What follows belongs to an exercise in optimizing a design on an open flow for small area; a production flow would make more cautious choices.
Where RTL was checked, it was by simulation tests only, not by an equivalence proof against the original.
The series may have gaps, and a smaller design here may also do less where the tests do not look.
No functional check of the RTL was part of runs 5, 6, 8 and 11.
Power is estimated from default activity; no workload was simulated.

==> design/flow/design.v <==
module vga_controller
(
	input                clk,
	input                rst,
	input                pix_en,
	output       [10:0]  hcount,
	output       [10:0]  vcount,
	output reg           hs,
	output reg           vs,
	output reg           vblank
);
reg   [10:0] hcounter;
reg   [10:0] vcounter;
reg          video_enable;
reg          blanking;
assign hcount = hcounter;
assign vcount = vcounter;
always @(posedge clk) begin
	if (rst == 1'b1)
		vblank <= 1'b0;
	else if (pix_en == 1'b1)
		vblank <= blanking;
end
always @(posedge clk) begin
	if (rst == 1'b1)
		hcounter <= 11'b0;
	else if (pix_en == 1'b0)
		hcounter <= hcounter;
	else if (hcounter == 11'd800)
		hcounter <= 11'b0;
	else
		hcounter <= hcounter + 1;
end
always @(posedge clk) begin
	if (rst == 1'b1)
		vcounter <= 11'b0;
	else if (pix_en == 1'b1 && hcounter == 11'd800) begin
		if (vcounter == 11'd525)
			vcounter <= 11'b0;
		else
			vcounter <= vcounter + 1;
	end
end
always @(posedge clk) begin
	if (rst == 1'b1)
		hs <= ~1'b0;
	else if (pix_en == 1'b0)
		hs <= hs;
	else if (hcounter >= 11'd648 && hcounter < 11'd744)
		hs <= 1'b0;
	else
		hs <= ~1'b0;
end
always @(posedge clk) begin
	if (rst == 1'b1)
		vs <= ~1'b0;
	else if (pix_en == 1'b0)
		vs <= vs;
	else if (vcounter >= 11'd482 && vcounter < 11'd484)
		vs <= 1'b0;
	else
		vs <= ~1'b0;
end
always @(hcounter or vcounter) begin
	if (hcounter < 11'd640 && vcounter < 11'd480)
		video_enable = 1'b1;
	else
		video_enable = 1'b0;
	if (vcounter >= 11'd480)
		blanking = 1'b1;
	else
		blanking = 1'b0;
end
endmodule
module ball
(
	input               clk,
	input               rst,
	input       [10:0]  hcount,
	input       [10:0]  vcount,
	input       [3:0]   speed,
	input               frame_tick,
	input               change_dir,
	output reg          ball_h_dir,
	output reg  [10:0]  ball_h_init,
	output reg  [10:0]  ball_v_init,
	output reg          pixel_valid
);
reg    [4:0]   ball_speed;
reg            ball_v_dir;
always @(posedge clk) begin
	if (rst == 1'b1)
		ball_speed <= 5'd0;
	else
		ball_speed <= speed;
	if (rst == 1'b1)
		pixel_valid <= 1'b0;
	else if (hcount >= ball_h_init && hcount <= (ball_h_init + 11'd4) &&
	    vcount >= ball_v_init && vcount <= (ball_v_init + 11'd4))
		pixel_valid <= 1'b1;
	else
		pixel_valid <= 1'b0;
end
always @(posedge clk) begin
	if (rst == 1'b1) begin
		ball_h_init <= 11'd310;
		ball_v_init <= 11'd230;
		ball_h_dir <= 1'b0;
		ball_v_dir <= 1'b0;
	end else if (frame_tick == 1'b0) begin
		ball_h_init <= ball_h_init;
	end else if (change_dir == 1'b1) begin
		if (ball_h_dir == 1'b1)
			ball_h_dir <= 1'b0;
		else
			ball_h_dir <= 1'b1;
	end else begin
		if (ball_h_dir == 1'b0) begin
			if ((ball_h_init + 11'd4 + ball_speed) >= 11'd610)
				ball_h_dir <= 1'b1;
			else
				ball_h_init <= ball_h_init + ball_speed;
		end else begin
			if (ball_h_init < (11'd30 + ball_speed))
				ball_h_dir <= 1'b0;
			else
				ball_h_init <= ball_h_init - ball_speed;
		end
		if (ball_v_dir == 1'b0) begin
			if ((ball_v_init + 11'd4 + ball_speed) >= 11'd420)
				ball_v_dir <= 1'b1;
			else
				ball_v_init <= ball_v_init + ball_speed;
		end else begin
			if (ball_v_init < (11'd60 + ball_speed))
				ball_v_dir <= 1'b0;
			else
				ball_v_init <= ball_v_init - ball_speed;
		end
	end
end
endmodule
module background
(
	input               clk,
	input               rst,
	input       [10:0]  hcount,
	input       [10:0]  vcount,
	output              pixel_valid
);
reg   left_valid;
reg   right_valid;
reg   top_valid;
reg   bottom_valid;
always @(posedge clk) begin
	if (rst == 1'b1)
		left_valid <= 1'b0;
	else if (  hcount <= 11'd30 &&
	      hcount >= (11'd30 - 11'd5) &&
	      vcount >= (11'd60 - 11'd5) &&
	      vcount <= (11'd420 + 11'd5)
	   )
		left_valid <= 1'b1;
	else
		left_valid <= 1'b0;
end
always @(posedge clk) begin
	if (rst == 1'b1)
		right_valid <= 1'b0;
	else if (  hcount >= 11'd610 &&
	      hcount <= (11'd610 + 11'd5) &&
	      vcount >= (11'd60 - 11'd5) &&
	      vcount <= (11'd420 + 11'd5)
	   )
		right_valid <= 1'b1;
	else
		right_valid <= 1'b0;
end
always @(posedge clk) begin
	if (rst == 1'b1)
		top_valid <= 1'b0;
	else if (  vcount <= 11'd60 &&
	      vcount >= (11'd60 - 11'd5) &&
	      hcount >= (11'd30 - 11'd5) &&
	      hcount <= (11'd610 + 11'd5)
	   )
		top_valid <= 1'b1;
	else
		top_valid <= 1'b0;
end
always @(posedge clk) begin
	if (rst == 1'b1)
		bottom_valid <= 1'b0;
	else if (  vcount >= 11'd420 &&
	      vcount <= (11'd420 + 11'd5) &&
	      hcount >= (11'd30 - 11'd5) &&
	      hcount <= (11'd610 + 11'd5)
	   )
		bottom_valid <= 1'b1;
	else
		bottom_valid <= 1'b0;
end
assign pixel_valid = left_valid | right_valid | top_valid | bottom_valid;
endmodule
module paddle
(
	input               clk,
	input               rst,
	input       [10:0]  hcount,
	input       [10:0]  vcount,
	input       [10:0]  hpos,
	input               up,
	input               down,
	input               frame_tick,
	output reg  [10:0]  paddle_v_pos,
	output reg          pixel_valid
);
always @(posedge clk) begin
	if (rst == 1'b1)
		pixel_valid <= 1'b0;
	else if
	(
	      vcount >= paddle_v_pos &&
	      vcount <= (paddle_v_pos + 11'd20) &&
	      hcount >= hpos &&
	      hcount <= (hpos + 11'd5)
	)
		pixel_valid <= 1'b1;
	else
		pixel_valid <= 1'b0;
end
always @(posedge clk) begin
	if (rst == 1'b1)
		paddle_v_pos <= 11'd230;  
	else if (frame_tick == 1'b1) begin
	if
	(
	     up == 1'b1 &&
	     paddle_v_pos >= (11'd60 + 11'd5 + 4'd5)
	)
		paddle_v_pos <= paddle_v_pos - 4'd5;
	if
	(
	     down == 1'b1 &&
	     (paddle_v_pos + 11'd20) <= (11'd420 - 11'd5 - 4'd5)
	)
		paddle_v_pos <= paddle_v_pos + 4'd5;
	end
end
endmodule
module colldetect
(
	input               clk,
	input               rst,
	input       [10:0]  left_paddle_pos,
	input       [10:0]  right_paddle_pos,
	input               ball_dir,
	input       [10:0]  ball_h,
	input       [10:0]  ball_v,
	input        [3:0]  ball_speed,
	output reg   [6:0]  seg,
	output reg   [3:0]  an,
	output reg          coll_paddle,
	output reg          coll_wall
);
reg  [15:0]  counter;
reg          update_lcd;
reg  [3:0]   digit;
reg  [3:0]   player1_0;
reg  [3:0]   player1_1;
reg  [3:0]   player2_0;
reg  [3:0]   player2_1;
reg  [1:0]   cnt;
reg          coll_wall_d;
always @(posedge clk) begin
	if (rst == 1'b1) begin
		coll_wall <= 1'b0;
		coll_paddle <= 1'b0;
	end else if (ball_dir == 1'b1) begin
		if ((ball_h - ball_speed) <= 11'd30)
			coll_wall <= 1'b1;
		else begin
			coll_wall <= 1'b0;
			if ((ball_h - ball_speed) <= ((11'd30 + 11'd10) + 11'd5) &&
			    !(ball_v > (left_paddle_pos + 11'd20) ||
			     (ball_v + 11'd4) < left_paddle_pos))
				coll_paddle <= 1'b1;
			else
				coll_paddle <= 1'b0;
		end
	end else begin
		if ((ball_h + 11'd4 + ball_speed) >= 11'd610)
			coll_wall <= 1'b1;
		else begin
			coll_wall <= 1'b0;
			if ((ball_h + 11'd4 + ball_speed) >= (11'd610 - 11'd10 - 11'd5) &&
			    !(ball_v > (right_paddle_pos + 11'd20) ||
			     (ball_v + 11'd4) < right_paddle_pos))
				coll_paddle <= 1'b1;
			else
				coll_paddle <= 1'b0;
		end
	end
	if (rst == 1'b1) begin
		counter <= 16'd0;
		update_lcd <= 1'b0;
	end else begin
		counter <= counter + 16'd1;
		if (counter == 16'd50000) begin
			counter <= 16'd0;
			update_lcd <= 1'b1;
		end else
			update_lcd <= 1'b0;
	end
end
always @(posedge clk) begin
	if (rst == 1'b1) begin
		digit <= 4'd0;
		seg <= 7'b1111111;
		an <= 4'b1111;
		cnt <= 2'b00;
	end else if (update_lcd == 1'b1) begin
		case (cnt)
			2'b00:    digit <= player1_0;
			2'b01:    digit <= player2_1;
			2'b10:    digit <= player2_0;
			default:  digit <= player1_1;
		endcase
		case (digit)
			4'd0:    seg <= 7'b1000000;
			4'd1:    seg <= 7'b1111001;
			4'd2:    seg <= 7'b0100100;
			4'd3:    seg <= 7'b0110000;
			4'd4:    seg <= 7'b0011001;
			4'd5:    seg <= 7'b0010010;
			4'd6:    seg <= 7'b0000010;
			4'd7:    seg <= 7'b1111000;
			4'd8:    seg <= 7'b0000000;
			4'd9:    seg <= 7'b0010000;
			default: seg <= 7'b0001110;
		endcase
		case (cnt)
			2'b00:   an <= 4'b0111;
			2'b01:   an <= 4'b1011;
			2'b10:   an <= 4'b1101;
			default: an <= 4'b1110;
		endcase
		cnt <= cnt + 2'd1;
	end
end
always @(posedge clk) begin
	if (rst == 1'b1) begin
		coll_wall_d <= 1'b0;
		player1_0 <= 4'd0;
		player1_1 <= 4'd0;
		player2_0 <= 4'd0;
		player2_1 <= 4'd0;
	end else begin
		coll_wall_d <= coll_wall;
		if (coll_wall == 1'b1 && coll_wall_d == 1'b0) begin
			if (ball_dir == 1'b1) begin
				if (player1_0 == 4'd9) begin
					if (player1_1 == 4'd9)
						player1_1 <= 4'd0;
					else
						player1_1 <= player1_1 + 4'd1;
					player1_0 <= 4'd0;
				end else
					player1_0 <= player1_0 + 4'd1;
			end else begin
				if (player2_0 == 4'd9) begin
					if (player2_1 == 4'd9)
						player2_1 <= 4'd0;
					else
						player2_1 <= player2_1 + 4'd1;
					player2_0 <= 4'd0;
				end else
					player2_0 <= player2_0 + 4'd1;
			end
		end
	end
end
endmodule
module pong
(
	input             clk,
	input             rst,
	input      [3:0]  sw,
	input      [3:0]  btn,
	output     [2:0]  led,
	output            hs,
	output            vs,
	output     [7:0]  rgb,
	output     [6:0]  seg,
	output     [3:0]  an
);
wire   [10:0]  hcount;
wire   [10:0]  vcount;
reg            clk_2;
reg            color;
wire           vblank;
reg            blank;
reg            blank_d;
wire           frame_tick;
wire           coll_paddle;
wire           coll_wall;
wire           ball_dir;
wire   [10:0]  ball_h;
wire   [10:0]  ball_v;
wire           ball_valid;
wire           bg_valid;
wire   [10:0]  left_paddle_pos;
wire   [10:0]  right_paddle_pos;
wire           left_paddle_valid;
wire           right_paddle_valid;
assign led[0] = coll_paddle;
assign led[2] = 1'b0;
assign rgb[0] = color;
assign rgb[1] = color;
assign rgb[2] = color;
assign rgb[3] = color;
assign rgb[4] = color;
assign rgb[5] = color;
assign rgb[6] = color;
assign rgb[7] = color;
always @(posedge clk) begin
	if (rst == 1'b1)
		clk_2 <= 1'b0;
	else
		clk_2 <= ~clk_2;
end
always @(posedge clk) begin
	if (rst == 1'b1)
		blank_d <= 1'b0;
	else
		blank_d <= blank;
end
assign frame_tick = blank & ~blank_d;
vga_controller vga0
(
	.clk         ( clk     ),
	.rst         ( rst     ),
	.pix_en      ( ~clk_2  ),
	.hcount      ( hcount  ),
	.vcount      ( vcount  ),
	.hs          ( hs      ),
	.vs          ( vs      ),
	.vblank      ( vblank  )
);
ball ball0
(
	.clk          ( clk               ),
	.rst          ( rst               ),
	.hcount       ( hcount            ),
	.vcount       ( vcount            ),
	.speed        ( sw                ),
	.frame_tick   ( frame_tick        ),
	.change_dir   ( coll_paddle       ),
	.ball_h_dir   ( ball_dir          ),
	.ball_h_init  ( ball_h            ),
	.ball_v_init  ( ball_v            ),
	.pixel_valid  ( ball_valid        )
);
background background0
(
	.clk          ( clk              ),
	.rst          ( rst              ),
	.hcount       ( hcount           ),
	.vcount       ( vcount           ),
	.pixel_valid  ( bg_valid         )
);
paddle left_paddle
(
	.clk           ( clk                     ),
	.rst           ( rst                     ),
	.hcount        ( hcount                  ),
	.vcount        ( vcount                  ),
	.hpos          ( (11'd30 + 11'd10)            ),
	.up            ( btn[1]                  ),
	.down          ( btn[0]                  ),
	.frame_tick    ( frame_tick              ),
	.paddle_v_pos  ( left_paddle_pos         ),
	.pixel_valid   ( left_paddle_valid       )
);
paddle right_paddle
(
	.clk           ( clk                     ),
	.rst           ( rst                     ),
	.hcount        ( hcount                  ),
	.vcount        ( vcount                  ),
	.hpos          ( (11'd610 - 11'd10 - 11'd5)           ),
	.up            ( btn[3]                  ),
	.down          ( btn[2]                  ),
	.frame_tick    ( frame_tick              ),
	.paddle_v_pos  ( right_paddle_pos        ),
	.pixel_valid   ( right_paddle_valid      )
);
colldetect colldetect0
(
	.clk               ( clk                     ),
	.rst               ( rst                     ),
	.left_paddle_pos   ( left_paddle_pos         ),
	.right_paddle_pos  ( right_paddle_pos        ),
	.ball_dir          ( ball_dir                ),
	.ball_h            ( ball_h                  ),
	.ball_v            ( ball_v                  ),
	.ball_speed        ( sw                      ),
	.seg               ( seg                     ),
	.an                ( an                      ),
	.coll_paddle       ( coll_paddle             ),
	.coll_wall         ( led[1]                  )
);
always @(posedge clk) begin
	if (rst == 1'b1) begin
		blank <= 1'b0;
		color <= 1'b0;
	end else if (clk_2 == 1'b0) begin
	blank <= vblank;
	if (
	      ball_valid == 1'b1 ||
	      bg_valid == 1'b1 ||
	      left_paddle_valid == 1'b1 ||
	      right_paddle_valid == 1'b1
	   )
	begin
		color <= 1'b1;
	end else begin
		color <= 1'b0;
	end
	end
end
endmodule
==> design/flow/run.sh <==
#!/bin/bash
# synth_recipe.tcl (not shown) runs the flow's synth.tcl, then flattens the netlist and writes it again
# the make line also repeats each setting of config.mk as NAME=value (left out here)
make -C /OpenROAD-flow-scripts/flow DESIGN_CONFIG=/design/flow/config.mk WORK_HOME=/design/flow/orfs CLKGATE_MAP_FILE= SYNTH_SCRIPT=/design/flow/synth_recipe.tcl finish
==> design/flow/config.mk <==
export PLATFORM = sky130hd
export DESIGN_NAME = pong
export DESIGN_NICKNAME = pong
export VERILOG_FILES = /design/flow/design.v
export SDC_FILE = /design/flow/constraint.sdc
export NUM_CORES = 4
export LEC_CHECK = 0
export CAP_MARGIN = 20
export CORE_MARGIN = 2
export CORE_UTILIZATION = 40
export SLEW_MARGIN = 20
==> design/flow/constraint.sdc <==
create_clock -name core_clock -period 10.0 [get_ports {clk}]
set_input_delay 2.0000 -clock core_clock [delete_from_list [all_inputs] [get_ports {clk}]]
set_output_delay 2.0000 -clock core_clock [all_outputs]
set_load 0.01 [all_outputs]
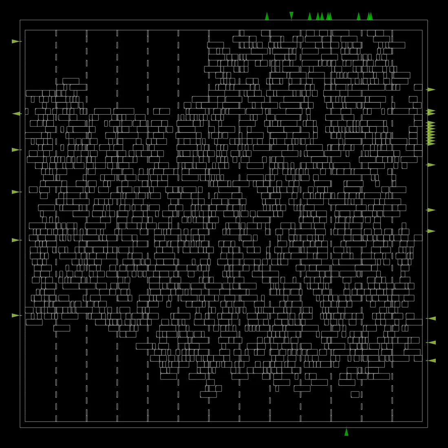
run_1/placement.png
# rows: 65
n_taps: 402
Core ar.: 31,720 um2
Seq/total area: 19.72%

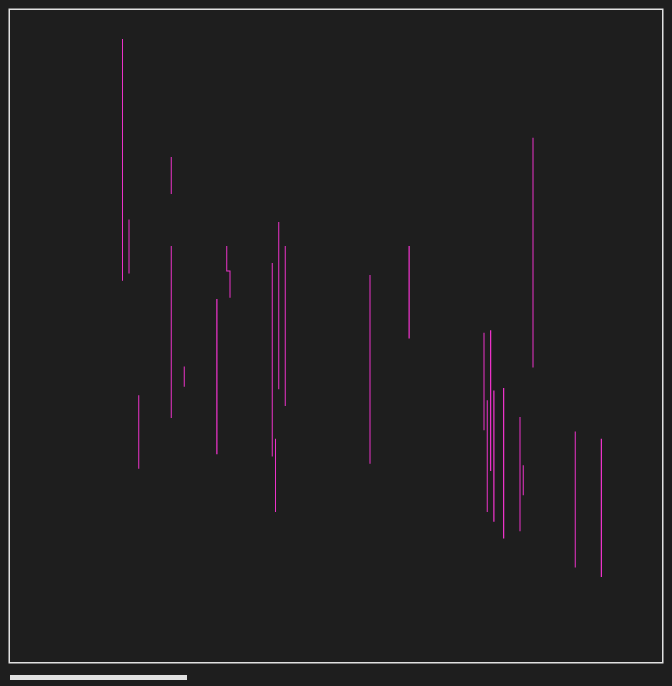
run_1/layer_met4.png
The bar under the picture is 50 um long.
longest straight run: 68.0 um
wire length on this layer: 830 um
main direction: vertical
nets with wire on the layer: 21
share of all routed wire: 2.3%

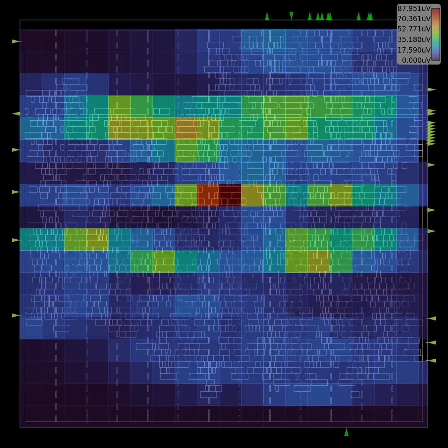
run_1/ir_drop.png
Pint: 984.0 uW
switching power: 400.7 uW
power per cell area: 98.12 nW/um2

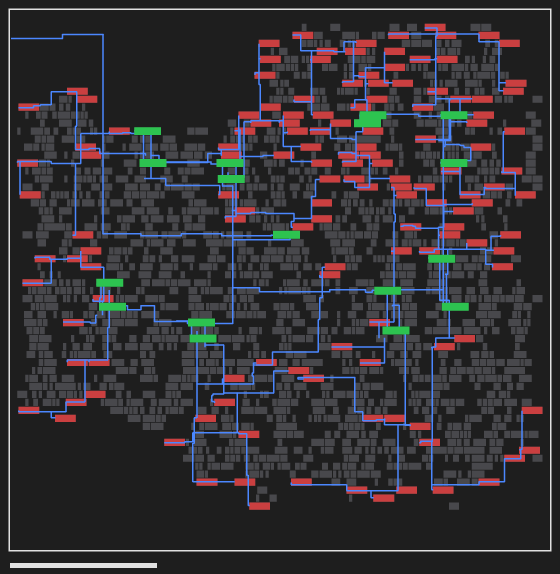
run_1/clk_routes.png
The bar under the picture is 50 um long.
[blue] clock wires | length: 2,530 um
[red] flip-flops | count: 139
[green] clock drivers | count: 17
flops lie: widely spread

==> out/metrics.yaml, run 1 <==
die:
  die_w_um: 184.1
  die_area_um2: 33890
clocking:
  cts-root-buf: "clkbuf_16"
  post_cts_resized: 0
  clk_pin_slew_ps: 70
  numClockSinks: 139
  cts_tree: "yes"
  post_cts_buffers: 0
  clockBufferDepth: 2
  h-tree-depth: 4
min_path:
  whs_path_depth: 2
  min_path_type: "reg2reg"
yosys:
  synthArstFlopShare_pct: 0
  ys_top_cells_by_count: "ha_1 (213), nor2_1 (161), dfxtp_1 (139), a21oi_1 (114), inv_1 (102)"
  synth.top_cell.area_share_pct: 21.45
  ys.warnings.count: 6
  postSynthAreaPerCell_um2: 8.093
  seq_area_frac_synth_pct: 21.45
  netlist_area_um2: 12970
layout:
  n_clock_buffer: 18
  regMostFlops: "colldetect0.counter"
  drive_above_1_share_pct: 5.439
  layout_common_cells: "ha_1 (213), nor2_1 (161), dfxtp_1 (139)"
  multi_input_area_share_pct: 67.06
  final_core_util_pct: 44.49
  nFillCells: 3146
  seqCellArea_um2: 2783
  largest_reg_flops: 16
  num-nonclk-buffers: 40
  mostFrequentLayoutCell: "ha_1"
global_route:
  grt_pass1_wl_um: 57890
  antenna_found_initial: 2
  grt_max_degree: 49
  gr-total-overflow: 0
sta:
  hold_viol: 0
placed_design:
  dp_hpwl_um: 25990
  dpl_cell_area_um2: 13520
routing:
  wl_met1_um: 17000
  dr_wl_met3_um: 1431
  drc_errors: 0
  wl_per_cell_um: 17.51
  drtIter0Drc: 722
pwr:
  clk-power_uw: 667
  swShare_pct: 28.94
critical_path:
  reg2reg_from: "right_paddle.paddle_v_pos[2]$_SDFFE_PP1P_"
  cp.buffers_inverters: 1
  crit_required_ps: 10300
outcome:
  outcome: "timing/DRC/antenna clean"
job:
  maxCapViolations: 0
## run 1: through the flow
step | hold WS (ps) | std cells | worst slack (ps)
finish | 472.3 | 2021 | 5270
global route | 499.6 | 2020 | 4947
CTS | 478.4 | 2020 | 5232
detailed placement | 456.2 | 1988 | 4773
global placement | 451.9 | 1988 | 4784
floorplan | 441.0 | 1603 | 5564
## run 1: kinds of logic after synthesis
| group | after synthesis | share of synthesized area (%) |
|---|---|---|
| and+or+nand+nor | 548 | 21.55 |
| xor gates and xnor gates | 113 | 8.005 |
| AOI/OAI and AO/OA | 403 | 20.42 |
| other | 1 | 0.02890 |
| adders and majority gates | 221 | 21.78 |
| muxes | 15 | 1.167 |
| DFF | 139 | 21.45 |
| buffers and inverters | 163 | 5.603 |
## run 1: per-layer routing
metal | track usage (%) | vias up
met3 | 3.478 | 54
met4 | 6.720 | 0
li1 | - | 5801
met1 | 28.71 | 5413
met2 | 35.43 | 240
met5 | 0 | -
run_1/io_placement.png
The bar under the picture is 50 um long. Pins as bars across the die edge, other pins in grey.
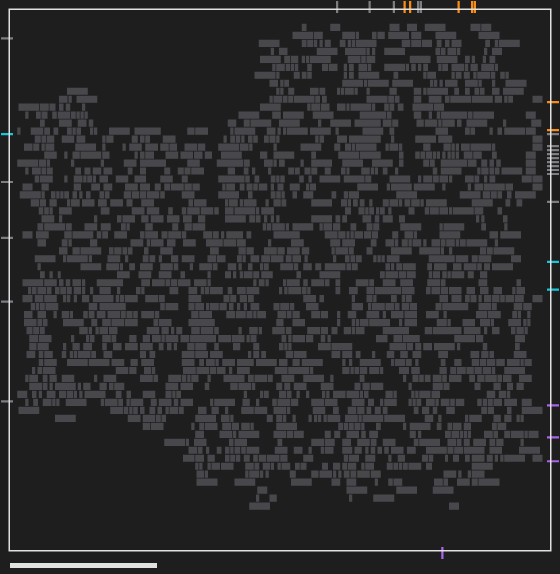

--- run 2 (changed files replaced; the others as in run 1) ---
==> design/flow/design.v <==
module pong
(
	input             clk,
	input             rst,
	input      [3:0]  sw,
	input      [3:0]  btn,
	output     [2:0]  led,
	output            hs,
	output            vs,
	output     [7:0]  rgb,
	output     [6:0]  seg,
	output     [3:0]  an
);
function automatic lt10(input [9:0] a, input [9:0] b);
	integer i; reg r;
	begin
		r = 1'b0;
		for (i = 0; i < 10; i = i + 1)
			r = (~a[i] & b[i]) | (~(a[i] ^ b[i]) & r);
		lt10 = r;
	end
endfunction
function automatic lt4(input [3:0] a, input [3:0] b);
	integer i; reg r;
	begin
		r = 1'b0;
		for (i = 0; i < 4; i = i + 1)
			r = (~a[i] & b[i]) | (~(a[i] ^ b[i]) & r);
		lt4 = r;
	end
endfunction
function automatic [9:0] add10(input [9:0] a, input [9:0] b, input ci);
	integer i; reg c;
	begin
		c = ci;
		for (i = 0; i < 10; i = i + 1) begin
			add10[i] = a[i] ^ b[i] ^ c;
			c = (a[i] & b[i]) | (a[i] & c) | (b[i] & c);
		end
	end
endfunction
function automatic [10:0] inc11(input [10:0] a);
	integer i; reg c;
	begin
		c = 1'b1;
		for (i = 0; i < 11; i = i + 1) begin
			inc11[i] = a[i] ^ c;
			c = a[i] & c;
		end
	end
endfunction
reg  [10:0] X;
reg  [9:0]  V;
wire [9:0]  P = X[10:1];
wire        xend = X[10] & X[9] & X[6] & X[0];           
wire        vend = V[9] & V[3] & V[2] & V[0];            
wire        ft   = (X == 11'd2) & (V == 10'd480);        
always @(posedge clk) begin
	if (rst)
		X <= 11'd1601;
	else if (xend)
		X <= 11'd0;
	else
		X <= inc11(X);
	if (rst)
		V <= 10'd525;
	else if (xend)
		V <= vend ? 10'd0 : inc11({1'b0, V});
end
assign hs = ~(P >= 10'd648 && P <= 10'd743);
assign vs = ~(V == 10'd482 || V == 10'd483);
reg  [9:0]  bh;          
reg  [8:0]  bv;          
reg         hdir;        
reg         vdir;        
reg  [3:0]  spd;
reg  [8:0]  lp, rp;
reg         cw, cp, cwd;
always @(posedge clk) spd <= sw;
wire        h_r0 = hdir ? (bh <= 10'd45) : (bh >= 10'd591);
wire        h_r1 = hdir ? (bh >= 10'd46 && bh <= 10'd60) : (bh >= 10'd576 && bh <= 10'd590);
wire [3:0]  h_lo = hdir ? (bh[3:0] + 4'd2) : (4'd14 - bh[3:0]);
wire        v_r0 = vdir ? (bv <= 9'd75) : (bv >= 9'd401);
wire [3:0]  v_lo = vdir ? (bv[3:0] + 4'd4) : (4'd0 - bv[3:0]);
wire        w_lt = lt4(h_lo, sw);
wire        w_eq = (h_lo == sw);
wire        wall = h_r0 & (w_lt | w_eq);
wire        padh = h_r0 | (h_r1 & w_lt);
wire [8:0]  pp = hdir ? lp : rp;
wire [9:0]  du = add10({1'b0, bv}, ~{1'b0, pp}, 1'b1);    
wire        ovl = (&du[9:2]) | (du[9:5] == 5'd0 && du[4:0] <= 5'd20);
wire        hf = h_r0 & (lt4(h_lo, spd) | (~hdir & (h_lo == spd)));
wire        vf = v_r0 & (lt4(v_lo, spd) | (~vdir & (v_lo == spd)));
wire [9:0]  spx = hdir ? ~{6'd0, spd} : {6'd0, spd};
wire [9:0]  spy = vdir ? ~{6'd0, spd} : {6'd0, spd};
wire [9:0]  bh_n = add10(bh, spx, hdir);
wire [9:0]  bv_n = add10({1'b0, bv}, spy, vdir);
always @(posedge clk) begin
	if (rst) begin
		bh <= 10'd310;
		bv <= 9'd230;
		hdir <= 1'b0;
		vdir <= 1'b0;
	end else if (ft) begin
		if (cp)
			hdir <= ~hdir;
		else begin
			if (hf) hdir <= ~hdir; else bh <= bh_n;
			if (vf) vdir <= ~vdir; else bv <= bv_n[8:0];
		end
	end
end
always @(posedge clk) begin
	if (rst) begin
		lp <= 9'd230;
		rp <= 9'd230;
	end else if (ft) begin
		if (btn[0] && lp <= 9'd390) lp <= lp + 9'd5;
		else if (btn[1] && lp >= 9'd70) lp <= lp - 9'd5;
		if (btn[2] && rp <= 9'd390) rp <= rp + 9'd5;
		else if (btn[3] && rp >= 9'd70) rp <= rp - 9'd5;
	end
end
always @(posedge clk) begin
	if (rst) begin
		cw <= 1'b0;
		cp <= 1'b0;
	end else begin
		cw <= wall;
		if (!wall) cp <= padh & ovl;
	end
end
assign led = {1'b0, cw, cp};
wire [9:0] dh = add10(P, ~bh, 1'b1);            
wire [9:0] dv = add10(V, ~{1'b0, bv}, 1'b1);    
wire [9:0] dpd = add10(V, ~{1'b0, (P[9] ? rp : lp)}, 1'b1);
wire ball_on = (dh <= 10'd4) & (dv <= 10'd4);
wire lp_on = ((P >= 10'd40 && P <= 10'd45) | (P >= 10'd595 && P <= 10'd600)) & (dpd <= 10'd20);
wire rp_on = 1'b0;
wire bg_v = (V >= 10'd55 && V <= 10'd425);
wire bg_h = (P >= 10'd25 && P <= 10'd615);
wire bg_on = (bg_v & ((P <= 10'd30) | (P >= 10'd610)) & bg_h) |
             (bg_h & ((V <= 10'd60) | (V >= 10'd420)) & bg_v);
wire color = ball_on | lp_on | rp_on | bg_on;
assign rgb = {8{color}};
reg [3:0] p10, p11, p20, p21;
always @(posedge clk) begin
	if (rst) begin
		cwd <= 1'b0;
		p10 <= 4'd0; p11 <= 4'd0; p20 <= 4'd0; p21 <= 4'd0;
	end else begin
		cwd <= cw;
		if (cw & ~cwd) begin
			if (hdir) begin
				if (p10 == 4'd9) begin
					p11 <= (p11 == 4'd9) ? 4'd0 : p11 + 4'd1;
					p10 <= 4'd0;
				end else
					p10 <= p10 + 4'd1;
			end else begin
				if (p20 == 4'd9) begin
					p21 <= (p21 == 4'd9) ? 4'd0 : p21 + 4'd1;
					p20 <= 4'd0;
				end else
					p20 <= p20 + 4'd1;
			end
		end
	end
end
reg  [15:0] lf;
wire        upd = (lf == 16'h44da);
always @(posedge clk) begin
	if (rst)
		lf <= 16'd0;
	else if (upd)
		lf <= 16'd1;
	else
		lf <= {lf[14:0], ~(lf[15] ^ lf[8])};
end
reg [1:0] cnt;
reg [3:0] digit;
reg [3:0] sc;        
always @(posedge clk) begin
	if (rst) begin
		cnt <= 2'd0;
		digit <= 4'd0;
		sc <= 4'd15;
	end else if (upd) begin
		case (cnt)
			2'd0: digit <= p10;
			2'd1: digit <= p21;
			2'd2: digit <= p20;
			default: digit <= p11;
		endcase
		sc <= digit;
		cnt <= cnt + 2'd1;
	end
end
wire [3:0] q = sc;
wire [6:0] sg;
assign sg[0] = (q == 4'd1) | (q == 4'd4) | (q == 4'd15);
assign sg[1] = (q == 4'd5) | (q == 4'd6) | (q == 4'd15);
assign sg[2] = (q == 4'd2) | (q == 4'd15);
assign sg[3] = (q == 4'd1) | (q == 4'd4) | (q == 4'd7) | (q == 4'd15);
assign sg[4] = (q == 4'd1) | (q == 4'd3) | (q == 4'd4) | (q == 4'd5) | (q == 4'd7) | (q == 4'd9) | (q == 4'd15);
assign sg[5] = (q == 4'd1) | (q == 4'd2) | (q == 4'd3) | (q == 4'd7) | (q == 4'd15);
assign sg[6] = (q == 4'd0) | (q == 4'd1) | (q == 4'd7) | (q == 4'd15);
assign seg = sg;
wire blank = (sc == 4'd15);
assign an = blank ? 4'b1111 :
            (cnt == 2'd1) ? 4'b0111 :
            (cnt == 2'd2) ? 4'b1011 :
            (cnt == 2'd3) ? 4'b1101 : 4'b1110;
endmodule
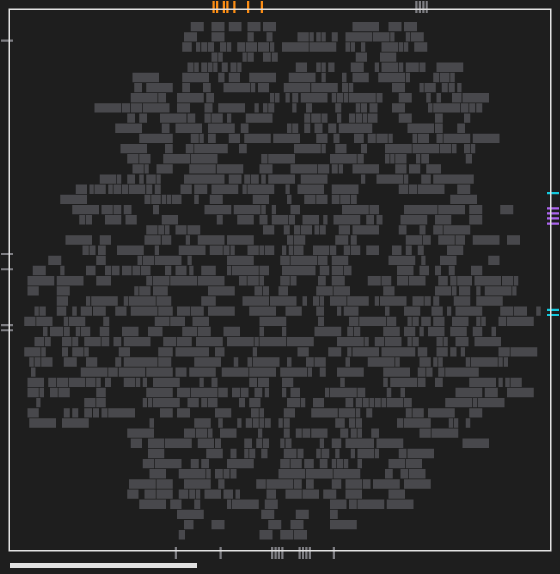
run_2/io_placement.png
The bar under the picture is 50 um long. Pins as bars across the die edge, other pins in grey.
| colour | port | pins | direction | edge |
|---|---|---|---|---|
| cyan | `led` | 3 | output | east |
| purple | `sw` | 4 | input | east |
| orange | `seg` | 7 | output | north |
all pins by edge: 11 north, 11 south, 7 east, 5 west

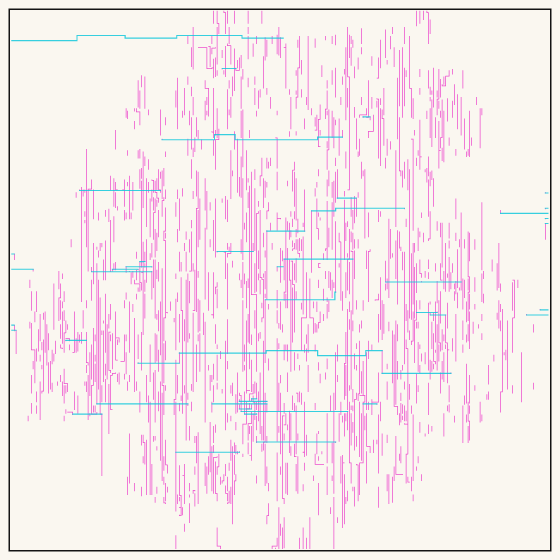
run_2/wires.png
Only two layers are drawn.
| colour | layer | wire length |
|---|---|---|
| magenta | metal 2 | 7,290 um |
| cyan | metal 3 | 564 um |

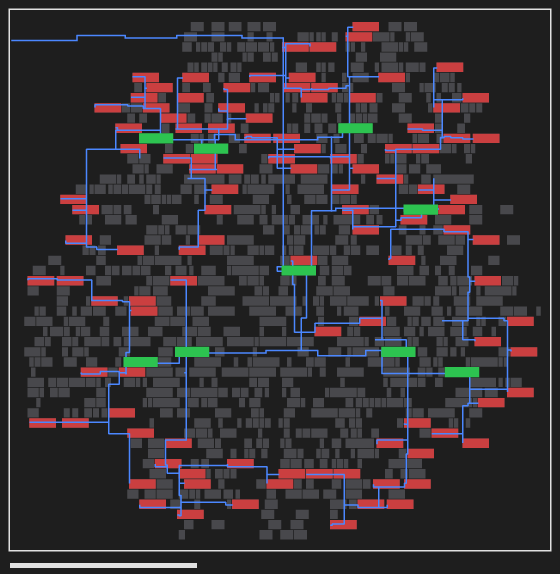
run_2/clk_routes.png
The bar under the picture is 50 um long.
[red] flip-flops | count: 109
[blue] clock wires | length: 1,540 um
[green] clock drivers | count: 9
routed clock nets: 10
flops lie: widely spread

==> run 2 against run 1 <==
Critical path depth rose by 8; synthesized cell count fell by 46%; total power fell by 28%; die area fell by 38%.
==> out/metrics.yaml, run 2 <==
yosys:
  yosys.area_share.simple_pct: 17.71
  synth_top_family_by_area: "adder cells"
  synthMuxAreaShare_pct: 4.118
  synthAdderAreaFrac_pct: 23.19
  netlist_area_um2: 7900
  synthArstFlopShare_pct: 0
clocking:
  clk_pin_slew_ps: 80
  h-tree-depth: 3
  numClockSinks: 109
  post_cts_buffers: 0
die:
  core_um2: 19400
  taps: 265
  num_rows: 51
sta:
  hold_ws_ps: 452.5
global_route:
  grtUsageMet3_pct: 3.411
  grt.busiest_layer: "met2"
  antenna_found_initial: 0
routing:
  wl_per_cell_um: 14.53
  dr_wl_met3_um: 564
  drc_errors: 0
pwr:
  power_density_nw_per_um2: 114.5
  switching_power_uw: 269.6
  internal_power_uw: 724.4
  swShare_pct: 27.12
layout:
  seqCellArea_um2: 2182
  num-nonclk-buffers: 36
  layout_common_cells: "dfxtp_1 (109), nor2_1 (76), inv_1 (73)"
  final_core_util_pct: 44.77
  n_clock_buffer: 9
placed_design:
  dp_hpwl_um: 12170
  dpl_cell_area_um2: 8353
  place_ws_ps: 2048
outcome:
  outcome: "timing/DRC/antenna clean"
critical_path:
  crit_required_ps: 8000
min_path:
  whs_path_depth: 1
## run 2: worst max path at each step
| stage | start | endpoint | slack, ps | depth (start not counted) |
|---|---|---|---|---|
| 3_3_place_gp | X[10]$_SDFF_PP1_ | rgb[4] | 2180 | 20 |
| 6_report | X[10]$_SDFF_PP1_ | rgb[6] | 1650 | 20 |
| 3_5_place_dp | X[10]$_SDFF_PP1_ | rgb[4] | 2050 | 20 |
| 4_1_cts | X[10]$_SDFF_PP1_ | rgb[4] | 1610 | 20 |
| 5_1_grt | X[10]$_SDFF_PP1_ | rgb[3] | 1280 | 20 |
| 2_1_floorplan | X[10]$_SDFF_PP1_ | rgb[0] | 2510 | 21 |
## run 2: critical path, stage by stage (launching register included)
cell             delay [ps]
dfxtp_1                 310
buf_4                   250
mux2_2                  200
ha_1                    150
fa_1                    170
inv_1                    50
fa_1                    370
fa_1                    390
fa_1                    390
fa_1                    390
fa_1                    370
inv_1                    80
fa_1                    160
inv_1                    50
fa_1                    420
or4b_2                  610
nor3_1                  160
o211ai_1                160
o21a_1                  140
o221ai_1                490
clkdlybuf4s50_1         660
run_2/ir_drop.png
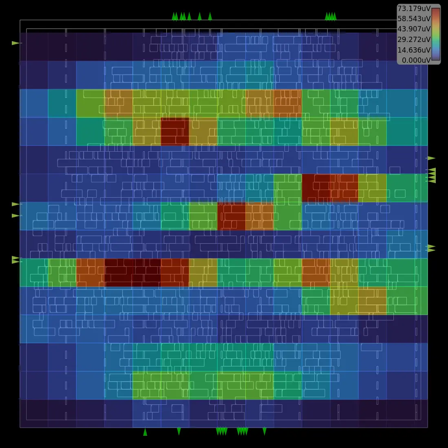

--- run 3 (changed files replaced; the others as in run 2) ---
==> design/flow/design.v <==
function automatic [10:0] f_add(input [10:0] a, input [10:0] b, input ci);
	integer i; reg c;
	begin
		c = ci;
		for (i = 0; i < 11; i = i + 1) begin
			f_add[i] = a[i] ^ b[i] ^ c;
			c = (a[i] & b[i]) | (a[i] & c) | (b[i] & c);
		end
	end
endfunction
function automatic [10:0] f_sub(input [10:0] a, input [10:0] b);
	f_sub = f_add(a, ~b, 1'b1);
endfunction
function automatic f_lt(input [10:0] a, input [10:0] b);
	integer i; reg r;
	begin
		r = 1'b0;
		for (i = 0; i < 11; i = i + 1)
			r = (~a[i] & b[i]) | (~(a[i] ^ b[i]) & r);
		f_lt = r;
	end
endfunction
function automatic [10:0] f_inc(input [10:0] a);
	integer i; reg c;
	begin
		c = 1'b1;
		for (i = 0; i < 11; i = i + 1) begin
			f_inc[i] = a[i] ^ c;
			c = a[i] & c;
		end
	end
endfunction
function automatic f_cmp(input [10:0] a, input [10:0] b, input ci);
	integer i; reg r;
	begin
		r = ci;
		for (i = 0; i < 11; i = i + 1)
			r = (~a[i] & b[i]) | (~(a[i] ^ b[i]) & r);
		f_cmp = r;
	end
endfunction
module pong
(
	input             clk,
	input             rst,
	input      [3:0]  sw,
	input      [3:0]  btn,
	output     [2:0]  led,
	output            hs,
	output            vs,
	output     [7:0]  rgb,
	output     [6:0]  seg,
	output     [3:0]  an
);
function automatic [10:0] f_add(input [10:0] a, input [10:0] b, input ci);
	integer i; reg c;
	begin
		c = ci;
		for (i = 0; i < 11; i = i + 1) begin
			f_add[i] = a[i] ^ b[i] ^ c;
			c = (a[i] & b[i]) | (a[i] & c) | (b[i] & c);
		end
	end
endfunction
function automatic [10:0] f_sub(input [10:0] a, input [10:0] b);
	f_sub = f_add(a, ~b, 1'b1);
endfunction
function automatic f_lt(input [10:0] a, input [10:0] b);
	integer i; reg r;
	begin
		r = 1'b0;
		for (i = 0; i < 11; i = i + 1)
			r = (~a[i] & b[i]) | (~(a[i] ^ b[i]) & r);
		f_lt = r;
	end
endfunction
function automatic [10:0] f_inc(input [10:0] a);
	integer i; reg c;
	begin
		c = 1'b1;
		for (i = 0; i < 11; i = i + 1) begin
			f_inc[i] = a[i] ^ c;
			c = a[i] & c;
		end
	end
endfunction
function automatic f_cmp(input [10:0] a, input [10:0] b, input ci);
	integer i; reg r;
	begin
		r = ci;
		for (i = 0; i < 11; i = i + 1)
			r = (~a[i] & b[i]) | (~(a[i] ^ b[i]) & r);
		f_cmp = r;
	end
endfunction
reg  [10:0] X;
reg  [9:0]  V;
wire [9:0]  P    = X[10:1];
wire        xend = X[10] & X[9] & X[6] & X[0];           
wire        vend = V[9] & V[3] & V[2] & V[0];            
wire        ft   = (X == 11'd2) & (V == 10'd480);
always @(posedge clk) begin
	if (rst)
		X <= 11'd1601;
	else if (xend)
		X <= 11'd0;
	else
		X <= f_inc(X);
	if (rst)
		V <= 10'd525;
	else if (xend & vend)
		V <= 10'd0;
	else
		V <= f_add(V, 11'd0, xend);
end
assign hs = ~(~f_lt(P, 10'd648) & f_lt(P, 10'd744));
assign vs = ~(V[9:1] == 9'd241);                         
reg  [9:0] bh;           
reg  [8:0] bv;           
reg        hdir;         
reg        vdir;         
reg  [3:0] spd;
reg        cw, cp, ovl;
always @(posedge clk) spd <= sw;
wire       h_r0 = hdir ? f_lt(bh, 10'd46) : ~f_lt(bh, 10'd591);
wire       h_r1 = hdir ? (~f_lt(bh, 10'd46) & f_lt(bh, 10'd61)) : (~f_lt(bh, 10'd576) & f_lt(bh, 10'd591));
wire [3:0] h_lo = hdir ? f_add(bh[3:0], 4'd2, 1'b0) : f_sub(4'd14, bh[3:0]);
wire       v_r0 = vdir ? f_lt(bv, 9'd76) : ~f_lt(bv, 9'd401);
wire [3:0] v_lo = vdir ? f_add(bv[3:0], 4'd4, 1'b0) : f_sub(4'd0, bv[3:0]);
wire       hf = h_r0 & f_cmp(h_lo, spd, ~hdir);
wire       vf = v_r0 & f_cmp(v_lo, spd, ~vdir);
wire       mh = ft & ~cp & ~hf;
wire       mv = ft & ~cp & ~vf;
wire [9:0] oh = {{6{mh & hdir}}, {4{mh}} & (spd ^ {4{hdir}})};
wire [8:0] ov = {{5{mv & vdir}}, {4{mv}} & (spd ^ {4{vdir}})};
wire [9:0] bh_n = f_add(bh, oh, mh & hdir);
wire [8:0] bv_n = f_add(bv, ov, mv & vdir);
wire       hdir_n = hdir ^ (ft & (cp | hf));
always @(posedge clk) begin
	if (rst) begin
		bh <= 10'd310;
		bv <= 9'd230;
		hdir <= 1'b0;
		vdir <= 1'b0;
	end else begin
		bh <= bh_n;
		bv <= bv_n;
		hdir <= hdir_n;
		vdir <= vdir ^ (ft & ~cp & vf);
	end
end
reg  [8:0] lp, rp;
wire       l_dn = ft & btn[0] & ~(lp[8] & lp[7] & lp[3]);           
wire       l_up = ft & ~l_dn & btn[1] & (|{lp[8], lp[5:1]});        
wire       r_dn = ft & btn[2] & ~(rp[8] & rp[7] & rp[3]);
wire       r_up = ft & ~r_dn & btn[3] & (|{rp[8], rp[5:1]});
wire [8:0] lp_n = f_add(lp, {{6{l_up}}, l_dn, l_up, l_dn | l_up}, 1'b0);
wire [8:0] rp_n = f_add(rp, {{6{r_up}}, r_dn, r_up, r_dn | r_up}, 1'b0);
always @(posedge clk) begin
	if (rst) begin
		lp <= 9'd230;
		rp <= 9'd230;
	end else begin
		lp <= lp_n;
		rp <= rp_n;
	end
end
wire [8:0] pa = (ft ? ~hdir_n : P[9]) ? rp_n : lp_n;
wire [8:0] ra = ft ? bv_n : V[8:0];
wire [9:0] dd = f_sub(ra, pa);
wire       d_0_20 = (dd[9:5] == 5'd0) & f_lt(dd[4:0], 5'd21);
wire       d_m4_m1 = &dd[9:2];
wire       w_lt = f_lt(h_lo, sw);
wire       wall = h_r0 & f_cmp(h_lo, sw, 1'b1);
wire       padh = h_r0 | (h_r1 & w_lt);
always @(posedge clk) begin
	if (rst) begin
		cw <= 1'b0;
		cp <= 1'b0;
		ovl <= 1'b1;
	end else begin
		cw <= wall;
		if (!wall) cp <= padh & ovl;
		if (ft) ovl <= d_0_20 | d_m4_m1;
	end
end
assign led = {1'b0, cw, cp};
wire [9:0] dh = f_sub(P, bh);
wire [9:0] dv = f_sub(V[8:0], bv);
wire ball_on = f_lt(dh, 10'd5) & f_lt(dv, 10'd5);
wire pad_on = ((~f_lt(P, 10'd40) & f_lt(P, 10'd46)) | (~f_lt(P, 10'd595) & f_lt(P, 10'd601))) & d_0_20;
wire bg_v = ~f_lt(V, 10'd55) & f_lt(V, 10'd426);
wire bg_h = ~f_lt(P, 10'd25) & f_lt(P, 10'd616);
wire bg_on = bg_v & bg_h & (f_lt(P, 10'd31) | ~f_lt(P, 10'd610) | f_lt(V, 10'd61) | ~f_lt(V, 10'd420));
assign rgb = {8{ball_on | pad_on | bg_on}};
reg  [3:0] p10, p11, p20, p21;
reg        cwd;
wire       hit = cw & ~cwd;
wire       e10 = hit & hdir;
wire       e20 = hit & ~hdir;
wire       e11 = e10 & p10[3] & p10[0];        
wire       e21 = e20 & p20[3] & p20[0];
always @(posedge clk) begin
	if (rst) begin
		cwd <= 1'b0;
		p10 <= 4'd0; p11 <= 4'd0; p20 <= 4'd0; p21 <= 4'd0;
	end else begin
		cwd <= cw;
		p10 <= bcd_inc(p10, e10);
		p11 <= bcd_inc(p11, e11);
		p20 <= bcd_inc(p20, e20);
		p21 <= bcd_inc(p21, e21);
	end
end
function automatic [3:0] bcd_inc(input [3:0] d, input e);
	begin
		bcd_inc[0] = d[0] ^ e;
		bcd_inc[1] = d[1] ^ (e & d[0] & ~d[3]);
		bcd_inc[2] = d[2] ^ (e & d[0] & d[1]);
		bcd_inc[3] = d[3] ^ (e & d[0] & (d[3] | (d[1] & d[2])));
	end
endfunction
reg  [15:0] lf;
wire        upd = (lf == 16'h44da);
always @(posedge clk) begin
	if (rst)
		lf <= 16'd0;
	else if (upd)
		lf <= 16'd1;
	else
		lf <= {lf[14:0], ~(lf[15] ^ lf[8])};
end
reg [1:0] cnt;
reg [3:0] digit;
reg [3:0] sc;        
always @(posedge clk) begin
	if (rst) begin
		cnt <= 2'd0;
		digit <= 4'd0;
		sc <= 4'd15;
	end else if (upd) begin
		digit <= cnt[1] ? (cnt[0] ? p11 : p20) : (cnt[0] ? p21 : p10);
		sc <= digit;
		cnt <= {cnt[1] ^ cnt[0], ~cnt[0]};
	end
end
wire [3:0] q = sc;
assign seg[0] = (q == 4'd1) | (q == 4'd4) | (q == 4'd15);
assign seg[1] = (q == 4'd5) | (q == 4'd6) | (q == 4'd15);
assign seg[2] = (q == 4'd2) | (q == 4'd15);
assign seg[3] = (q == 4'd1) | (q == 4'd4) | (q == 4'd7) | (q == 4'd15);
assign seg[4] = (q == 4'd1) | (q == 4'd3) | (q == 4'd4) | (q == 4'd5) | (q == 4'd7) | (q == 4'd9) | (q == 4'd15);
assign seg[5] = (q == 4'd1) | (q == 4'd2) | (q == 4'd3) | (q == 4'd7) | (q == 4'd15);
assign seg[6] = (q == 4'd0) | (q == 4'd1) | (q == 4'd7) | (q == 4'd15);
wire blank = &sc;
assign an = {blank | (cnt != 2'd1), blank | (cnt != 2'd2), blank | (cnt != 2'd3), blank | (cnt != 2'd0)};
endmodule
==> design/flow/config.mk <==
export PLATFORM = sky130hd
export DESIGN_NAME = pong
export DESIGN_NICKNAME = pong
export VERILOG_FILES = /design/flow/design.v
export SDC_FILE = /design/flow/constraint.sdc
export NUM_CORES = 4
export LEC_CHECK = 0
export CAP_MARGIN = 20
export CORE_MARGIN = 2
export CORE_UTILIZATION = 40
export CTS_BUF_LIST = sky130_fd_sc_hd__clkbuf_8
export SLEW_MARGIN = 20
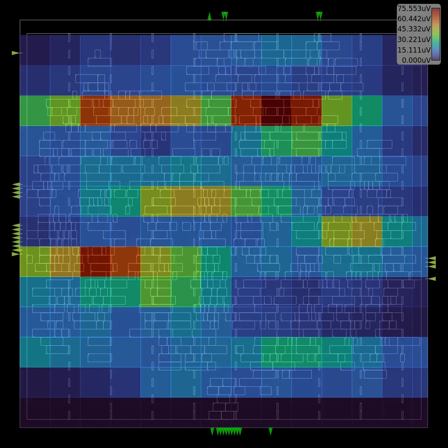
run_3/ir_drop.png
Pint: 646.9 uW
power per cell area: 117.5 nW/um2

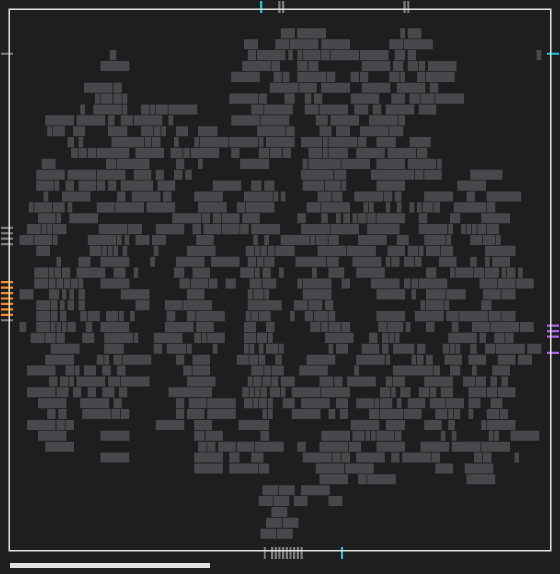
run_3/io_placement.png
The bar under the picture is 50 um long. Pins as bars across the die edge, other pins in grey.
| colour | port | pins | direction | edge |
|---|---|---|---|---|
| orange | `seg` | 7 | output | west |
| purple | `sw` | 4 | input | east |
| cyan | `led` | 3 | output | 1 south, 1 north, 1 east |

==> run 3 against run 2 <==
Worst setup slack worse by 1400 ps; combinational power shrank about 10%; sequential cell count up 1; clock skew increased by 3.4 ps; register-to-register slack worse by 2000 ps; final cell count fell by 19%; critical path depth is the same; utilization grew 1.1 points; non-clock buffer count grew 6; fmax decreased by 14%; critical endpoint is now rgb[7]; highest routed layer unchanged.
==> out/metrics.yaml, run 3 <==
critical_path:
  path_depth: 20
  path_common_cell: "fa_1"
  crit_required_ps: 8000
  timing.critical_path.to: "rgb[7]"
  reg2reg_from: "bv[0]$_SDFF_PP0_"
  cp-startpoint: "btn[1]"
  cp_slowest_stage_delay_ps: 450
clocking:
  post_cts_buffers: 0
  cts-root-buf: "clkbuf_8"
  cts_tree: "yes"
  clk_pin_slew_ps: 100
  post_cts_resized: 14
routing:
  dr_wl_met3_um: 480
  wl_per_cell_um: 15.06
min_path:
  whs_path_depth: 1
job:
  maxCapViolations: 0
outcome:
  outcome: "timing/DRC/antenna clean"
yosys:
  seq_area_frac_synth_pct: 32.06
  postSynthAreaPerCell_um2: 10.07
  synthArstFlopShare_pct: 0
  netlist_area_um2: 6869
die:
  num_rows: 47
  core_um2: 16700
global_route:
  antenna_found_initial: 0
  grtUsageMet3_pct: 3.754
  grt_max_degree: 86
layout:
  layout_common_cells: "dfxtp_1 (108), ha_1 (53), fa_1 (50)"
  fin_cells: 927
  nFillCells: 1556
  regMostFlops: "lf"
  final_core_util_pct: 45.89
  largest_reg_flops: 16
pwr:
  switching_power_uw: 253.7
placed_design:
  dp_hpwl_um: 10610
  dp_cells: 911
sta:
  hold_ws_ps: 470.9
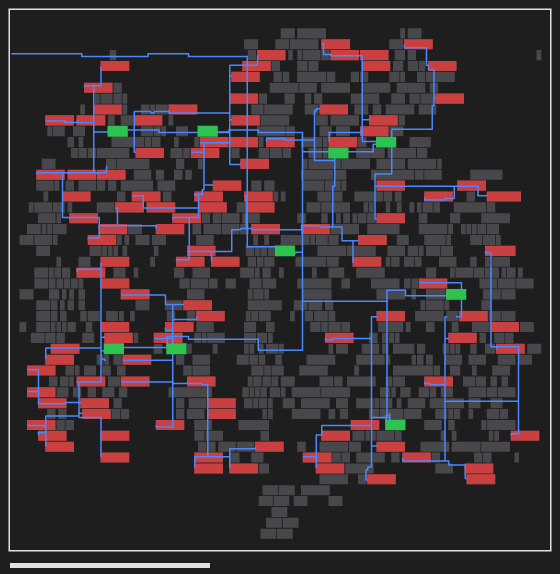
run_3/clk_routes.png
The bar under the picture is 50 um long.
[red] flip-flops | count: 110
[blue] clock wires | length: 1,480 um
[green] clock drivers | count: 9
flops lie: widely spread
routed clock nets: 10

[run 3: cell count changes after synthesis, sizes merged, moves of 12 or more]
cell | previous run | this run
a21oi | 62 | 29
ha | 68 | 53
inv | 73 | 47
nor2 | 76 | 44
nor3 | 20 | 8
o21ai | 40 | 15
or2 | 2 | 22
[run 3: final cells by class]
type | count | area, um2 | share of cell area (%)
clock inverter | 7 | 107.6 | 1.404
multi-input combinational | 492 | 4373 | 57.06
clock buffer | 9 | 123.9 | 1.616
sequential | 110 | 2207 | 28.80
timing repair buffer | 42 | 400.4 | 5.224
inverter | 47 | 176.4 | 2.302
tap | 220 | 275.3 | 3.592
[run 3: logic make-up (layout without fill, tap and decap cells)]
family / Yosys count / in the layout / share of synthesized area (%)
fa+ha+maj: 108 / 108 / 25.68
other cells: 1 / 1 / 0.05459
simple gates: 238 / 238 / 19.89
mux: 24 / 24 / 4.408
flops: 110 / 110 / 32.06
buf+inv: 80 / 105 / 5.191
xor+xnor: 32 / 32 / 4.080
compound gates: 89 / 89 / 8.634
run_3/placement.png
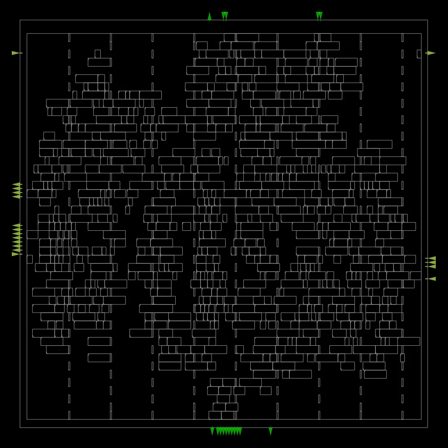

## Run 4: what changed since run 3
--- a/design/flow/config.mk
+++ b/design/flow/config.mk
@@ -8,5 +8,4 @@
 export CAP_MARGIN = 20
 export CORE_MARGIN = 2
 export CORE_UTILIZATION = 40
-export CTS_BUF_LIST = sky130_fd_sc_hd__clkbuf_8
 export SLEW_MARGIN = 20
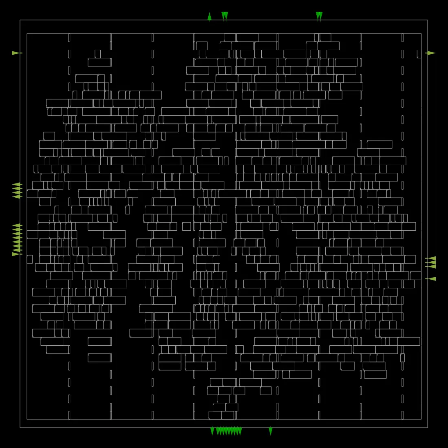
run_4/placement.png
n_taps: 220
Core ar.: 16,700 um2
# rows: 47

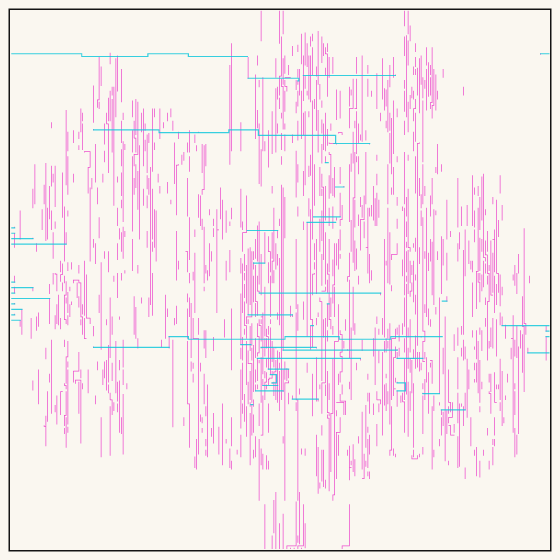
run_4/wires.png
Only two layers are drawn.
| colour | layer | wire length |
|---|---|---|
| cyan | metal 3 | 515 um |
| magenta | metal 2 | 6,590 um |

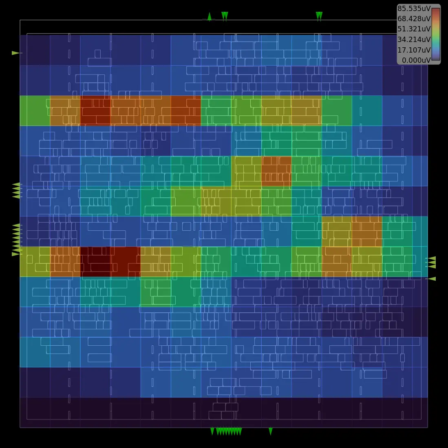
run_4/ir_drop.png
power per cell area: 127.6 nW/um2
power after layout: 990.6 uW
switching power: 264.1 uW
Pint: 726.5 uW

==> run 4 against run 3 <==
Worst setup slack worse by 38 ps; largest power group unchanged; critical path type unchanged; still clean; global-route usage down 0.13 points; non-clock buffer count unchanged; die area stayed put.
==> out/metrics.yaml, run 4 <==
critical_path:
  cp-startpoint: "btn[1]"
  cp_slowest_stage_delay_ps: 450
  crit_chain: "clkdlybuf4s50_1 -> o31ai_1 -> a21oi_1 -> ha_1 -> fa_1 -> fa_1 -> fa_1 -> fa_1 -> fa_1 -> fa_1 -> fa_1 -> mux2_4 -> fa_2 -> fa_2 -> nor4b_2 -> o211ai_1 -> nor2_1 -> o21ai_0 -> nand3_2 -> buf_6"
  crit_required_ps: 8000
  cp.buffers_inverters: 2
  crit_family: "adder cells"
min_path:
  whs_path_depth: 1
routing:
  wl_met1_um: 6688
  drtIter0Drc: 222
  dr_wl_met3_um: 514
yosys:
  synthArstFlopShare_pct: 0
  synth.top_cell.area_share_pct: 32.06
clocking:
  numClockSinks: 110
  h-tree-depth: 3
  cts_tree: "yes"
  post_cts_resized: 14
  clockBufferDepth: 2
global_route:
  grtUsageMet3_pct: 3.866
  met2_usage_pct: 26.82
  grt_use_met1_pct: 21.92
  antenna_found_initial: 0
placed_design:
  dp_cells: 911
  place_ws_ps: -390.2
  dp_hpwl_um: 10610
sta:
  hold_viol: 0
  hold_ws_ps: 463.3
layout:
  largest_reg_flops: 16
  multi_input_comb_area_um2: 4370
  nFillCells: 1547
  fin_cells: 927
  final_core_util_pct: 46.48
  mostFrequentLayoutCell: "dfxtp_1"
  drive_above_1_share_pct: 12.31
die:
  die_w_um: 135.0
  die_area_um2: 18240
job:
  maxCapViolations: 0
outcome:
  outcome: "timing/DRC/antenna clean"
## run 4: cell count changes in the layout (fill, tap and decap cells not counted)
cell,change
clkbuf_1,+1
clkbuf_16,+9
clkbuf_8,-9
fa_1,+1
fa_2,-1
inv_1,-1
## run 4: final cells by class
type,count,area share (%)
clock buffers,10,2.950
flip-flops and latches,110,28.43
multi-input cells,492,56.30
repair buffers,42,5.158
inverters,47,2.273
well taps,220,3.546
clock inverters,6,1.338
## run 4: path summary, 6_finish.rpt
path                                         end
worst max-delay path                      rgb[7]
worst min-delay path             X[0]$_SDFF_PP1_
worst max register to register  ovl$_SDFFE_PP1N_
worst min register to register   X[0]$_SDFF_PP1_
## run 4: logic make-up (layout without fill, tap and decap cells)
group,count (synthesis),count (layout),synth area share [%]
buffers and inverters,80,105,5.191
AND/OR/NAND/NOR,238,238,19.89
XOR/XNOR,32,32,4.080
adder cells (fa/ha/maj),108,108,25.68
flip-flops,110,110,32.06
other,1,1,0.05459
multiplexers,24,24,4.408
AO/OA/AOI/OAI,89,89,8.634
## run 4: report_power, final
group	internal, mW	leakage [nW]	total [mW]	switching [mW]
Clock	0.225	0.158	0.402	0.177
Sequential	0.450	0.892	0.474	0.0240
Combinational	0.0520	2.09	0.115	0.0627
run_4/clk_routes.png
The bar under the picture is 50 um long.
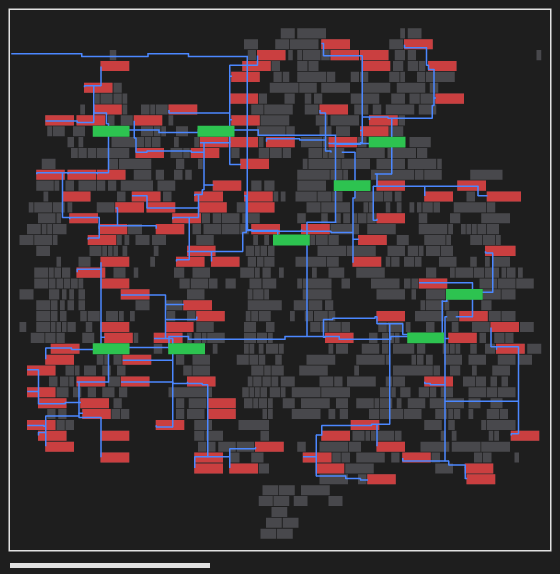

## Run 5: what changed since run 4
--- a/design/flow/design.v
+++ b/design/flow/design.v
@@ -99,6 +99,7 @@
 wire        xend = X[10] & X[9] & X[6] & X[0];           
 wire        vend = V[9] & V[3] & V[2] & V[0];            
 wire        ft   = (X == 11'd2) & (V == 10'd480);
+wire        ft1  = (X == 11'd3) & (V == 10'd480);         
 always @(posedge clk) begin
 	if (rst)
 		X <= 11'd1601;
@@ -165,14 +166,16 @@
 		rp <= rp_n;
 	end
 end
-wire [8:0] pa = (ft ? ~hdir_n : P[9]) ? rp_n : lp_n;
-wire [8:0] ra = ft ? bv_n : V[8:0];
+wire [8:0] pa = (ft1 ? ~hdir : P[9]) ? rp : lp;
+wire [8:0] ra = ft1 ? bv : V[8:0];
 wire [9:0] dd = f_sub(ra, pa);
 wire       d_0_20 = (dd[9:5] == 5'd0) & f_lt(dd[4:0], 5'd21);
 wire       d_m4_m1 = &dd[9:2];
 wire       w_lt = f_lt(h_lo, sw);
 wire       wall = h_r0 & f_cmp(h_lo, sw, 1'b1);
 wire       padh = h_r0 | (h_r1 & w_lt);
+wire       ovl_new = d_0_20 | d_m4_m1;
+wire       ovl_now = ft1 ? ovl_new : ovl;
 always @(posedge clk) begin
 	if (rst) begin
 		cw <= 1'b0;
@@ -180,8 +183,8 @@
 		ovl <= 1'b1;
 	end else begin
 		cw <= wall;
-		if (!wall) cp <= padh & ovl;
-		if (ft) ovl <= d_0_20 | d_m4_m1;
+		if (!wall) cp <= padh & ovl_now;
+		if (ft1) ovl <= ovl_new;
 	end
 end
 assign led = {1'b0, cw, cp};
@@ -200,12 +203,11 @@
 wire       e20 = hit & ~hdir;
 wire       e11 = e10 & p10[3] & p10[0];        
 wire       e21 = e20 & p20[3] & p20[0];
-always @(posedge clk) begin
-	if (rst) begin
-		cwd <= 1'b0;
+always @(posedge clk) cwd <= cw;      
+always @(posedge clk) begin
+	if (rst) begin
 		p10 <= 4'd0; p11 <= 4'd0; p20 <= 4'd0; p21 <= 4'd0;
 	end else begin
-		cwd <= cw;
 		p10 <= bcd_inc(p10, e10);
 		p11 <= bcd_inc(p11, e11);
 		p20 <= bcd_inc(p20, e20);
--- a/design/flow/config.mk
+++ b/design/flow/config.mk
@@ -8,4 +8,5 @@
 export CAP_MARGIN = 20
 export CORE_MARGIN = 2
 export CORE_UTILIZATION = 40
+export CTS_BUF_LIST = sky130_fd_sc_hd__clkbuf_8
 export SLEW_MARGIN = 20
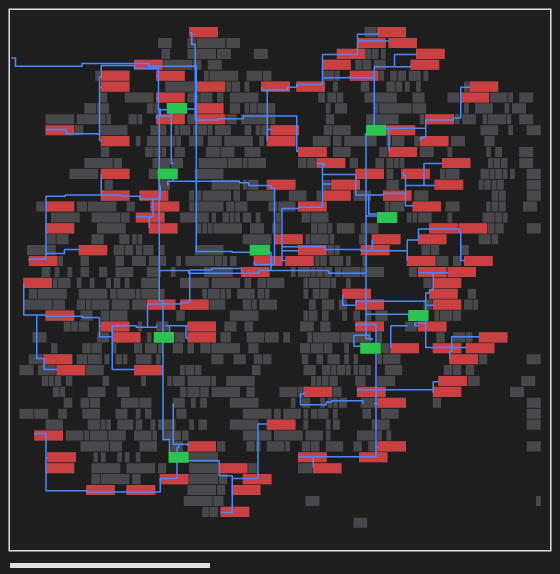
run_5/clk_routes.png
The bar under the picture is 50 um long.
[red] flip-flops | count: 110
[blue] clock wires | length: 1,420 um
[green] clock drivers | count: 9
flops lie: widely spread
routed clock nets: 10

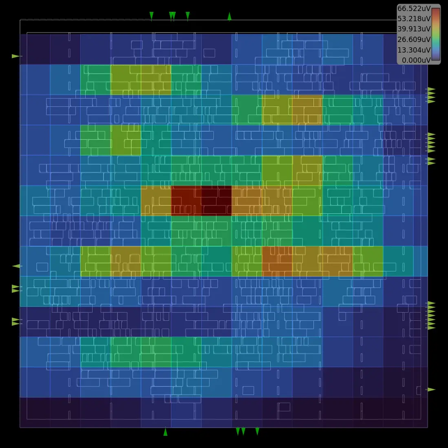
run_5/ir_drop.png
power per cell area: 114.5 nW/um2
power after layout: 853.0 uW
Pint: 596.5 uW
switching power: 256.5 uW

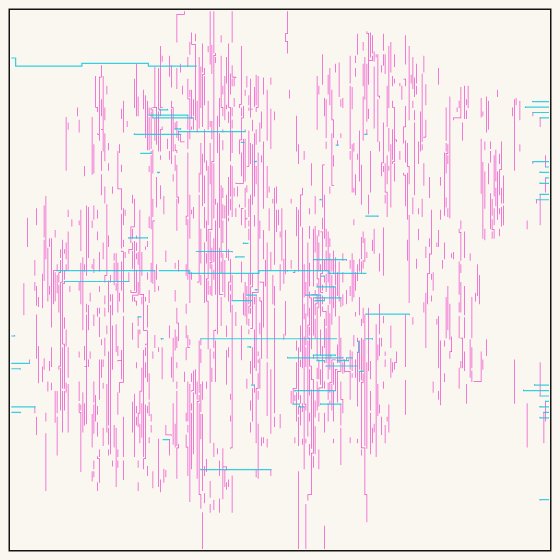
run_5/wires.png
Only two layers are drawn.
| colour | layer | wire length |
|---|---|---|
| cyan | metal 3 | 440 um |
| magenta | metal 2 | 6,460 um |

==> run 5 against run 4 <==
Clock-buffer cell count down 1; highest routed layer unchanged; still clean on timing, DRC and antenna; sequential cell count unchanged; worst hold slack worse by 16 ps; critical endpoint is now rgb[0].
==> out/metrics.yaml, run 5 <==
routing:
  drc_errors: 0
  wl_per_cell_um: 14.81
  dr_wl_met3_um: 440
yosys:
  synthArstFlopShare_pct: 0
  seq_area_frac_synth_pct: 32.22
  postSynthAreaPerCell_um2: 9.777
  synth.top_cell.area_share_pct: 32.22
  ys_top_cells_by_count: "dfxtp_1 (110), nand2_1 (57), fa_1 (55), ha_1 (53)"
  synth_compound_area_share_pct: 6.390
  netlist_area_um2: 6834
  yosys.area_share.simple_pct: 21.33
  synthAdderAreaFrac_pct: 25.81
  ys.warnings.count: 1
critical_path:
  reg2reg_from: "bh[0]$_SDFF_PP0_"
  crit_required_ps: 8000
  slowest_stage: "dfxtp_1"
  crit_family: "adder cells"
  crit_chain: "clkinv_1 -> a21oi_2 -> mux2_2 -> ha_1 -> fa_1 -> inv_1 -> fa_1 -> fa_1 -> fa_1 -> fa_1 -> fa_1 -> fa_1 -> inv_1 -> fa_1 -> nand4_1 -> a211o_1 -> nand3_1 -> clkdlybuf4s50_1"
  path_common_cell: "fa_1"
layout:
  nFillCells: 1604
  drive_above_1_share_pct: 7.961
  final_core_util_pct: 44.76
  regMostFlops: "lf"
  mostFrequentLayoutCell: "dfxtp_1"
job:
  maxCapViolations: 0
clocking:
  numClockSinks: 110
  h-tree-depth: 3
  cts_tree: "yes"
  clockBufferDepth: 2
global_route:
  gr-total-overflow: 0
  grt_max_degree: 72
  grtUsageMet3_pct: 2.477
  grt.busiest_layer: "met2"
  grt_pass1_wl_um: 23810
placed_design:
  place_ws_ps: 1721
  dpl_cell_area_um2: 7266
  dp_cells: 920
outcome:
  outcome: "timing/DRC/antenna clean"
die:
  num_rows: 47
  die_area_um2: 18150
sta:
  fin_ws_ps: 1284
  hold_ws_ps: 447.0
run 5: changes by cell type after synthesis, moves of 3 or more:
cell	before	now
and2_1	24	1
mux2i_1	16	19
inv_1	46	51
nor2_1	44	51
a21o_1	10	2
nand2_1	38	57
nand4_1	9	13
a211o_1	6	1
and3_1	4	29
run 5: power breakdown:
| part | leakage, nW | switching, mW | total [mW] | internal, mW |
|---|---|---|---|---|
| logic | 2.23 | 0.0701 | 0.122 | 0.0514 |
| clock network | 0.0975 | 0.164 | 0.259 | 0.0948 |
| registers | 0.892 | 0.0221 | 0.472 | 0.450 |
| total | 3.22 | 0.256 | 0.853 | 0.597 |
run 5: cell type report:
type,instances,area (um2),area share (%)
well taps,220,275.3,3.696
repair buffers,33,322.8,4.334
flip-flops and latches,110,2202,29.56
multi-input cells,505,4270,57.33
inverters,52,195.2,2.621
clock buffers,9,123.9,1.663
clock inverters,7,58.81,0.7895
run 5: worst reg2reg max path: cells and delay by family (launching register included):
family	cells	cell delay (ps)
AO/OA/AOI/OAI	4	710
XOR/XNOR	1	180
adder cells (fa/ha/maj)	11	3920
buffers and inverters	2	210
flip-flops	1	480
multiplexers	1	280
AND/OR/NAND/NOR	3	620
run_5/placement.png
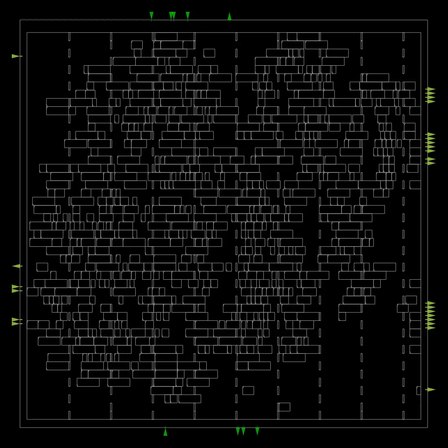

## Run 6: what changed since run 5
==> design/flow/flow/run.sh (new file) <==
#!/bin/bash
# The standard layout, with the port buffers made of the smallest buffer
# cell and the buffers that synthesis (ABC) inserted removed at floorplan.
set -euo pipefail
bash standard.sh "BUFFER_PORTS_ARGS=-buffer_cell sky130_fd_sc_hd__buf_1" "REMOVE_ABC_BUFFERS=1" finish > standard.log 2>&1
==> design/flow/standard.sh (new file) <==
#!/bin/bash
# synth_recipe.tcl (not shown) runs the flow's synth.tcl, then flattens the netlist and writes it again
# the make line also repeats each setting of config.mk as NAME=value (left out here)
make -C /OpenROAD-flow-scripts/flow DESIGN_CONFIG=/design/flow/config.mk WORK_HOME=/design/flow/orfs CLKGATE_MAP_FILE= SYNTH_SCRIPT=/design/flow/synth_recipe.tcl "${@:-finish}"
removed: design/flow/run.sh
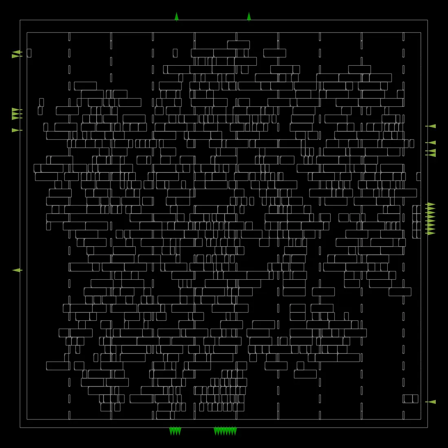
run_6/placement.png
flip-flop and latch count: 110
Seq/total area: 30.35%

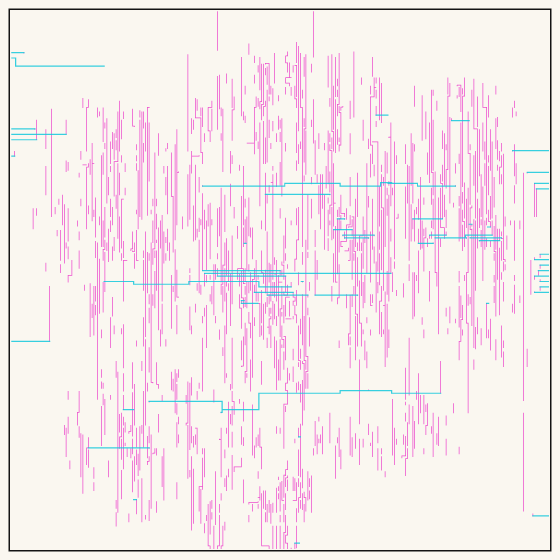
run_6/wires.png
Only two layers are drawn.
| colour | layer | wire length |
|---|---|---|
| magenta | metal 2 | 6,710 um |
| cyan | metal 3 | 534 um |

==> run 6 against run 5 <==
Non-clock buffer count is the same; sequential cell count stayed put; critical path type unchanged; sequential power about the same; largest power group unchanged; highest routed layer unchanged; worst hold slack lost 24 ps.
==> out/metrics.yaml, run 6 <==
outcome:
  outcome: "timing/DRC/antenna clean"
job:
  maxCapViolations: 0
pwr:
  pwr-share-seq_pct: 55.1
  maxPowerGroup: "registers"
  swShare_pct: 29.92
  p_comb_share_pct: 14.5
  power_density_nw_per_um2: 118.0
  switching_power_uw: 256.2
  p_clk_share_pct: 30.4
min_path:
  min_path_type: "reg2reg"
layout:
  n_clock_buffer: 10
  multi_input_comb_area_um2: 4270
sta:
  hold_ws_ps: 423.0
global_route:
  grt_pass1_wl_um: 23790
placed_design:
  dpl_cell_area_um2: 7072
  place_ws_ps: 2253
die:
  die_area_um2: 18150
  core_um2: 16640
  num_rows: 47
clocking:
  clk_pin_slew_ps: 110
  cts-root-buf: "clkbuf_8"
  numClockSinks: 110
critical_path:
  cp.buffers_inverters: 4
  crit_chain: "clkinv_1 -> a21oi_2 -> mux2_2 -> ha_1 -> fa_1 -> inv_1 -> fa_1 -> fa_1 -> fa_1 -> fa_1 -> fa_1 -> fa_1 -> inv_1 -> fa_1 -> nand4_1 -> a211o_1 -> nand3_1 -> buf_1"
routing:
  wl_per_cell_um: 15.15
yosys:
  netlist_area_um2: 6834
  postSynthAreaPerCell_um2: 9.777
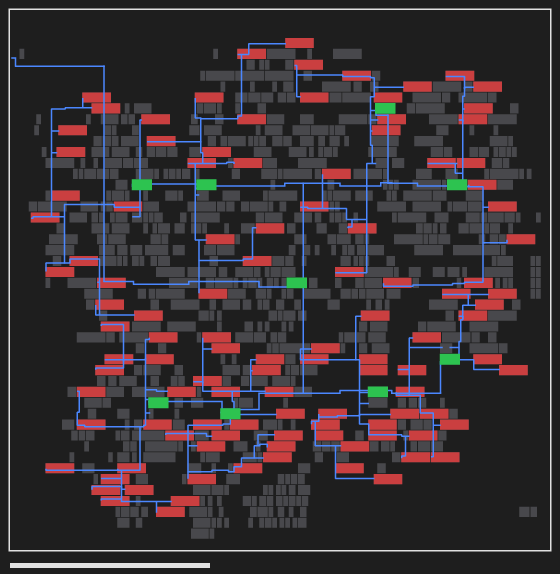
run_6/clk_routes.png
The bar under the picture is 50 um long.
[red] flip-flops | count: 110
[green] clock drivers | count: 9
[blue] clock wires | length: 1,480 um
flops lie: widely spread

==> run 6: cell types whose count changed in the layout (fill, tap and decap cells not counted), sizes merged <==
cell,before,now
buf,2,32
clkbuf,9,11
clkdlybuf4s50,31,0
clkinv,4,3
clkinvlp,0,1
inv,55,54
==> run 6: logic make-up after synthesis <==
family                     synth area share, %
buffers and inverters                    5.291
other                                  0.05487
xor gates and xnor gates                 3.973
adders and majority gates                25.81
DFF                                      32.22
and+or+nand+nor                          21.33
muxes                                    4.925
AOI/OAI and AO/OA                        6.390
==> run 6: path summary, 6_finish.rpt <==
| kind | slack (ps) | start | cells after the start | endpoint |
|---|---|---|---|---|
| hold / removal | 420 | cw$_SDFF_PP0_ | 0 | cwd$_DFF_P_ |
| hold reg to reg | 420 | cw$_SDFF_PP0_ | 0 | cwd$_DFF_P_ |
| setup / recovery | 1800 | hdir$_SDFF_PP0_ | 18 | rgb[3] |
| setup reg to reg | 3460 | bh[0]$_SDFF_PP0_ | 22 | bh[9]$_SDFF_PP0_ |
run_6/ir_drop.png
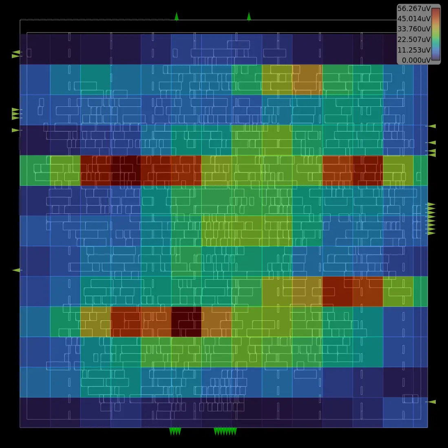

## Run 7: what changed since run 6
--- a/design/flow/design.v
+++ b/design/flow/design.v
@@ -166,10 +166,13 @@
 		rp <= rp_n;
 	end
 end
-wire [8:0] pa = (ft1 ? ~hdir : P[9]) ? rp : lp;
+wire       bsel = (P[9:4] == 6'd0) & ~ft1;
+wire [8:0] pa = bsel ? bv : ((ft1 ? ~hdir : P[9]) ? rp : lp);
 wire [8:0] ra = ft1 ? bv : V[8:0];
 wire [9:0] dd = f_sub(ra, pa);
 wire       d_0_20 = (dd[9:5] == 5'd0) & f_lt(dd[4:0], 5'd21);
+reg        brow;
+always @(posedge clk) if (bsel) brow <= (dd[9:3] == 7'd0) & f_lt(dd[2:0], 3'd5);
 wire       d_m4_m1 = &dd[9:2];
 wire       w_lt = f_lt(h_lo, sw);
 wire       wall = h_r0 & f_cmp(h_lo, sw, 1'b1);
@@ -189,8 +192,7 @@
 end
 assign led = {1'b0, cw, cp};
 wire [9:0] dh = f_sub(P, bh);
-wire [9:0] dv = f_sub(V[8:0], bv);
-wire ball_on = f_lt(dh, 10'd5) & f_lt(dv, 10'd5);
+wire ball_on = f_lt(dh, 10'd5) & brow;
 wire pad_on = ((~f_lt(P, 10'd40) & f_lt(P, 10'd46)) | (~f_lt(P, 10'd595) & f_lt(P, 10'd601))) & d_0_20;
 wire bg_v = ~f_lt(V, 10'd55) & f_lt(V, 10'd426);
 wire bg_h = ~f_lt(P, 10'd25) & f_lt(P, 10'd616);
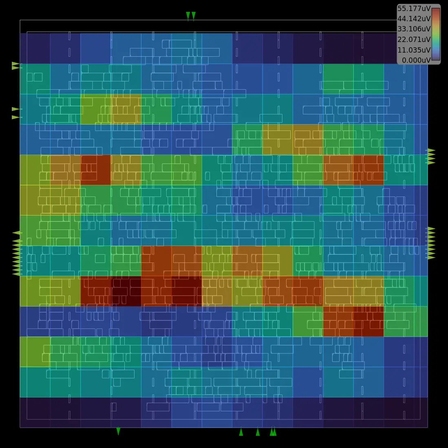
run_7/ir_drop.png
Pint: 635.8 uW
power per cell area: 121.0 nW/um2
power after layout: 878.9 uW
switching power: 243.1 uW

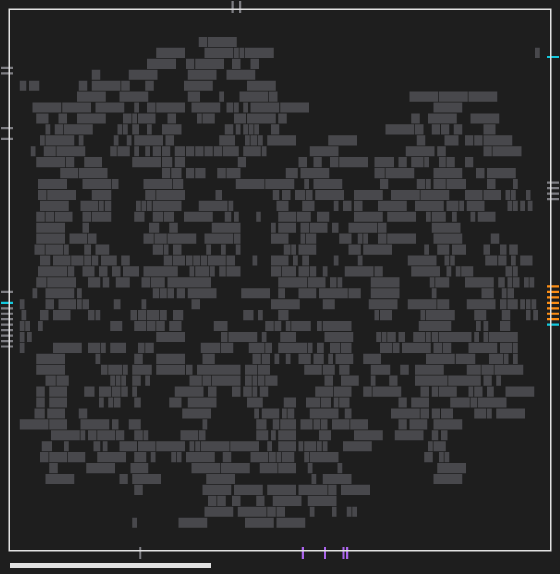
run_7/io_placement.png
The bar under the picture is 50 um long. Pins as bars across the die edge, other pins in grey.
| colour | port | pins | direction | edge |
|---|---|---|---|---|
| purple | `sw` | 4 | input | south |
| cyan | `led` | 3 | output | 2 east, 1 west |
| orange | `seg` | 7 | output | east |
all pins by edge: 14 west, 13 east, 5 south, 2 north

==> run 7 against run 6 <==
Sequential share of layout area up 0.38 points; global-route usage increased by 0.64 points; still clean; clock power is 9.6% higher; combinational power decreased by 4%; utilization up 0.21 points; worst setup slack lost 960 ps; clock-buffer cell count up 1.
==> out/metrics.yaml, run 7 <==
outcome:
  outcome: "timing/DRC/antenna clean"
job:
  maxCapViolations: 0
critical_path:
  reg2reg_depth: 22
  crit_required_ps: 8000
  slowest_stage: "o21ai_1"
pwr:
  p_comb_share_pct: 13.5
  clk-power_uw: 285
  swShare_pct: 27.66
  maxPowerGroup: "registers"
placed_design:
  dp_cells: 921
global_route:
  antenna_found_initial: 0
  grt_max_degree: 87
routing:
  dr_wl_met3_um: 604
  drc_errors: 0
layout:
  seqCellArea_um2: 2232
  mostFrequentLayoutCell: "dfxtp_1"
sta:
  hold_viol: 0
  fin_ws_ps: 841.3
die:
  num_rows: 47
  die_area_um2: 18080
clocking:
  numClockSinks: 111
  h-tree-depth: 3
yosys:
  synth_top_family_by_area: "adder cells"
  synth.top_cell.area_share_pct: 32.35
  synthArstFlopShare_pct: 0
  postSynthAreaPerCell_um2: 9.724
min_path:
  min_path_type: "reg2reg"
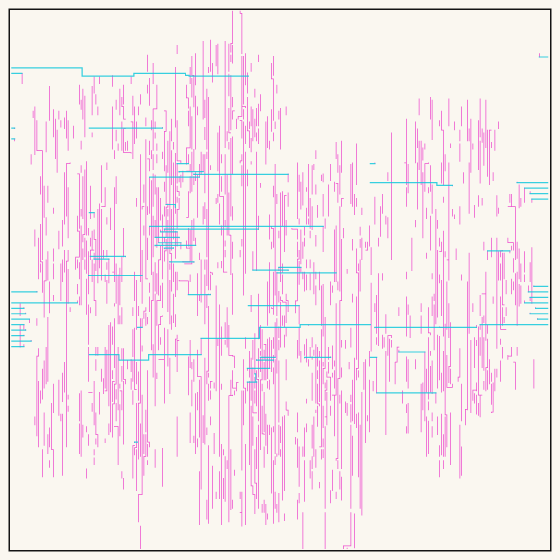
run_7/wires.png
Only two layers are drawn.
| colour | layer | wire length |
|---|---|---|
| cyan | metal 3 | 604 um |
| magenta | metal 2 | 7,200 um |

[run 7: cell count changes after synthesis, moves of 4 or more]
cell      change
fa_1          -8
a21o_1       +11
o21ai_0       -7
or4_1         -5
mux2i_1       -9
and3_1       -19
inv_1         -9
and2_1       +24
nor2_1        +4
a211oi_1      +6
nand2_1      -22
a211o_1       +4
nand3_1       +5
nand2b_1      +7
[run 7: worst max-delay path: cells and delay by family, from the launching register on]
kind	cells	cell delay (ps)
flops	1	390
buf+inv	2	260
compound gates	4	1190
fa+ha+maj	9	3380
simple gates	6	1550
[run 7: final timing paths]
kind	startpoint	to	slack, ps
setup reg to reg	hdir$_SDFF_PP0_	bh[9]$_SDFF_PP0_	3060
setup / recovery	V[2]$_SDFF_PP1_	rgb[3]	840
hold reg to reg	cw$_SDFF_PP0_	cwd$_DFF_P_	400
hold / removal	cw$_SDFF_PP0_	cwd$_DFF_P_	400
[run 7: layout make-up]
type | count | share of cell area [%]
inverters | 43 | 2.222
repair buffers | 34 | 1.877
well taps | 220 | 3.789
clock inverters | 5 | 0.7923
multi-input cells | 513 | 58.51
clock buffers | 11 | 2.084
flip-flops and latches | 111 | 30.73
run_7/clk_routes.png
The bar under the picture is 50 um long.
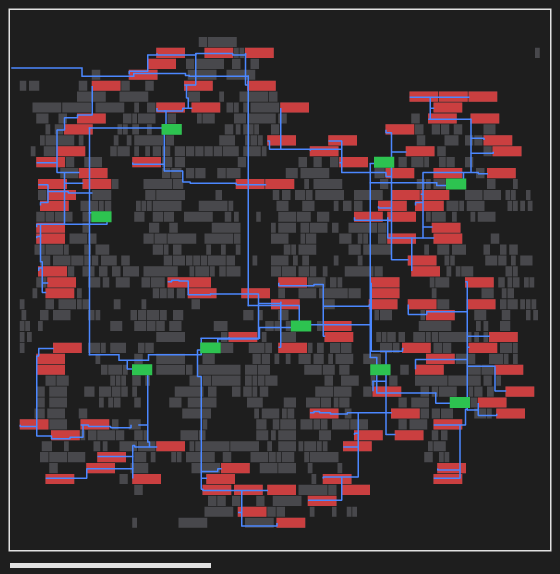

## Run 8: what changed since run 7
--- a/design/flow/design.v
+++ b/design/flow/design.v
@@ -150,34 +150,35 @@
 		vdir <= vdir ^ (ft & ~cp & vf);
 	end
 end
-reg  [8:0] lp, rp;
-wire       l_dn = ft & btn[0] & ~(lp[8] & lp[7] & lp[3]);           
-wire       l_up = ft & ~l_dn & btn[1] & (|{lp[8], lp[5:1]});        
-wire       r_dn = ft & btn[2] & ~(rp[8] & rp[7] & rp[3]);
-wire       r_up = ft & ~r_dn & btn[3] & (|{rp[8], rp[5:1]});
-wire [8:0] lp_n = f_add(lp, {{6{l_up}}, l_dn, l_up, l_dn | l_up}, 1'b0);
-wire [8:0] rp_n = f_add(rp, {{6{r_up}}, r_dn, r_up, r_dn | r_up}, 1'b0);
-always @(posedge clk) begin
-	if (rst) begin
-		lp <= 9'd230;
-		rp <= 9'd230;
-	end else begin
-		lp <= lp_n;
-		rp <= rp_n;
+reg  [6:0] lk, rk;
+wire       l_dn = ft & btn[0] & ~(lk[6] & lk[1]);                 
+wire       l_up = ft & ~l_dn & btn[1] & (|lk);                    
+wire       r_dn = ft & btn[2] & ~(rk[6] & rk[1]);
+wire       r_up = ft & ~r_dn & btn[3] & (|rk);
+wire [6:0] lk_n = f_add(lk, {{6{l_up}}, l_dn | l_up}, 1'b0);
+wire [6:0] rk_n = f_add(rk, {{6{r_up}}, r_dn | r_up}, 1'b0);
+always @(posedge clk) begin
+	if (rst) begin
+		lk <= 7'd33;
+		rk <= 7'd33;
+	end else begin
+		lk <= lk_n;
+		rk <= rk_n;
 	end
 end
 wire       bsel = (P[9:4] == 6'd0) & ~ft1;
-wire [8:0] pa = bsel ? bv : ((ft1 ? ~hdir : P[9]) ? rp : lp);
+wire [6:0] ks = (ft1 ? ~hdir : P[9]) ? rk : lk;
+wire [8:0] k5 = f_add({ks, 2'b00}, ks, 1'b0);
+wire [8:0] pa = bsel ? bv : k5;
 wire [8:0] ra = ft1 ? bv : V[8:0];
 wire [9:0] dd = f_sub(ra, pa);
-wire       d_0_20 = (dd[9:5] == 5'd0) & f_lt(dd[4:0], 5'd21);
+wire       d_pad = ~dd[9] & ~f_lt(dd, 10'd65) & f_lt(dd, 10'd86);        
 reg        brow;
 always @(posedge clk) if (bsel) brow <= (dd[9:3] == 7'd0) & f_lt(dd[2:0], 3'd5);
-wire       d_m4_m1 = &dd[9:2];
 wire       w_lt = f_lt(h_lo, sw);
 wire       wall = h_r0 & f_cmp(h_lo, sw, 1'b1);
 wire       padh = h_r0 | (h_r1 & w_lt);
-wire       ovl_new = d_0_20 | d_m4_m1;
+wire       ovl_new = ~dd[9] & ~f_lt(dd, 10'd61) & f_lt(dd, 10'd86);     
 wire       ovl_now = ft1 ? ovl_new : ovl;
 always @(posedge clk) begin
 	if (rst) begin
@@ -193,7 +194,7 @@
 assign led = {1'b0, cw, cp};
 wire [9:0] dh = f_sub(P, bh);
 wire ball_on = f_lt(dh, 10'd5) & brow;
-wire pad_on = ((~f_lt(P, 10'd40) & f_lt(P, 10'd46)) | (~f_lt(P, 10'd595) & f_lt(P, 10'd601))) & d_0_20;
+wire pad_on = ((~f_lt(P, 10'd40) & f_lt(P, 10'd46)) | (~f_lt(P, 10'd595) & f_lt(P, 10'd601))) & d_pad;
 wire bg_v = ~f_lt(V, 10'd55) & f_lt(V, 10'd426);
 wire bg_h = ~f_lt(P, 10'd25) & f_lt(P, 10'd616);
 wire bg_on = bg_v & bg_h & (f_lt(P, 10'd31) | ~f_lt(P, 10'd610) | f_lt(V, 10'd61) | ~f_lt(V, 10'd420));
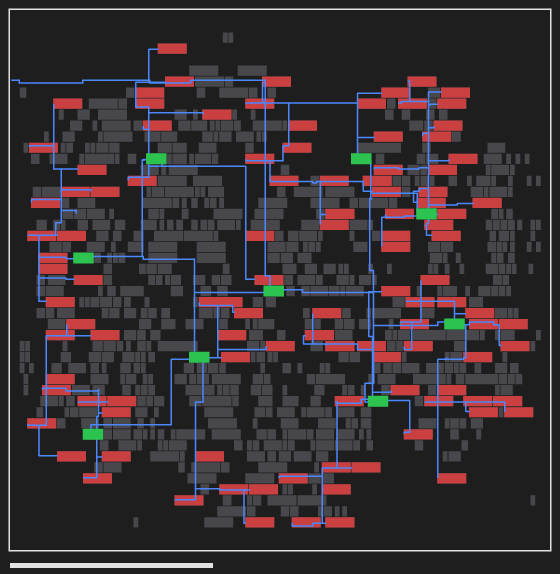
run_8/clk_routes.png
The bar under the picture is 50 um long.
[blue] clock wires | length: 1,380 um
[green] clock drivers | count: 9
[red] flip-flops | count: 107
routed clock nets: 10
flops lie: widely spread

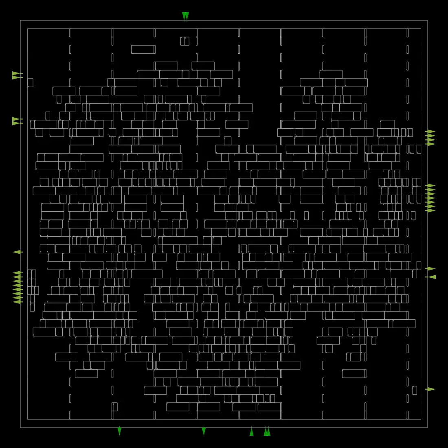
run_8/placement.png
Final Util: 43.29%
Finished Layout Cells: 927
flip-flop and latch count: 107
# fillers: 1,608

==> run 8 against run 7 <==
Sequential cell count shrank 4; largest power group unchanged; area after synthesis fell by 1.8%; largest cell class unchanged; die area fell by 1.7%; sequential share of layout area is 0.54 points lower; worst hold slack better by 34 ps; fmax increased by 2.2%; combinational power is 11% lower; non-clock buffer count is 1 lower; highest routed layer unchanged; global-route usage fell by 1.3 points; worst setup slack better by 200 ps; final cell count shrank 1.1%.
==> out/metrics.yaml, run 8 <==
routing:
  drc_errors: 0
  wl_met1_um: 6201
  wl_per_cell_um: 14.30
  dr_wl_met3_um: 469
sta:
  fin_ws_ps: 1040
  hold_ws_ps: 437.8
die:
  die_w_um: 133.3
pwr:
  p_total_uw: 841.1
  swShare_pct: 28.14
  power_density_nw_per_um2: 118.0
  pg_seq_uw: 462
  maxPowerGroup: "registers"
  internal_power_uw: 604.4
  pwr-share-seq_pct: 54.9
  p_comb_share_pct: 12.6
critical_path:
  cp_slowest_stage_delay_ps: 620
  crit_required_ps: 8000
  cp.buffers_inverters: 3
  reg2reg_from: "X[3]$_SDFF_PP0_"
  slowest_stage: "a2111oi_0"
  path_depth: 21
  reg2reg_depth: 22
  r2r_end: "cp$_SDFFE_PP0N_"
clocking:
  h-tree-depth: 3
  numClockSinks: 107
  cts-root-buf: "clkbuf_8"
  post_cts_resized: 0
  clk_pin_slew_ps: 110
layout:
  multi_input_gates: 502
  mostFrequentLayoutCell: "dfxtp_1"
  multi_input_area_share_pct: 58.75
  multi_input_comb_area_um2: 4188
  layout_common_cells: "dfxtp_1 (106), nor2_1 (56), ha_1 (54)"
  n_clock_buffer: 9
  clkCellAreaFrac_pct: 2.808
  seq_area_share_pct: 30.19
  dominant_cells: "multi-input gates"
  num-nonclk-buffers: 33
  drive_above_1_share_pct: 7.214
job:
  maxCapViolations: 0
global_route:
  grt.busiest_layer: "met2"
  met2_usage_pct: 26.43
  grt_use_met1_pct: 20.66
  grtUsageMet3_pct: 3.501
  gr-total-overflow: 0
  antenna_found_initial: 0
min_path:
  min_path_type: "reg2reg"
yosys:
  ys.warnings.count: 1
  netlist_area_um2: 6685
  synthArstFlopShare_pct: 0
  ys_top_cells_by_count: "dfxtp_1 (106), nor2_1 (56), ha_1 (54), inv_1 (49), fa_1 (47)"
placed_design:
  dpl_cell_area_um2: 6928
  dp_hpwl_um: 10240
  dp_cells: 911
outcome:
  outcome: "timing/DRC/antenna clean"
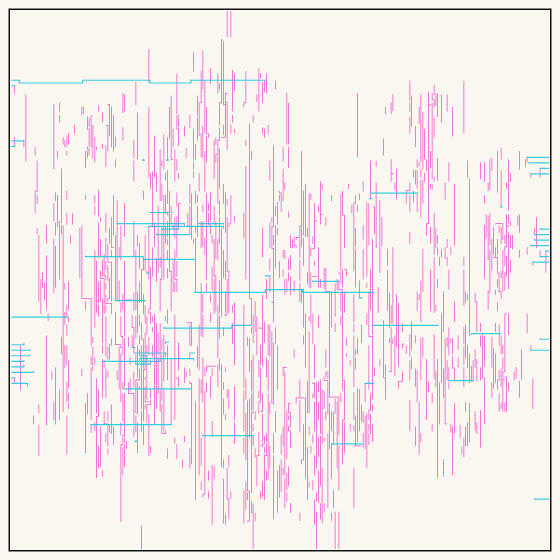
run_8/wires.png
Only two layers are drawn.
| colour | layer | wire length |
|---|---|---|
| magenta | metal 2 | 6,290 um |
| cyan | metal 3 | 470 um |

-- run 8: cell count changes after synthesis, sizes merged, moves of 5 or more --
cell / change
nand2b: -5
nand2: +5
inv: +7
nand3: -7
a21oi: +7
-- run 8: cell families (layout without fill, tap and decap cells) --
group	after synthesis	count (layout)	synth area share [%]
muxes	24	24	4.473
AOI/OAI and AO/OA	99	99	9.733
other	1	1	0.05609
DFF	107	107	32.19
and+or+nand+nor	246	246	20.14
adders and majority gates	101	101	24.18
xor gates and xnor gates	31	31	4.061
buffers and inverters	81	98	5.166
-- run 8: worst min path at each step --
stage / from / endpoint / slack [ps] / cells after the start
4_1_cts: cw$_SDFF_PP0_ / cwd$_DFF_P_ / 430 / 0
3_3_place_gp: cw$_SDFF_PP0_ / cwd$_DFF_P_ / 410 / 0
5_1_grt: cw$_SDFF_PP0_ / cwd$_DFF_P_ / 430 / 0
3_5_place_dp: cw$_SDFF_PP0_ / cwd$_DFF_P_ / 410 / 0
6_report: cw$_SDFF_PP0_ / cwd$_DFF_P_ / 440 / 0
2_1_floorplan: cw$_SDFF_PP0_ / cwd$_DFF_P_ / 400 / 0
run_8/ir_drop.png
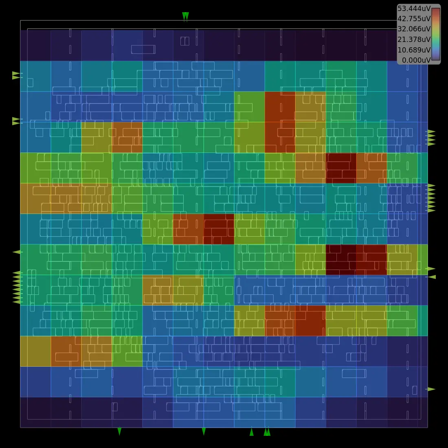

## Run 9: what changed since run 8
--- a/design/flow/design.v
+++ b/design/flow/design.v
@@ -128,7 +128,8 @@
 wire [3:0] h_lo = hdir ? f_add(bh[3:0], 4'd2, 1'b0) : f_sub(4'd14, bh[3:0]);
 wire       v_r0 = vdir ? f_lt(bv, 9'd76) : ~f_lt(bv, 9'd401);
 wire [3:0] v_lo = vdir ? f_add(bv[3:0], 4'd4, 1'b0) : f_sub(4'd0, bv[3:0]);
-wire       hf = h_r0 & f_cmp(h_lo, spd, ~hdir);
+reg        wl;
+wire       hf = hdir ? wl : cw;
 wire       vf = v_r0 & f_cmp(v_lo, spd, ~vdir);
 wire       mh = ft & ~cp & ~hf;
 wire       mv = ft & ~cp & ~vf;
@@ -178,6 +179,7 @@
 wire       w_lt = f_lt(h_lo, sw);
 wire       wall = h_r0 & f_cmp(h_lo, sw, 1'b1);
 wire       padh = h_r0 | (h_r1 & w_lt);
+always @(posedge clk) wl <= h_r0 & w_lt;
 wire       ovl_new = ~dd[9] & ~f_lt(dd, 10'd61) & f_lt(dd, 10'd86);     
 wire       ovl_now = ft1 ? ovl_new : ovl;
 always @(posedge clk) begin
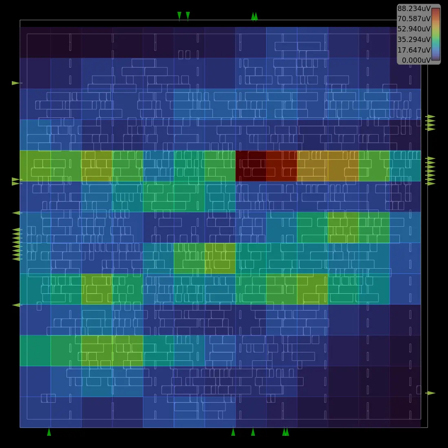
run_9/ir_drop.png
power after layout: 856.5 uW
power per cell area: 121.8 nW/um2
switching power: 235.1 uW
Pint: 621.4 uW

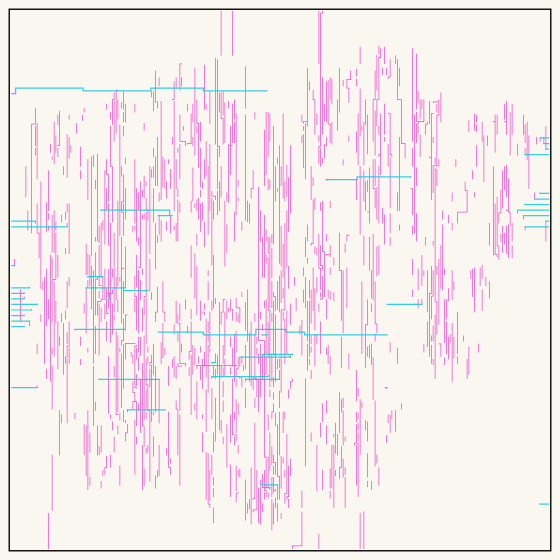
run_9/wires.png
Only two layers are drawn.
| colour | layer | wire length |
|---|---|---|
| magenta | metal 2 | 6,130 um |
| cyan | metal 3 | 395 um |

==> run 9 against run 8 <==
Still clean on timing, DRC and antenna; final cell count decreased by 1.9%; combinational power about the same; total power grew 1.8%; first-iteration DRC count grew 11%; critical endpoint is now rgb[7]; largest power group unchanged.
==> out/metrics.yaml, run 9 <==
critical_path:
  slowest_stage: "nor4_1"
  cp.buffers_inverters: 5
  crit_family: "adder cells"
  cp_slowest_stage_delay_ps: 490
layout:
  final_core_util_pct: 43.94
  num-nonclk-buffers: 33
  multi_input_comb_area_um2: 4034
  drive_above_1_share_pct: 7.504
  n_clock_buffer: 11
  mostFrequentLayoutCell: "dfxtp_1"
  layout_common_cells: "dfxtp_1 (107), inv_1 (55), nor2_1 (55)"
  multi_input_area_share_pct: 57.38
  regMostFlops: "lf"
  inverters: 55
  nFillCells: 1603
  seq_area_share_pct: 30.90
  seqCellArea_um2: 2172
clocking:
  cts_tree: "yes"
  clockBufferDepth: 2
  clk_pin_slew_ps: 100
  cts-root-buf: "clkbuf_8"
  numClockSinks: 108
  post_cts_resized: 0
job:
  maxCapViolations: 0
global_route:
  grtUsageMet3_pct: 3.191
  grt.busiest_layer: "met2"
  antenna_found_initial: 0
  met2_usage_pct: 25.79
placed_design:
  dp_cells: 893
  place_ws_ps: 2415
  dpl_cell_area_um2: 6812
  dp_hpwl_um: 9587
yosys:
  netlist_area_um2: 6589
  ys_top_cells_by_count: "dfxtp_1 (107), inv_1 (55), nor2_1 (55), ha_1 (50), fa_1 (47)"
  synth.top_cell.area_share_pct: 32.51
  synth_compound_area_share_pct: 8.488
outcome:
  outcome: "timing/DRC/antenna clean"
die:
  die_w_um: 132.3
  taps: 216
pwr:
  swShare_pct: 27.44
  pwr-share-seq_pct: 54.4
routing:
  drtIter0Drc: 234
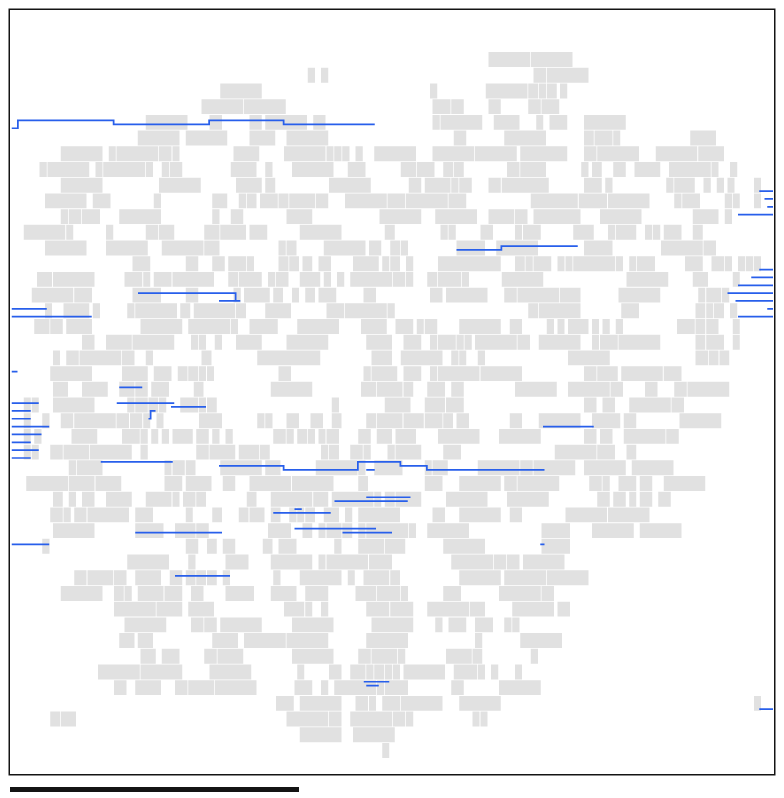
run_9/layer_met3.png
The bar under the picture is 50 um long. Cells faint in the background.
main direction: horizontal
nets with wire on the layer: 39
wire length on this layer: 395 um
share of all routed wire: 3.2%

## run 9: cell count changes in the layout (fill, tap and decap cells not counted), sizes merged, moves of 4 or more
cell / previous run / this run
ha: 54 / 50
or2: 17 / 12
xnor2: 18 / 24
a21oi: 36 / 25
o21ai: 14 / 20
or3: 2 / 7
inv: 52 / 57
## run 9: power by group through the flow
stage	clock, mW	sequential, mW	combinational (mW)
4_1_cts	0.300	0.466	0.104
3_5_place_dp	0	0.476	0.103
2_1_floorplan	0	0.469	0.0759
5_1_grt	0.317	0.470	0.119
6_report	0.288	0.466	0.103
3_3_place_gp	0	0.475	0.100
## run 9: layer usage
metal  vias up  wire length (um)  share of wire, %
met5         -                 0                 0
met4         0               161               1.3
met3        11               394               3.1
met2        61              6130                49
met1      2156              5832                47
li1       2280                 -                 -
## run 9: path summary, 6_finish.rpt
path                    start               end  slack [ps]
max           X[6]$_SDFF_PP1_            rgb[7]        2030
max reg2reg  bv[1]$_SDFF_PP1_  bv[8]$_SDFF_PP0_        3980
min reg2reg     cw$_SDFF_PP0_       cwd$_DFF_P_         430
min             cw$_SDFF_PP0_       cwd$_DFF_P_         430
## Run 10: what changed since run 9
--- a/design/flow/config.mk
+++ b/design/flow/config.mk
@@ -8,5 +8,6 @@
 export CAP_MARGIN = 20
 export CORE_MARGIN = 2
 export CORE_UTILIZATION = 40
-export CTS_BUF_LIST = sky130_fd_sc_hd__clkbuf_8
+export CTS_BUF_LIST = sky130_fd_sc_hd__clkbuf_4 sky130_fd_sc_hd__clkbuf_8
+export CTS_CLUSTER_SIZE = 12
 export SLEW_MARGIN = 20
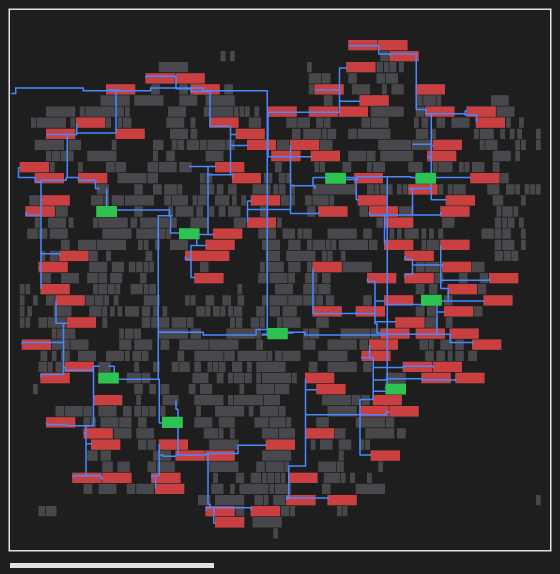
run_10/clk_routes.png
The bar under the picture is 50 um long.
[blue] clock wires | length: 1,320 um
[red] flip-flops | count: 108
[green] clock drivers | count: 9
flops lie: widely spread
routed clock nets: 10

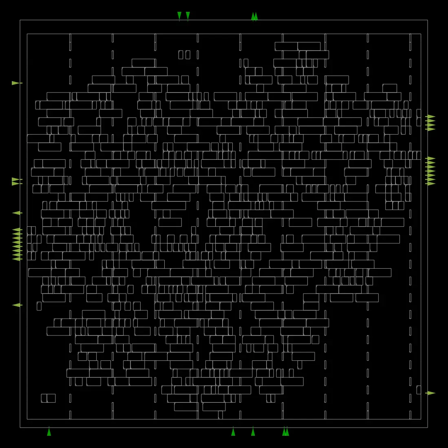
run_10/placement.png
Seq/total area: 30.90%
n_taps: 216
# rows: 46
Core ar.: 16,000 um2

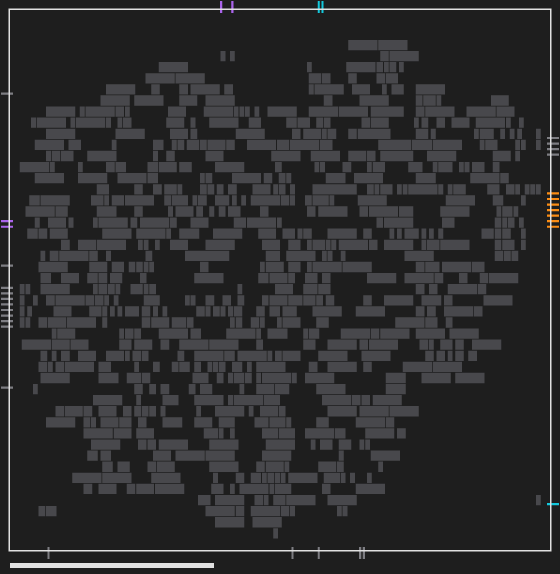
run_10/io_placement.png
The bar under the picture is 50 um long. Pins as bars across the die edge, other pins in grey.
| colour | port | pins | direction | edge |
|---|---|---|---|---|
| purple | `sw` | 4 | input | 2 west, 2 north |
| cyan | `led` | 3 | output | 2 north, 1 east |
| orange | `seg` | 7 | output | east |
all pins by edge: 13 west, 12 east, 5 south, 4 north

==> run 10 against run 9 <==
Total power did not move; still clean on timing, DRC and antenna; routed wire length is the same; register-to-register slack hardly changed; global-route usage did not move; clock-buffer cell count unchanged; area after synthesis is the same; utilization did not move; clock skew stayed put; worst hold slack is the same; worst setup slack did not move.
==> out/metrics.yaml, run 10 <==
outcome:
  outcome: "timing/DRC/antenna clean"
routing:
  top_layer: "met4"
  drc_errors: 0
  dr_wl_met3_um: 394
  met2_length_um: 6130
  drtIter0Drc: 234
layout:
  largest_reg_flops: 16
  fin_cells: 909
  final_core_util_pct: 43.94
  nFillCells: 1603
  mostFrequentLayoutCell: "dfxtp_1"
  regMostFlops: "lf"
  drive_above_1_share_pct: 7.504
clocking:
  post_cts_resized: 0
  numClockSinks: 108
  clk_pin_slew_ps: 100
  post_cts_buffers: 0
  cts-root-buf: "clkbuf_8"
  clockBufferDepth: 2
yosys:
  postSynthAreaPerCell_um2: 9.732
  yosys.area_share.simple_pct: 19.83
  synth_xor_area_share_pct: 4.520
  netlist_area_um2: 6589
  synth.top_cell.area_share_pct: 32.51
  ys.warnings.count: 1
  synthArstFlopShare_pct: 0
  synthAdderAreaFrac_pct: 23.78
  synth_top_family_by_area: "adder cells"
  synthMuxAreaShare_pct: 4.558
  synth_compound_area_share_pct: 8.488
  ys_top_cells_by_count: "dfxtp_1 (107), inv_1 (55), nor2_1 (55), ha_1 (50), fa_1 (47)"
global_route:
  gr-total-overflow: 0
  grt.busiest_layer: "met2"
  antenna_found_initial: 0
  grt_pass1_wl_um: 21850
  grt_max_degree: 82
  grtUsageMet3_pct: 3.191
  met2_usage_pct: 25.79
job:
  maxCapViolations: 0
sta:
  fin_ws_ps: 2026
critical_path:
  cp_slowest_stage_delay_ps: 490
  slowest_stage: "nor4_1"
  path_common_cell: "fa_1"
  crit_chain: "nor4_1 -> nand3_1 -> o21bai_2 -> mux2_2 -> mux2_2 -> ha_1 -> inv_1 -> fa_1 -> inv_1 -> fa_1 -> inv_1 -> fa_1 -> fa_1 -> fa_1 -> inv_1 -> fa_1 -> fa_1 -> fa_1 -> nand3b_1 -> nor2_1 -> a311o_1 -> buf_1"
  cp.buffers_inverters: 5
pwr:
  switching_power_uw: 235.1
  pwr-share-seq_pct: 54.4
  power_density_nw_per_um2: 121.8
  p_total_uw: 856.5
  p_clk_share_pct: 33.6
min_path:
  min_path_type: "reg2reg"
placed_design:
  dp_hpwl_um: 9587
  place_ws_ps: 2415
die:
  die_area_um2: 17520
-- run 10: final cells by class --
type                            count  area [um2]  area share [%]
Timing Repair Buffer               33       128.9           1.833
Clock buffer                       11       151.4           2.153
Sequential cell                   108        2172           30.90
Multi-Input combinational cell    481        4034           57.38
Tap cell                          216       270.3           3.844
Clock inverter                      5       67.56          0.9610
Inverter                           55       206.4           2.936
-- run 10: power groups by stage --
stage	Clock, mW	Combinational [mW]	Sequential (mW)
3_3_place_gp	0	0.100	0.475
4_1_cts	0.300	0.104	0.466
5_1_grt	0.317	0.119	0.470
6_report	0.288	0.103	0.466
2_1_floorplan	0	0.0759	0.469
3_5_place_dp	0	0.103	0.476
-- run 10: final timing paths --
kind                                       start               end  slack [ps]  cells past startpoint
worst min-delay path               cw$_SDFF_PP0_       cwd$_DFF_P_         430                      0
worst max register to register  bv[1]$_SDFF_PP1_  bv[8]$_SDFF_PP0_        3980                     22
worst min register to register     cw$_SDFF_PP0_       cwd$_DFF_P_         430                      0
worst max-delay path             X[6]$_SDFF_PP1_            rgb[7]        2030                     22
## Run 11: what changed since run 10
--- a/design/flow/design.v
+++ b/design/flow/design.v
@@ -128,8 +128,7 @@
 wire [3:0] h_lo = hdir ? f_add(bh[3:0], 4'd2, 1'b0) : f_sub(4'd14, bh[3:0]);
 wire       v_r0 = vdir ? f_lt(bv, 9'd76) : ~f_lt(bv, 9'd401);
 wire [3:0] v_lo = vdir ? f_add(bv[3:0], 4'd4, 1'b0) : f_sub(4'd0, bv[3:0]);
-reg        wl;
-wire       hf = hdir ? wl : cw;
+wire       hf = h_r0 & f_cmp(h_lo, spd, ~hdir);
 wire       vf = v_r0 & f_cmp(v_lo, spd, ~vdir);
 wire       mh = ft & ~cp & ~hf;
 wire       mv = ft & ~cp & ~vf;
@@ -179,7 +178,6 @@
 wire       w_lt = f_lt(h_lo, sw);
 wire       wall = h_r0 & f_cmp(h_lo, sw, 1'b1);
 wire       padh = h_r0 | (h_r1 & w_lt);
-always @(posedge clk) wl <= h_r0 & w_lt;
 wire       ovl_new = ~dd[9] & ~f_lt(dd, 10'd61) & f_lt(dd, 10'd86);     
 wire       ovl_now = ft1 ? ovl_new : ovl;
 always @(posedge clk) begin
==> design/flow/flow/run.sh (replaced) <==
#!/bin/bash
# The standard layout, with the port buffers made of the smallest buffer
# cell, the buffers that synthesis (ABC) inserted removed at floorplan, and
# cells with spare slack shrunk after floorplan.
set -euo pipefail
bash standard.sh "BUFFER_PORTS_ARGS=-buffer_cell sky130_fd_sc_hd__buf_1" "REMOVE_ABC_BUFFERS=1" "POST_FLOORPLAN_TCL=$PWD/flow/recover.tcl" finish > standard.log 2>&1
==> design/flow/flow/recover.tcl (new file) <==
# after floorplan: shrink cells that have timing slack to spare
estimate_parasitics -placement
repair_timing -recover_power 100 -setup_margin 0.5
--- a/design/flow/config.mk
+++ b/design/flow/config.mk
@@ -8,6 +8,5 @@
 export CAP_MARGIN = 20
 export CORE_MARGIN = 2
 export CORE_UTILIZATION = 40
-export CTS_BUF_LIST = sky130_fd_sc_hd__clkbuf_4 sky130_fd_sc_hd__clkbuf_8
-export CTS_CLUSTER_SIZE = 12
+export CTS_BUF_LIST = sky130_fd_sc_hd__clkbuf_8
 export SLEW_MARGIN = 20
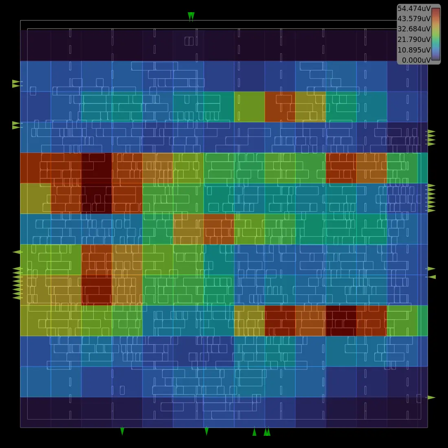
run_11/ir_drop.png
power per cell area: 120.9 nW/um2
Pint: 626.7 uW

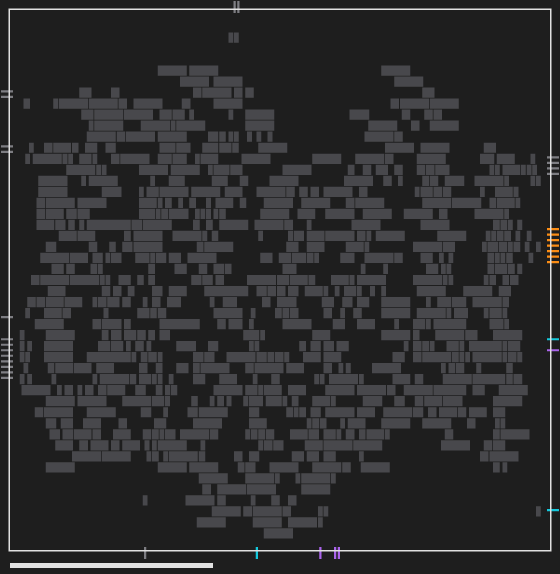
run_11/io_placement.png
The bar under the picture is 50 um long. Pins as bars across the die edge, other pins in grey.
| colour | port | pins | direction | edge |
|---|---|---|---|---|
| purple | `sw` | 4 | input | 3 south, 1 east |
| orange | `seg` | 7 | output | east |
| cyan | `led` | 3 | output | 2 east, 1 south |
all pins by edge: 14 east, 13 west, 5 south, 2 north

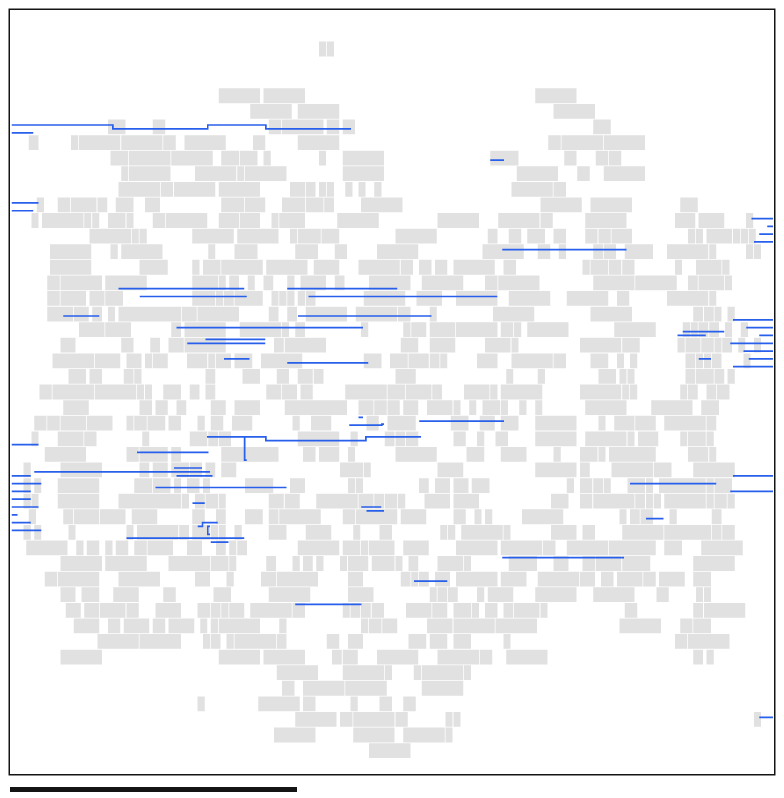
run_11/layer_met3.png
The bar under the picture is 50 um long. Cells faint in the background.
wire length on this layer: 626 um
nets with wire on the layer: 56
share of all routed wire: 4.6%
main direction: horizontal

==> run 11 against run 10 <==
Area after synthesis grew 1.5%; worst hold slack lost 18 ps; via count grew 5.5%; critical path type unchanged; clock-buffer cell count shrank 2; still clean on timing, DRC and antenna; global-route usage grew 1.1 points; die area grew 1.4%.
==> out/metrics.yaml, run 11 <==
outcome:
  outcome: "timing/DRC/antenna clean"
yosys:
  synthAdderAreaFrac_pct: 24.18
  synthArstFlopShare_pct: 0
  seq_area_frac_synth_pct: 32.19
  synthMuxAreaShare_pct: 4.473
  synth_xor_area_share_pct: 4.061
  netlist_area_um2: 6685
  synth.top_cell.area_share_pct: 31.74
critical_path:
  r2r_end: "cp$_SDFFE_PP0N_"
  reg2reg_from: "V[2]$_SDFF_PP1_"
clocking:
  post_cts_resized: 0
  post_cts_buffers: 0
  clockBufferDepth: 2
  cts-root-buf: "clkbuf_8"
layout:
  layout_common_cells: "dfxtp_1 (106), nor2_1 (56), ha_1 (54)"
  final_core_util_pct: 43.28
  seqCellArea_um2: 2152
  largest_reg_flops: 16
  mostFrequentLayoutCell: "dfxtp_1"
  drive_above_1_share_pct: 6.941
  nFillCells: 1642
min_path:
  min_from: "cw$_SDFF_PP0_"
pwr:
  switching_power_uw: 234.7
  swShare_pct: 27.25
  p_comb_share_pct: 12.1
  p_total_uw: 861.4
  clk-power_uw: 295
routing:
  wl_per_cell_um: 14.64
die:
  num_rows: 47
  core_um2: 16470
  die_area_um2: 17760
placed_design:
  dpl_cell_area_um2: 6913
sta:
  hold_ws_ps: 415.4
  fin_ws_ps: 571.4
global_route:
  gr-total-overflow: 0
job:
  maxCapViolations: 0
-- run 11: cell types whose count changed in the layout (fill, tap and decap cells not counted), sizes merged, moves of 5 or more --
cell	previous run	this run
or3	7	2
inv	57	52
or2	12	17
xnor2	24	18
o21ai	20	14
a21oi	25	36
-- run 11: worst max-delay path: stages (launching register included) --
cell and delay, ps:
dfxtp_1 390, or3_2 510, nor3_1 760, nand3_1 270, nand4_1 500, mux2_2 410, ha_1 210, fa_1 380
fa_1 360, inv_1 80, fa_1 180, fa_1 190, fa_1 160, inv_1 50, fa_1 370, fa_1 400
fa_1 510, nand3b_1 80, a2111oi_0 590, o211ai_1 180, nand3_1 280, buf_1 190
-- run 11: area by class of cell --
| class | instances | share of cell area, % |
|---|---|---|
| flip-flops and latches | 107 | 30.20 |
| clock inverters | 6 | 1.247 |
| well taps | 220 | 3.863 |
| clock buffers | 9 | 1.738 |
| inverters | 49 | 2.581 |
| repair buffers | 33 | 1.809 |
| multi-input cells | 502 | 58.56 |
-- run 11: per-layer routing --
metal	up-vias	track usage [%]	share of wire, %
met5	-	0	0
li1	2352	-	-
met4	0	4.610	1.3
met1	2299	21.32	46
met3	11	3.158	4.6
met2	94	27.89	48

## port drivers added, routing unchanged
Ports are ideal in the flow. The routed layouts listed here were re-timed in OpenROAD.
Step 1 sets driving cells, clkbuf_16 on the clock port and buf_2 on the other inputs (assumed; they add their load-dependent delay and slew).
Step 2 adds t to the input delays and takes it off the output delays; t is the mean of the earliest and latest rising clock arrival at the registers after step 1. Input paths then give back, and output paths get back, about the clock's delay inside the block.
Slacks: no drivers / after step 1 / after step 2; pairs: no drivers / after step 1.
run	t, ns	setup WS [ns]	hold slack, ns
run 1	0.487	5.270 / 5.299 / 4.812	0.472 / 0.472 / 0.472
run 2	0.399	1.654 / 1.609 / 2.008	0.453 / 0.453 / 0.453
run 3	0.426	0.304 / 0.282 / 0.282	0.471 / 0.471 / 0.471
run 4	0.392	0.266 / 0.245 / 0.245	0.463 / 0.463 / 0.463
run 5	0.418	1.284 / 1.248 / 1.666	0.447 / 0.447 / 0.447
run 6	0.421	1.797 / 1.757 / 2.179	0.423 / 0.423 / 0.423
run 7	0.426	0.841 / 0.800 / 1.227	0.403 / 0.403 / 0.403
run 8	0.425	1.040 / 1.003 / 1.428	0.438 / 0.438 / 0.438
run 9	0.419	2.026 / 1.984 / 2.403	0.434 / 0.434 / 0.434
run 10	0.419	2.026 / 1.984 / 2.403	0.434 / 0.434 / 0.434
run 11	0.424	0.571 / 0.533 / 0.957	0.415 / 0.415 / 0.415
After both steps every run listed still meets setup and hold. The setup slack of run 1, which loses most, moves by +0.029 ns with the drivers and by -0.458 ns with both steps.
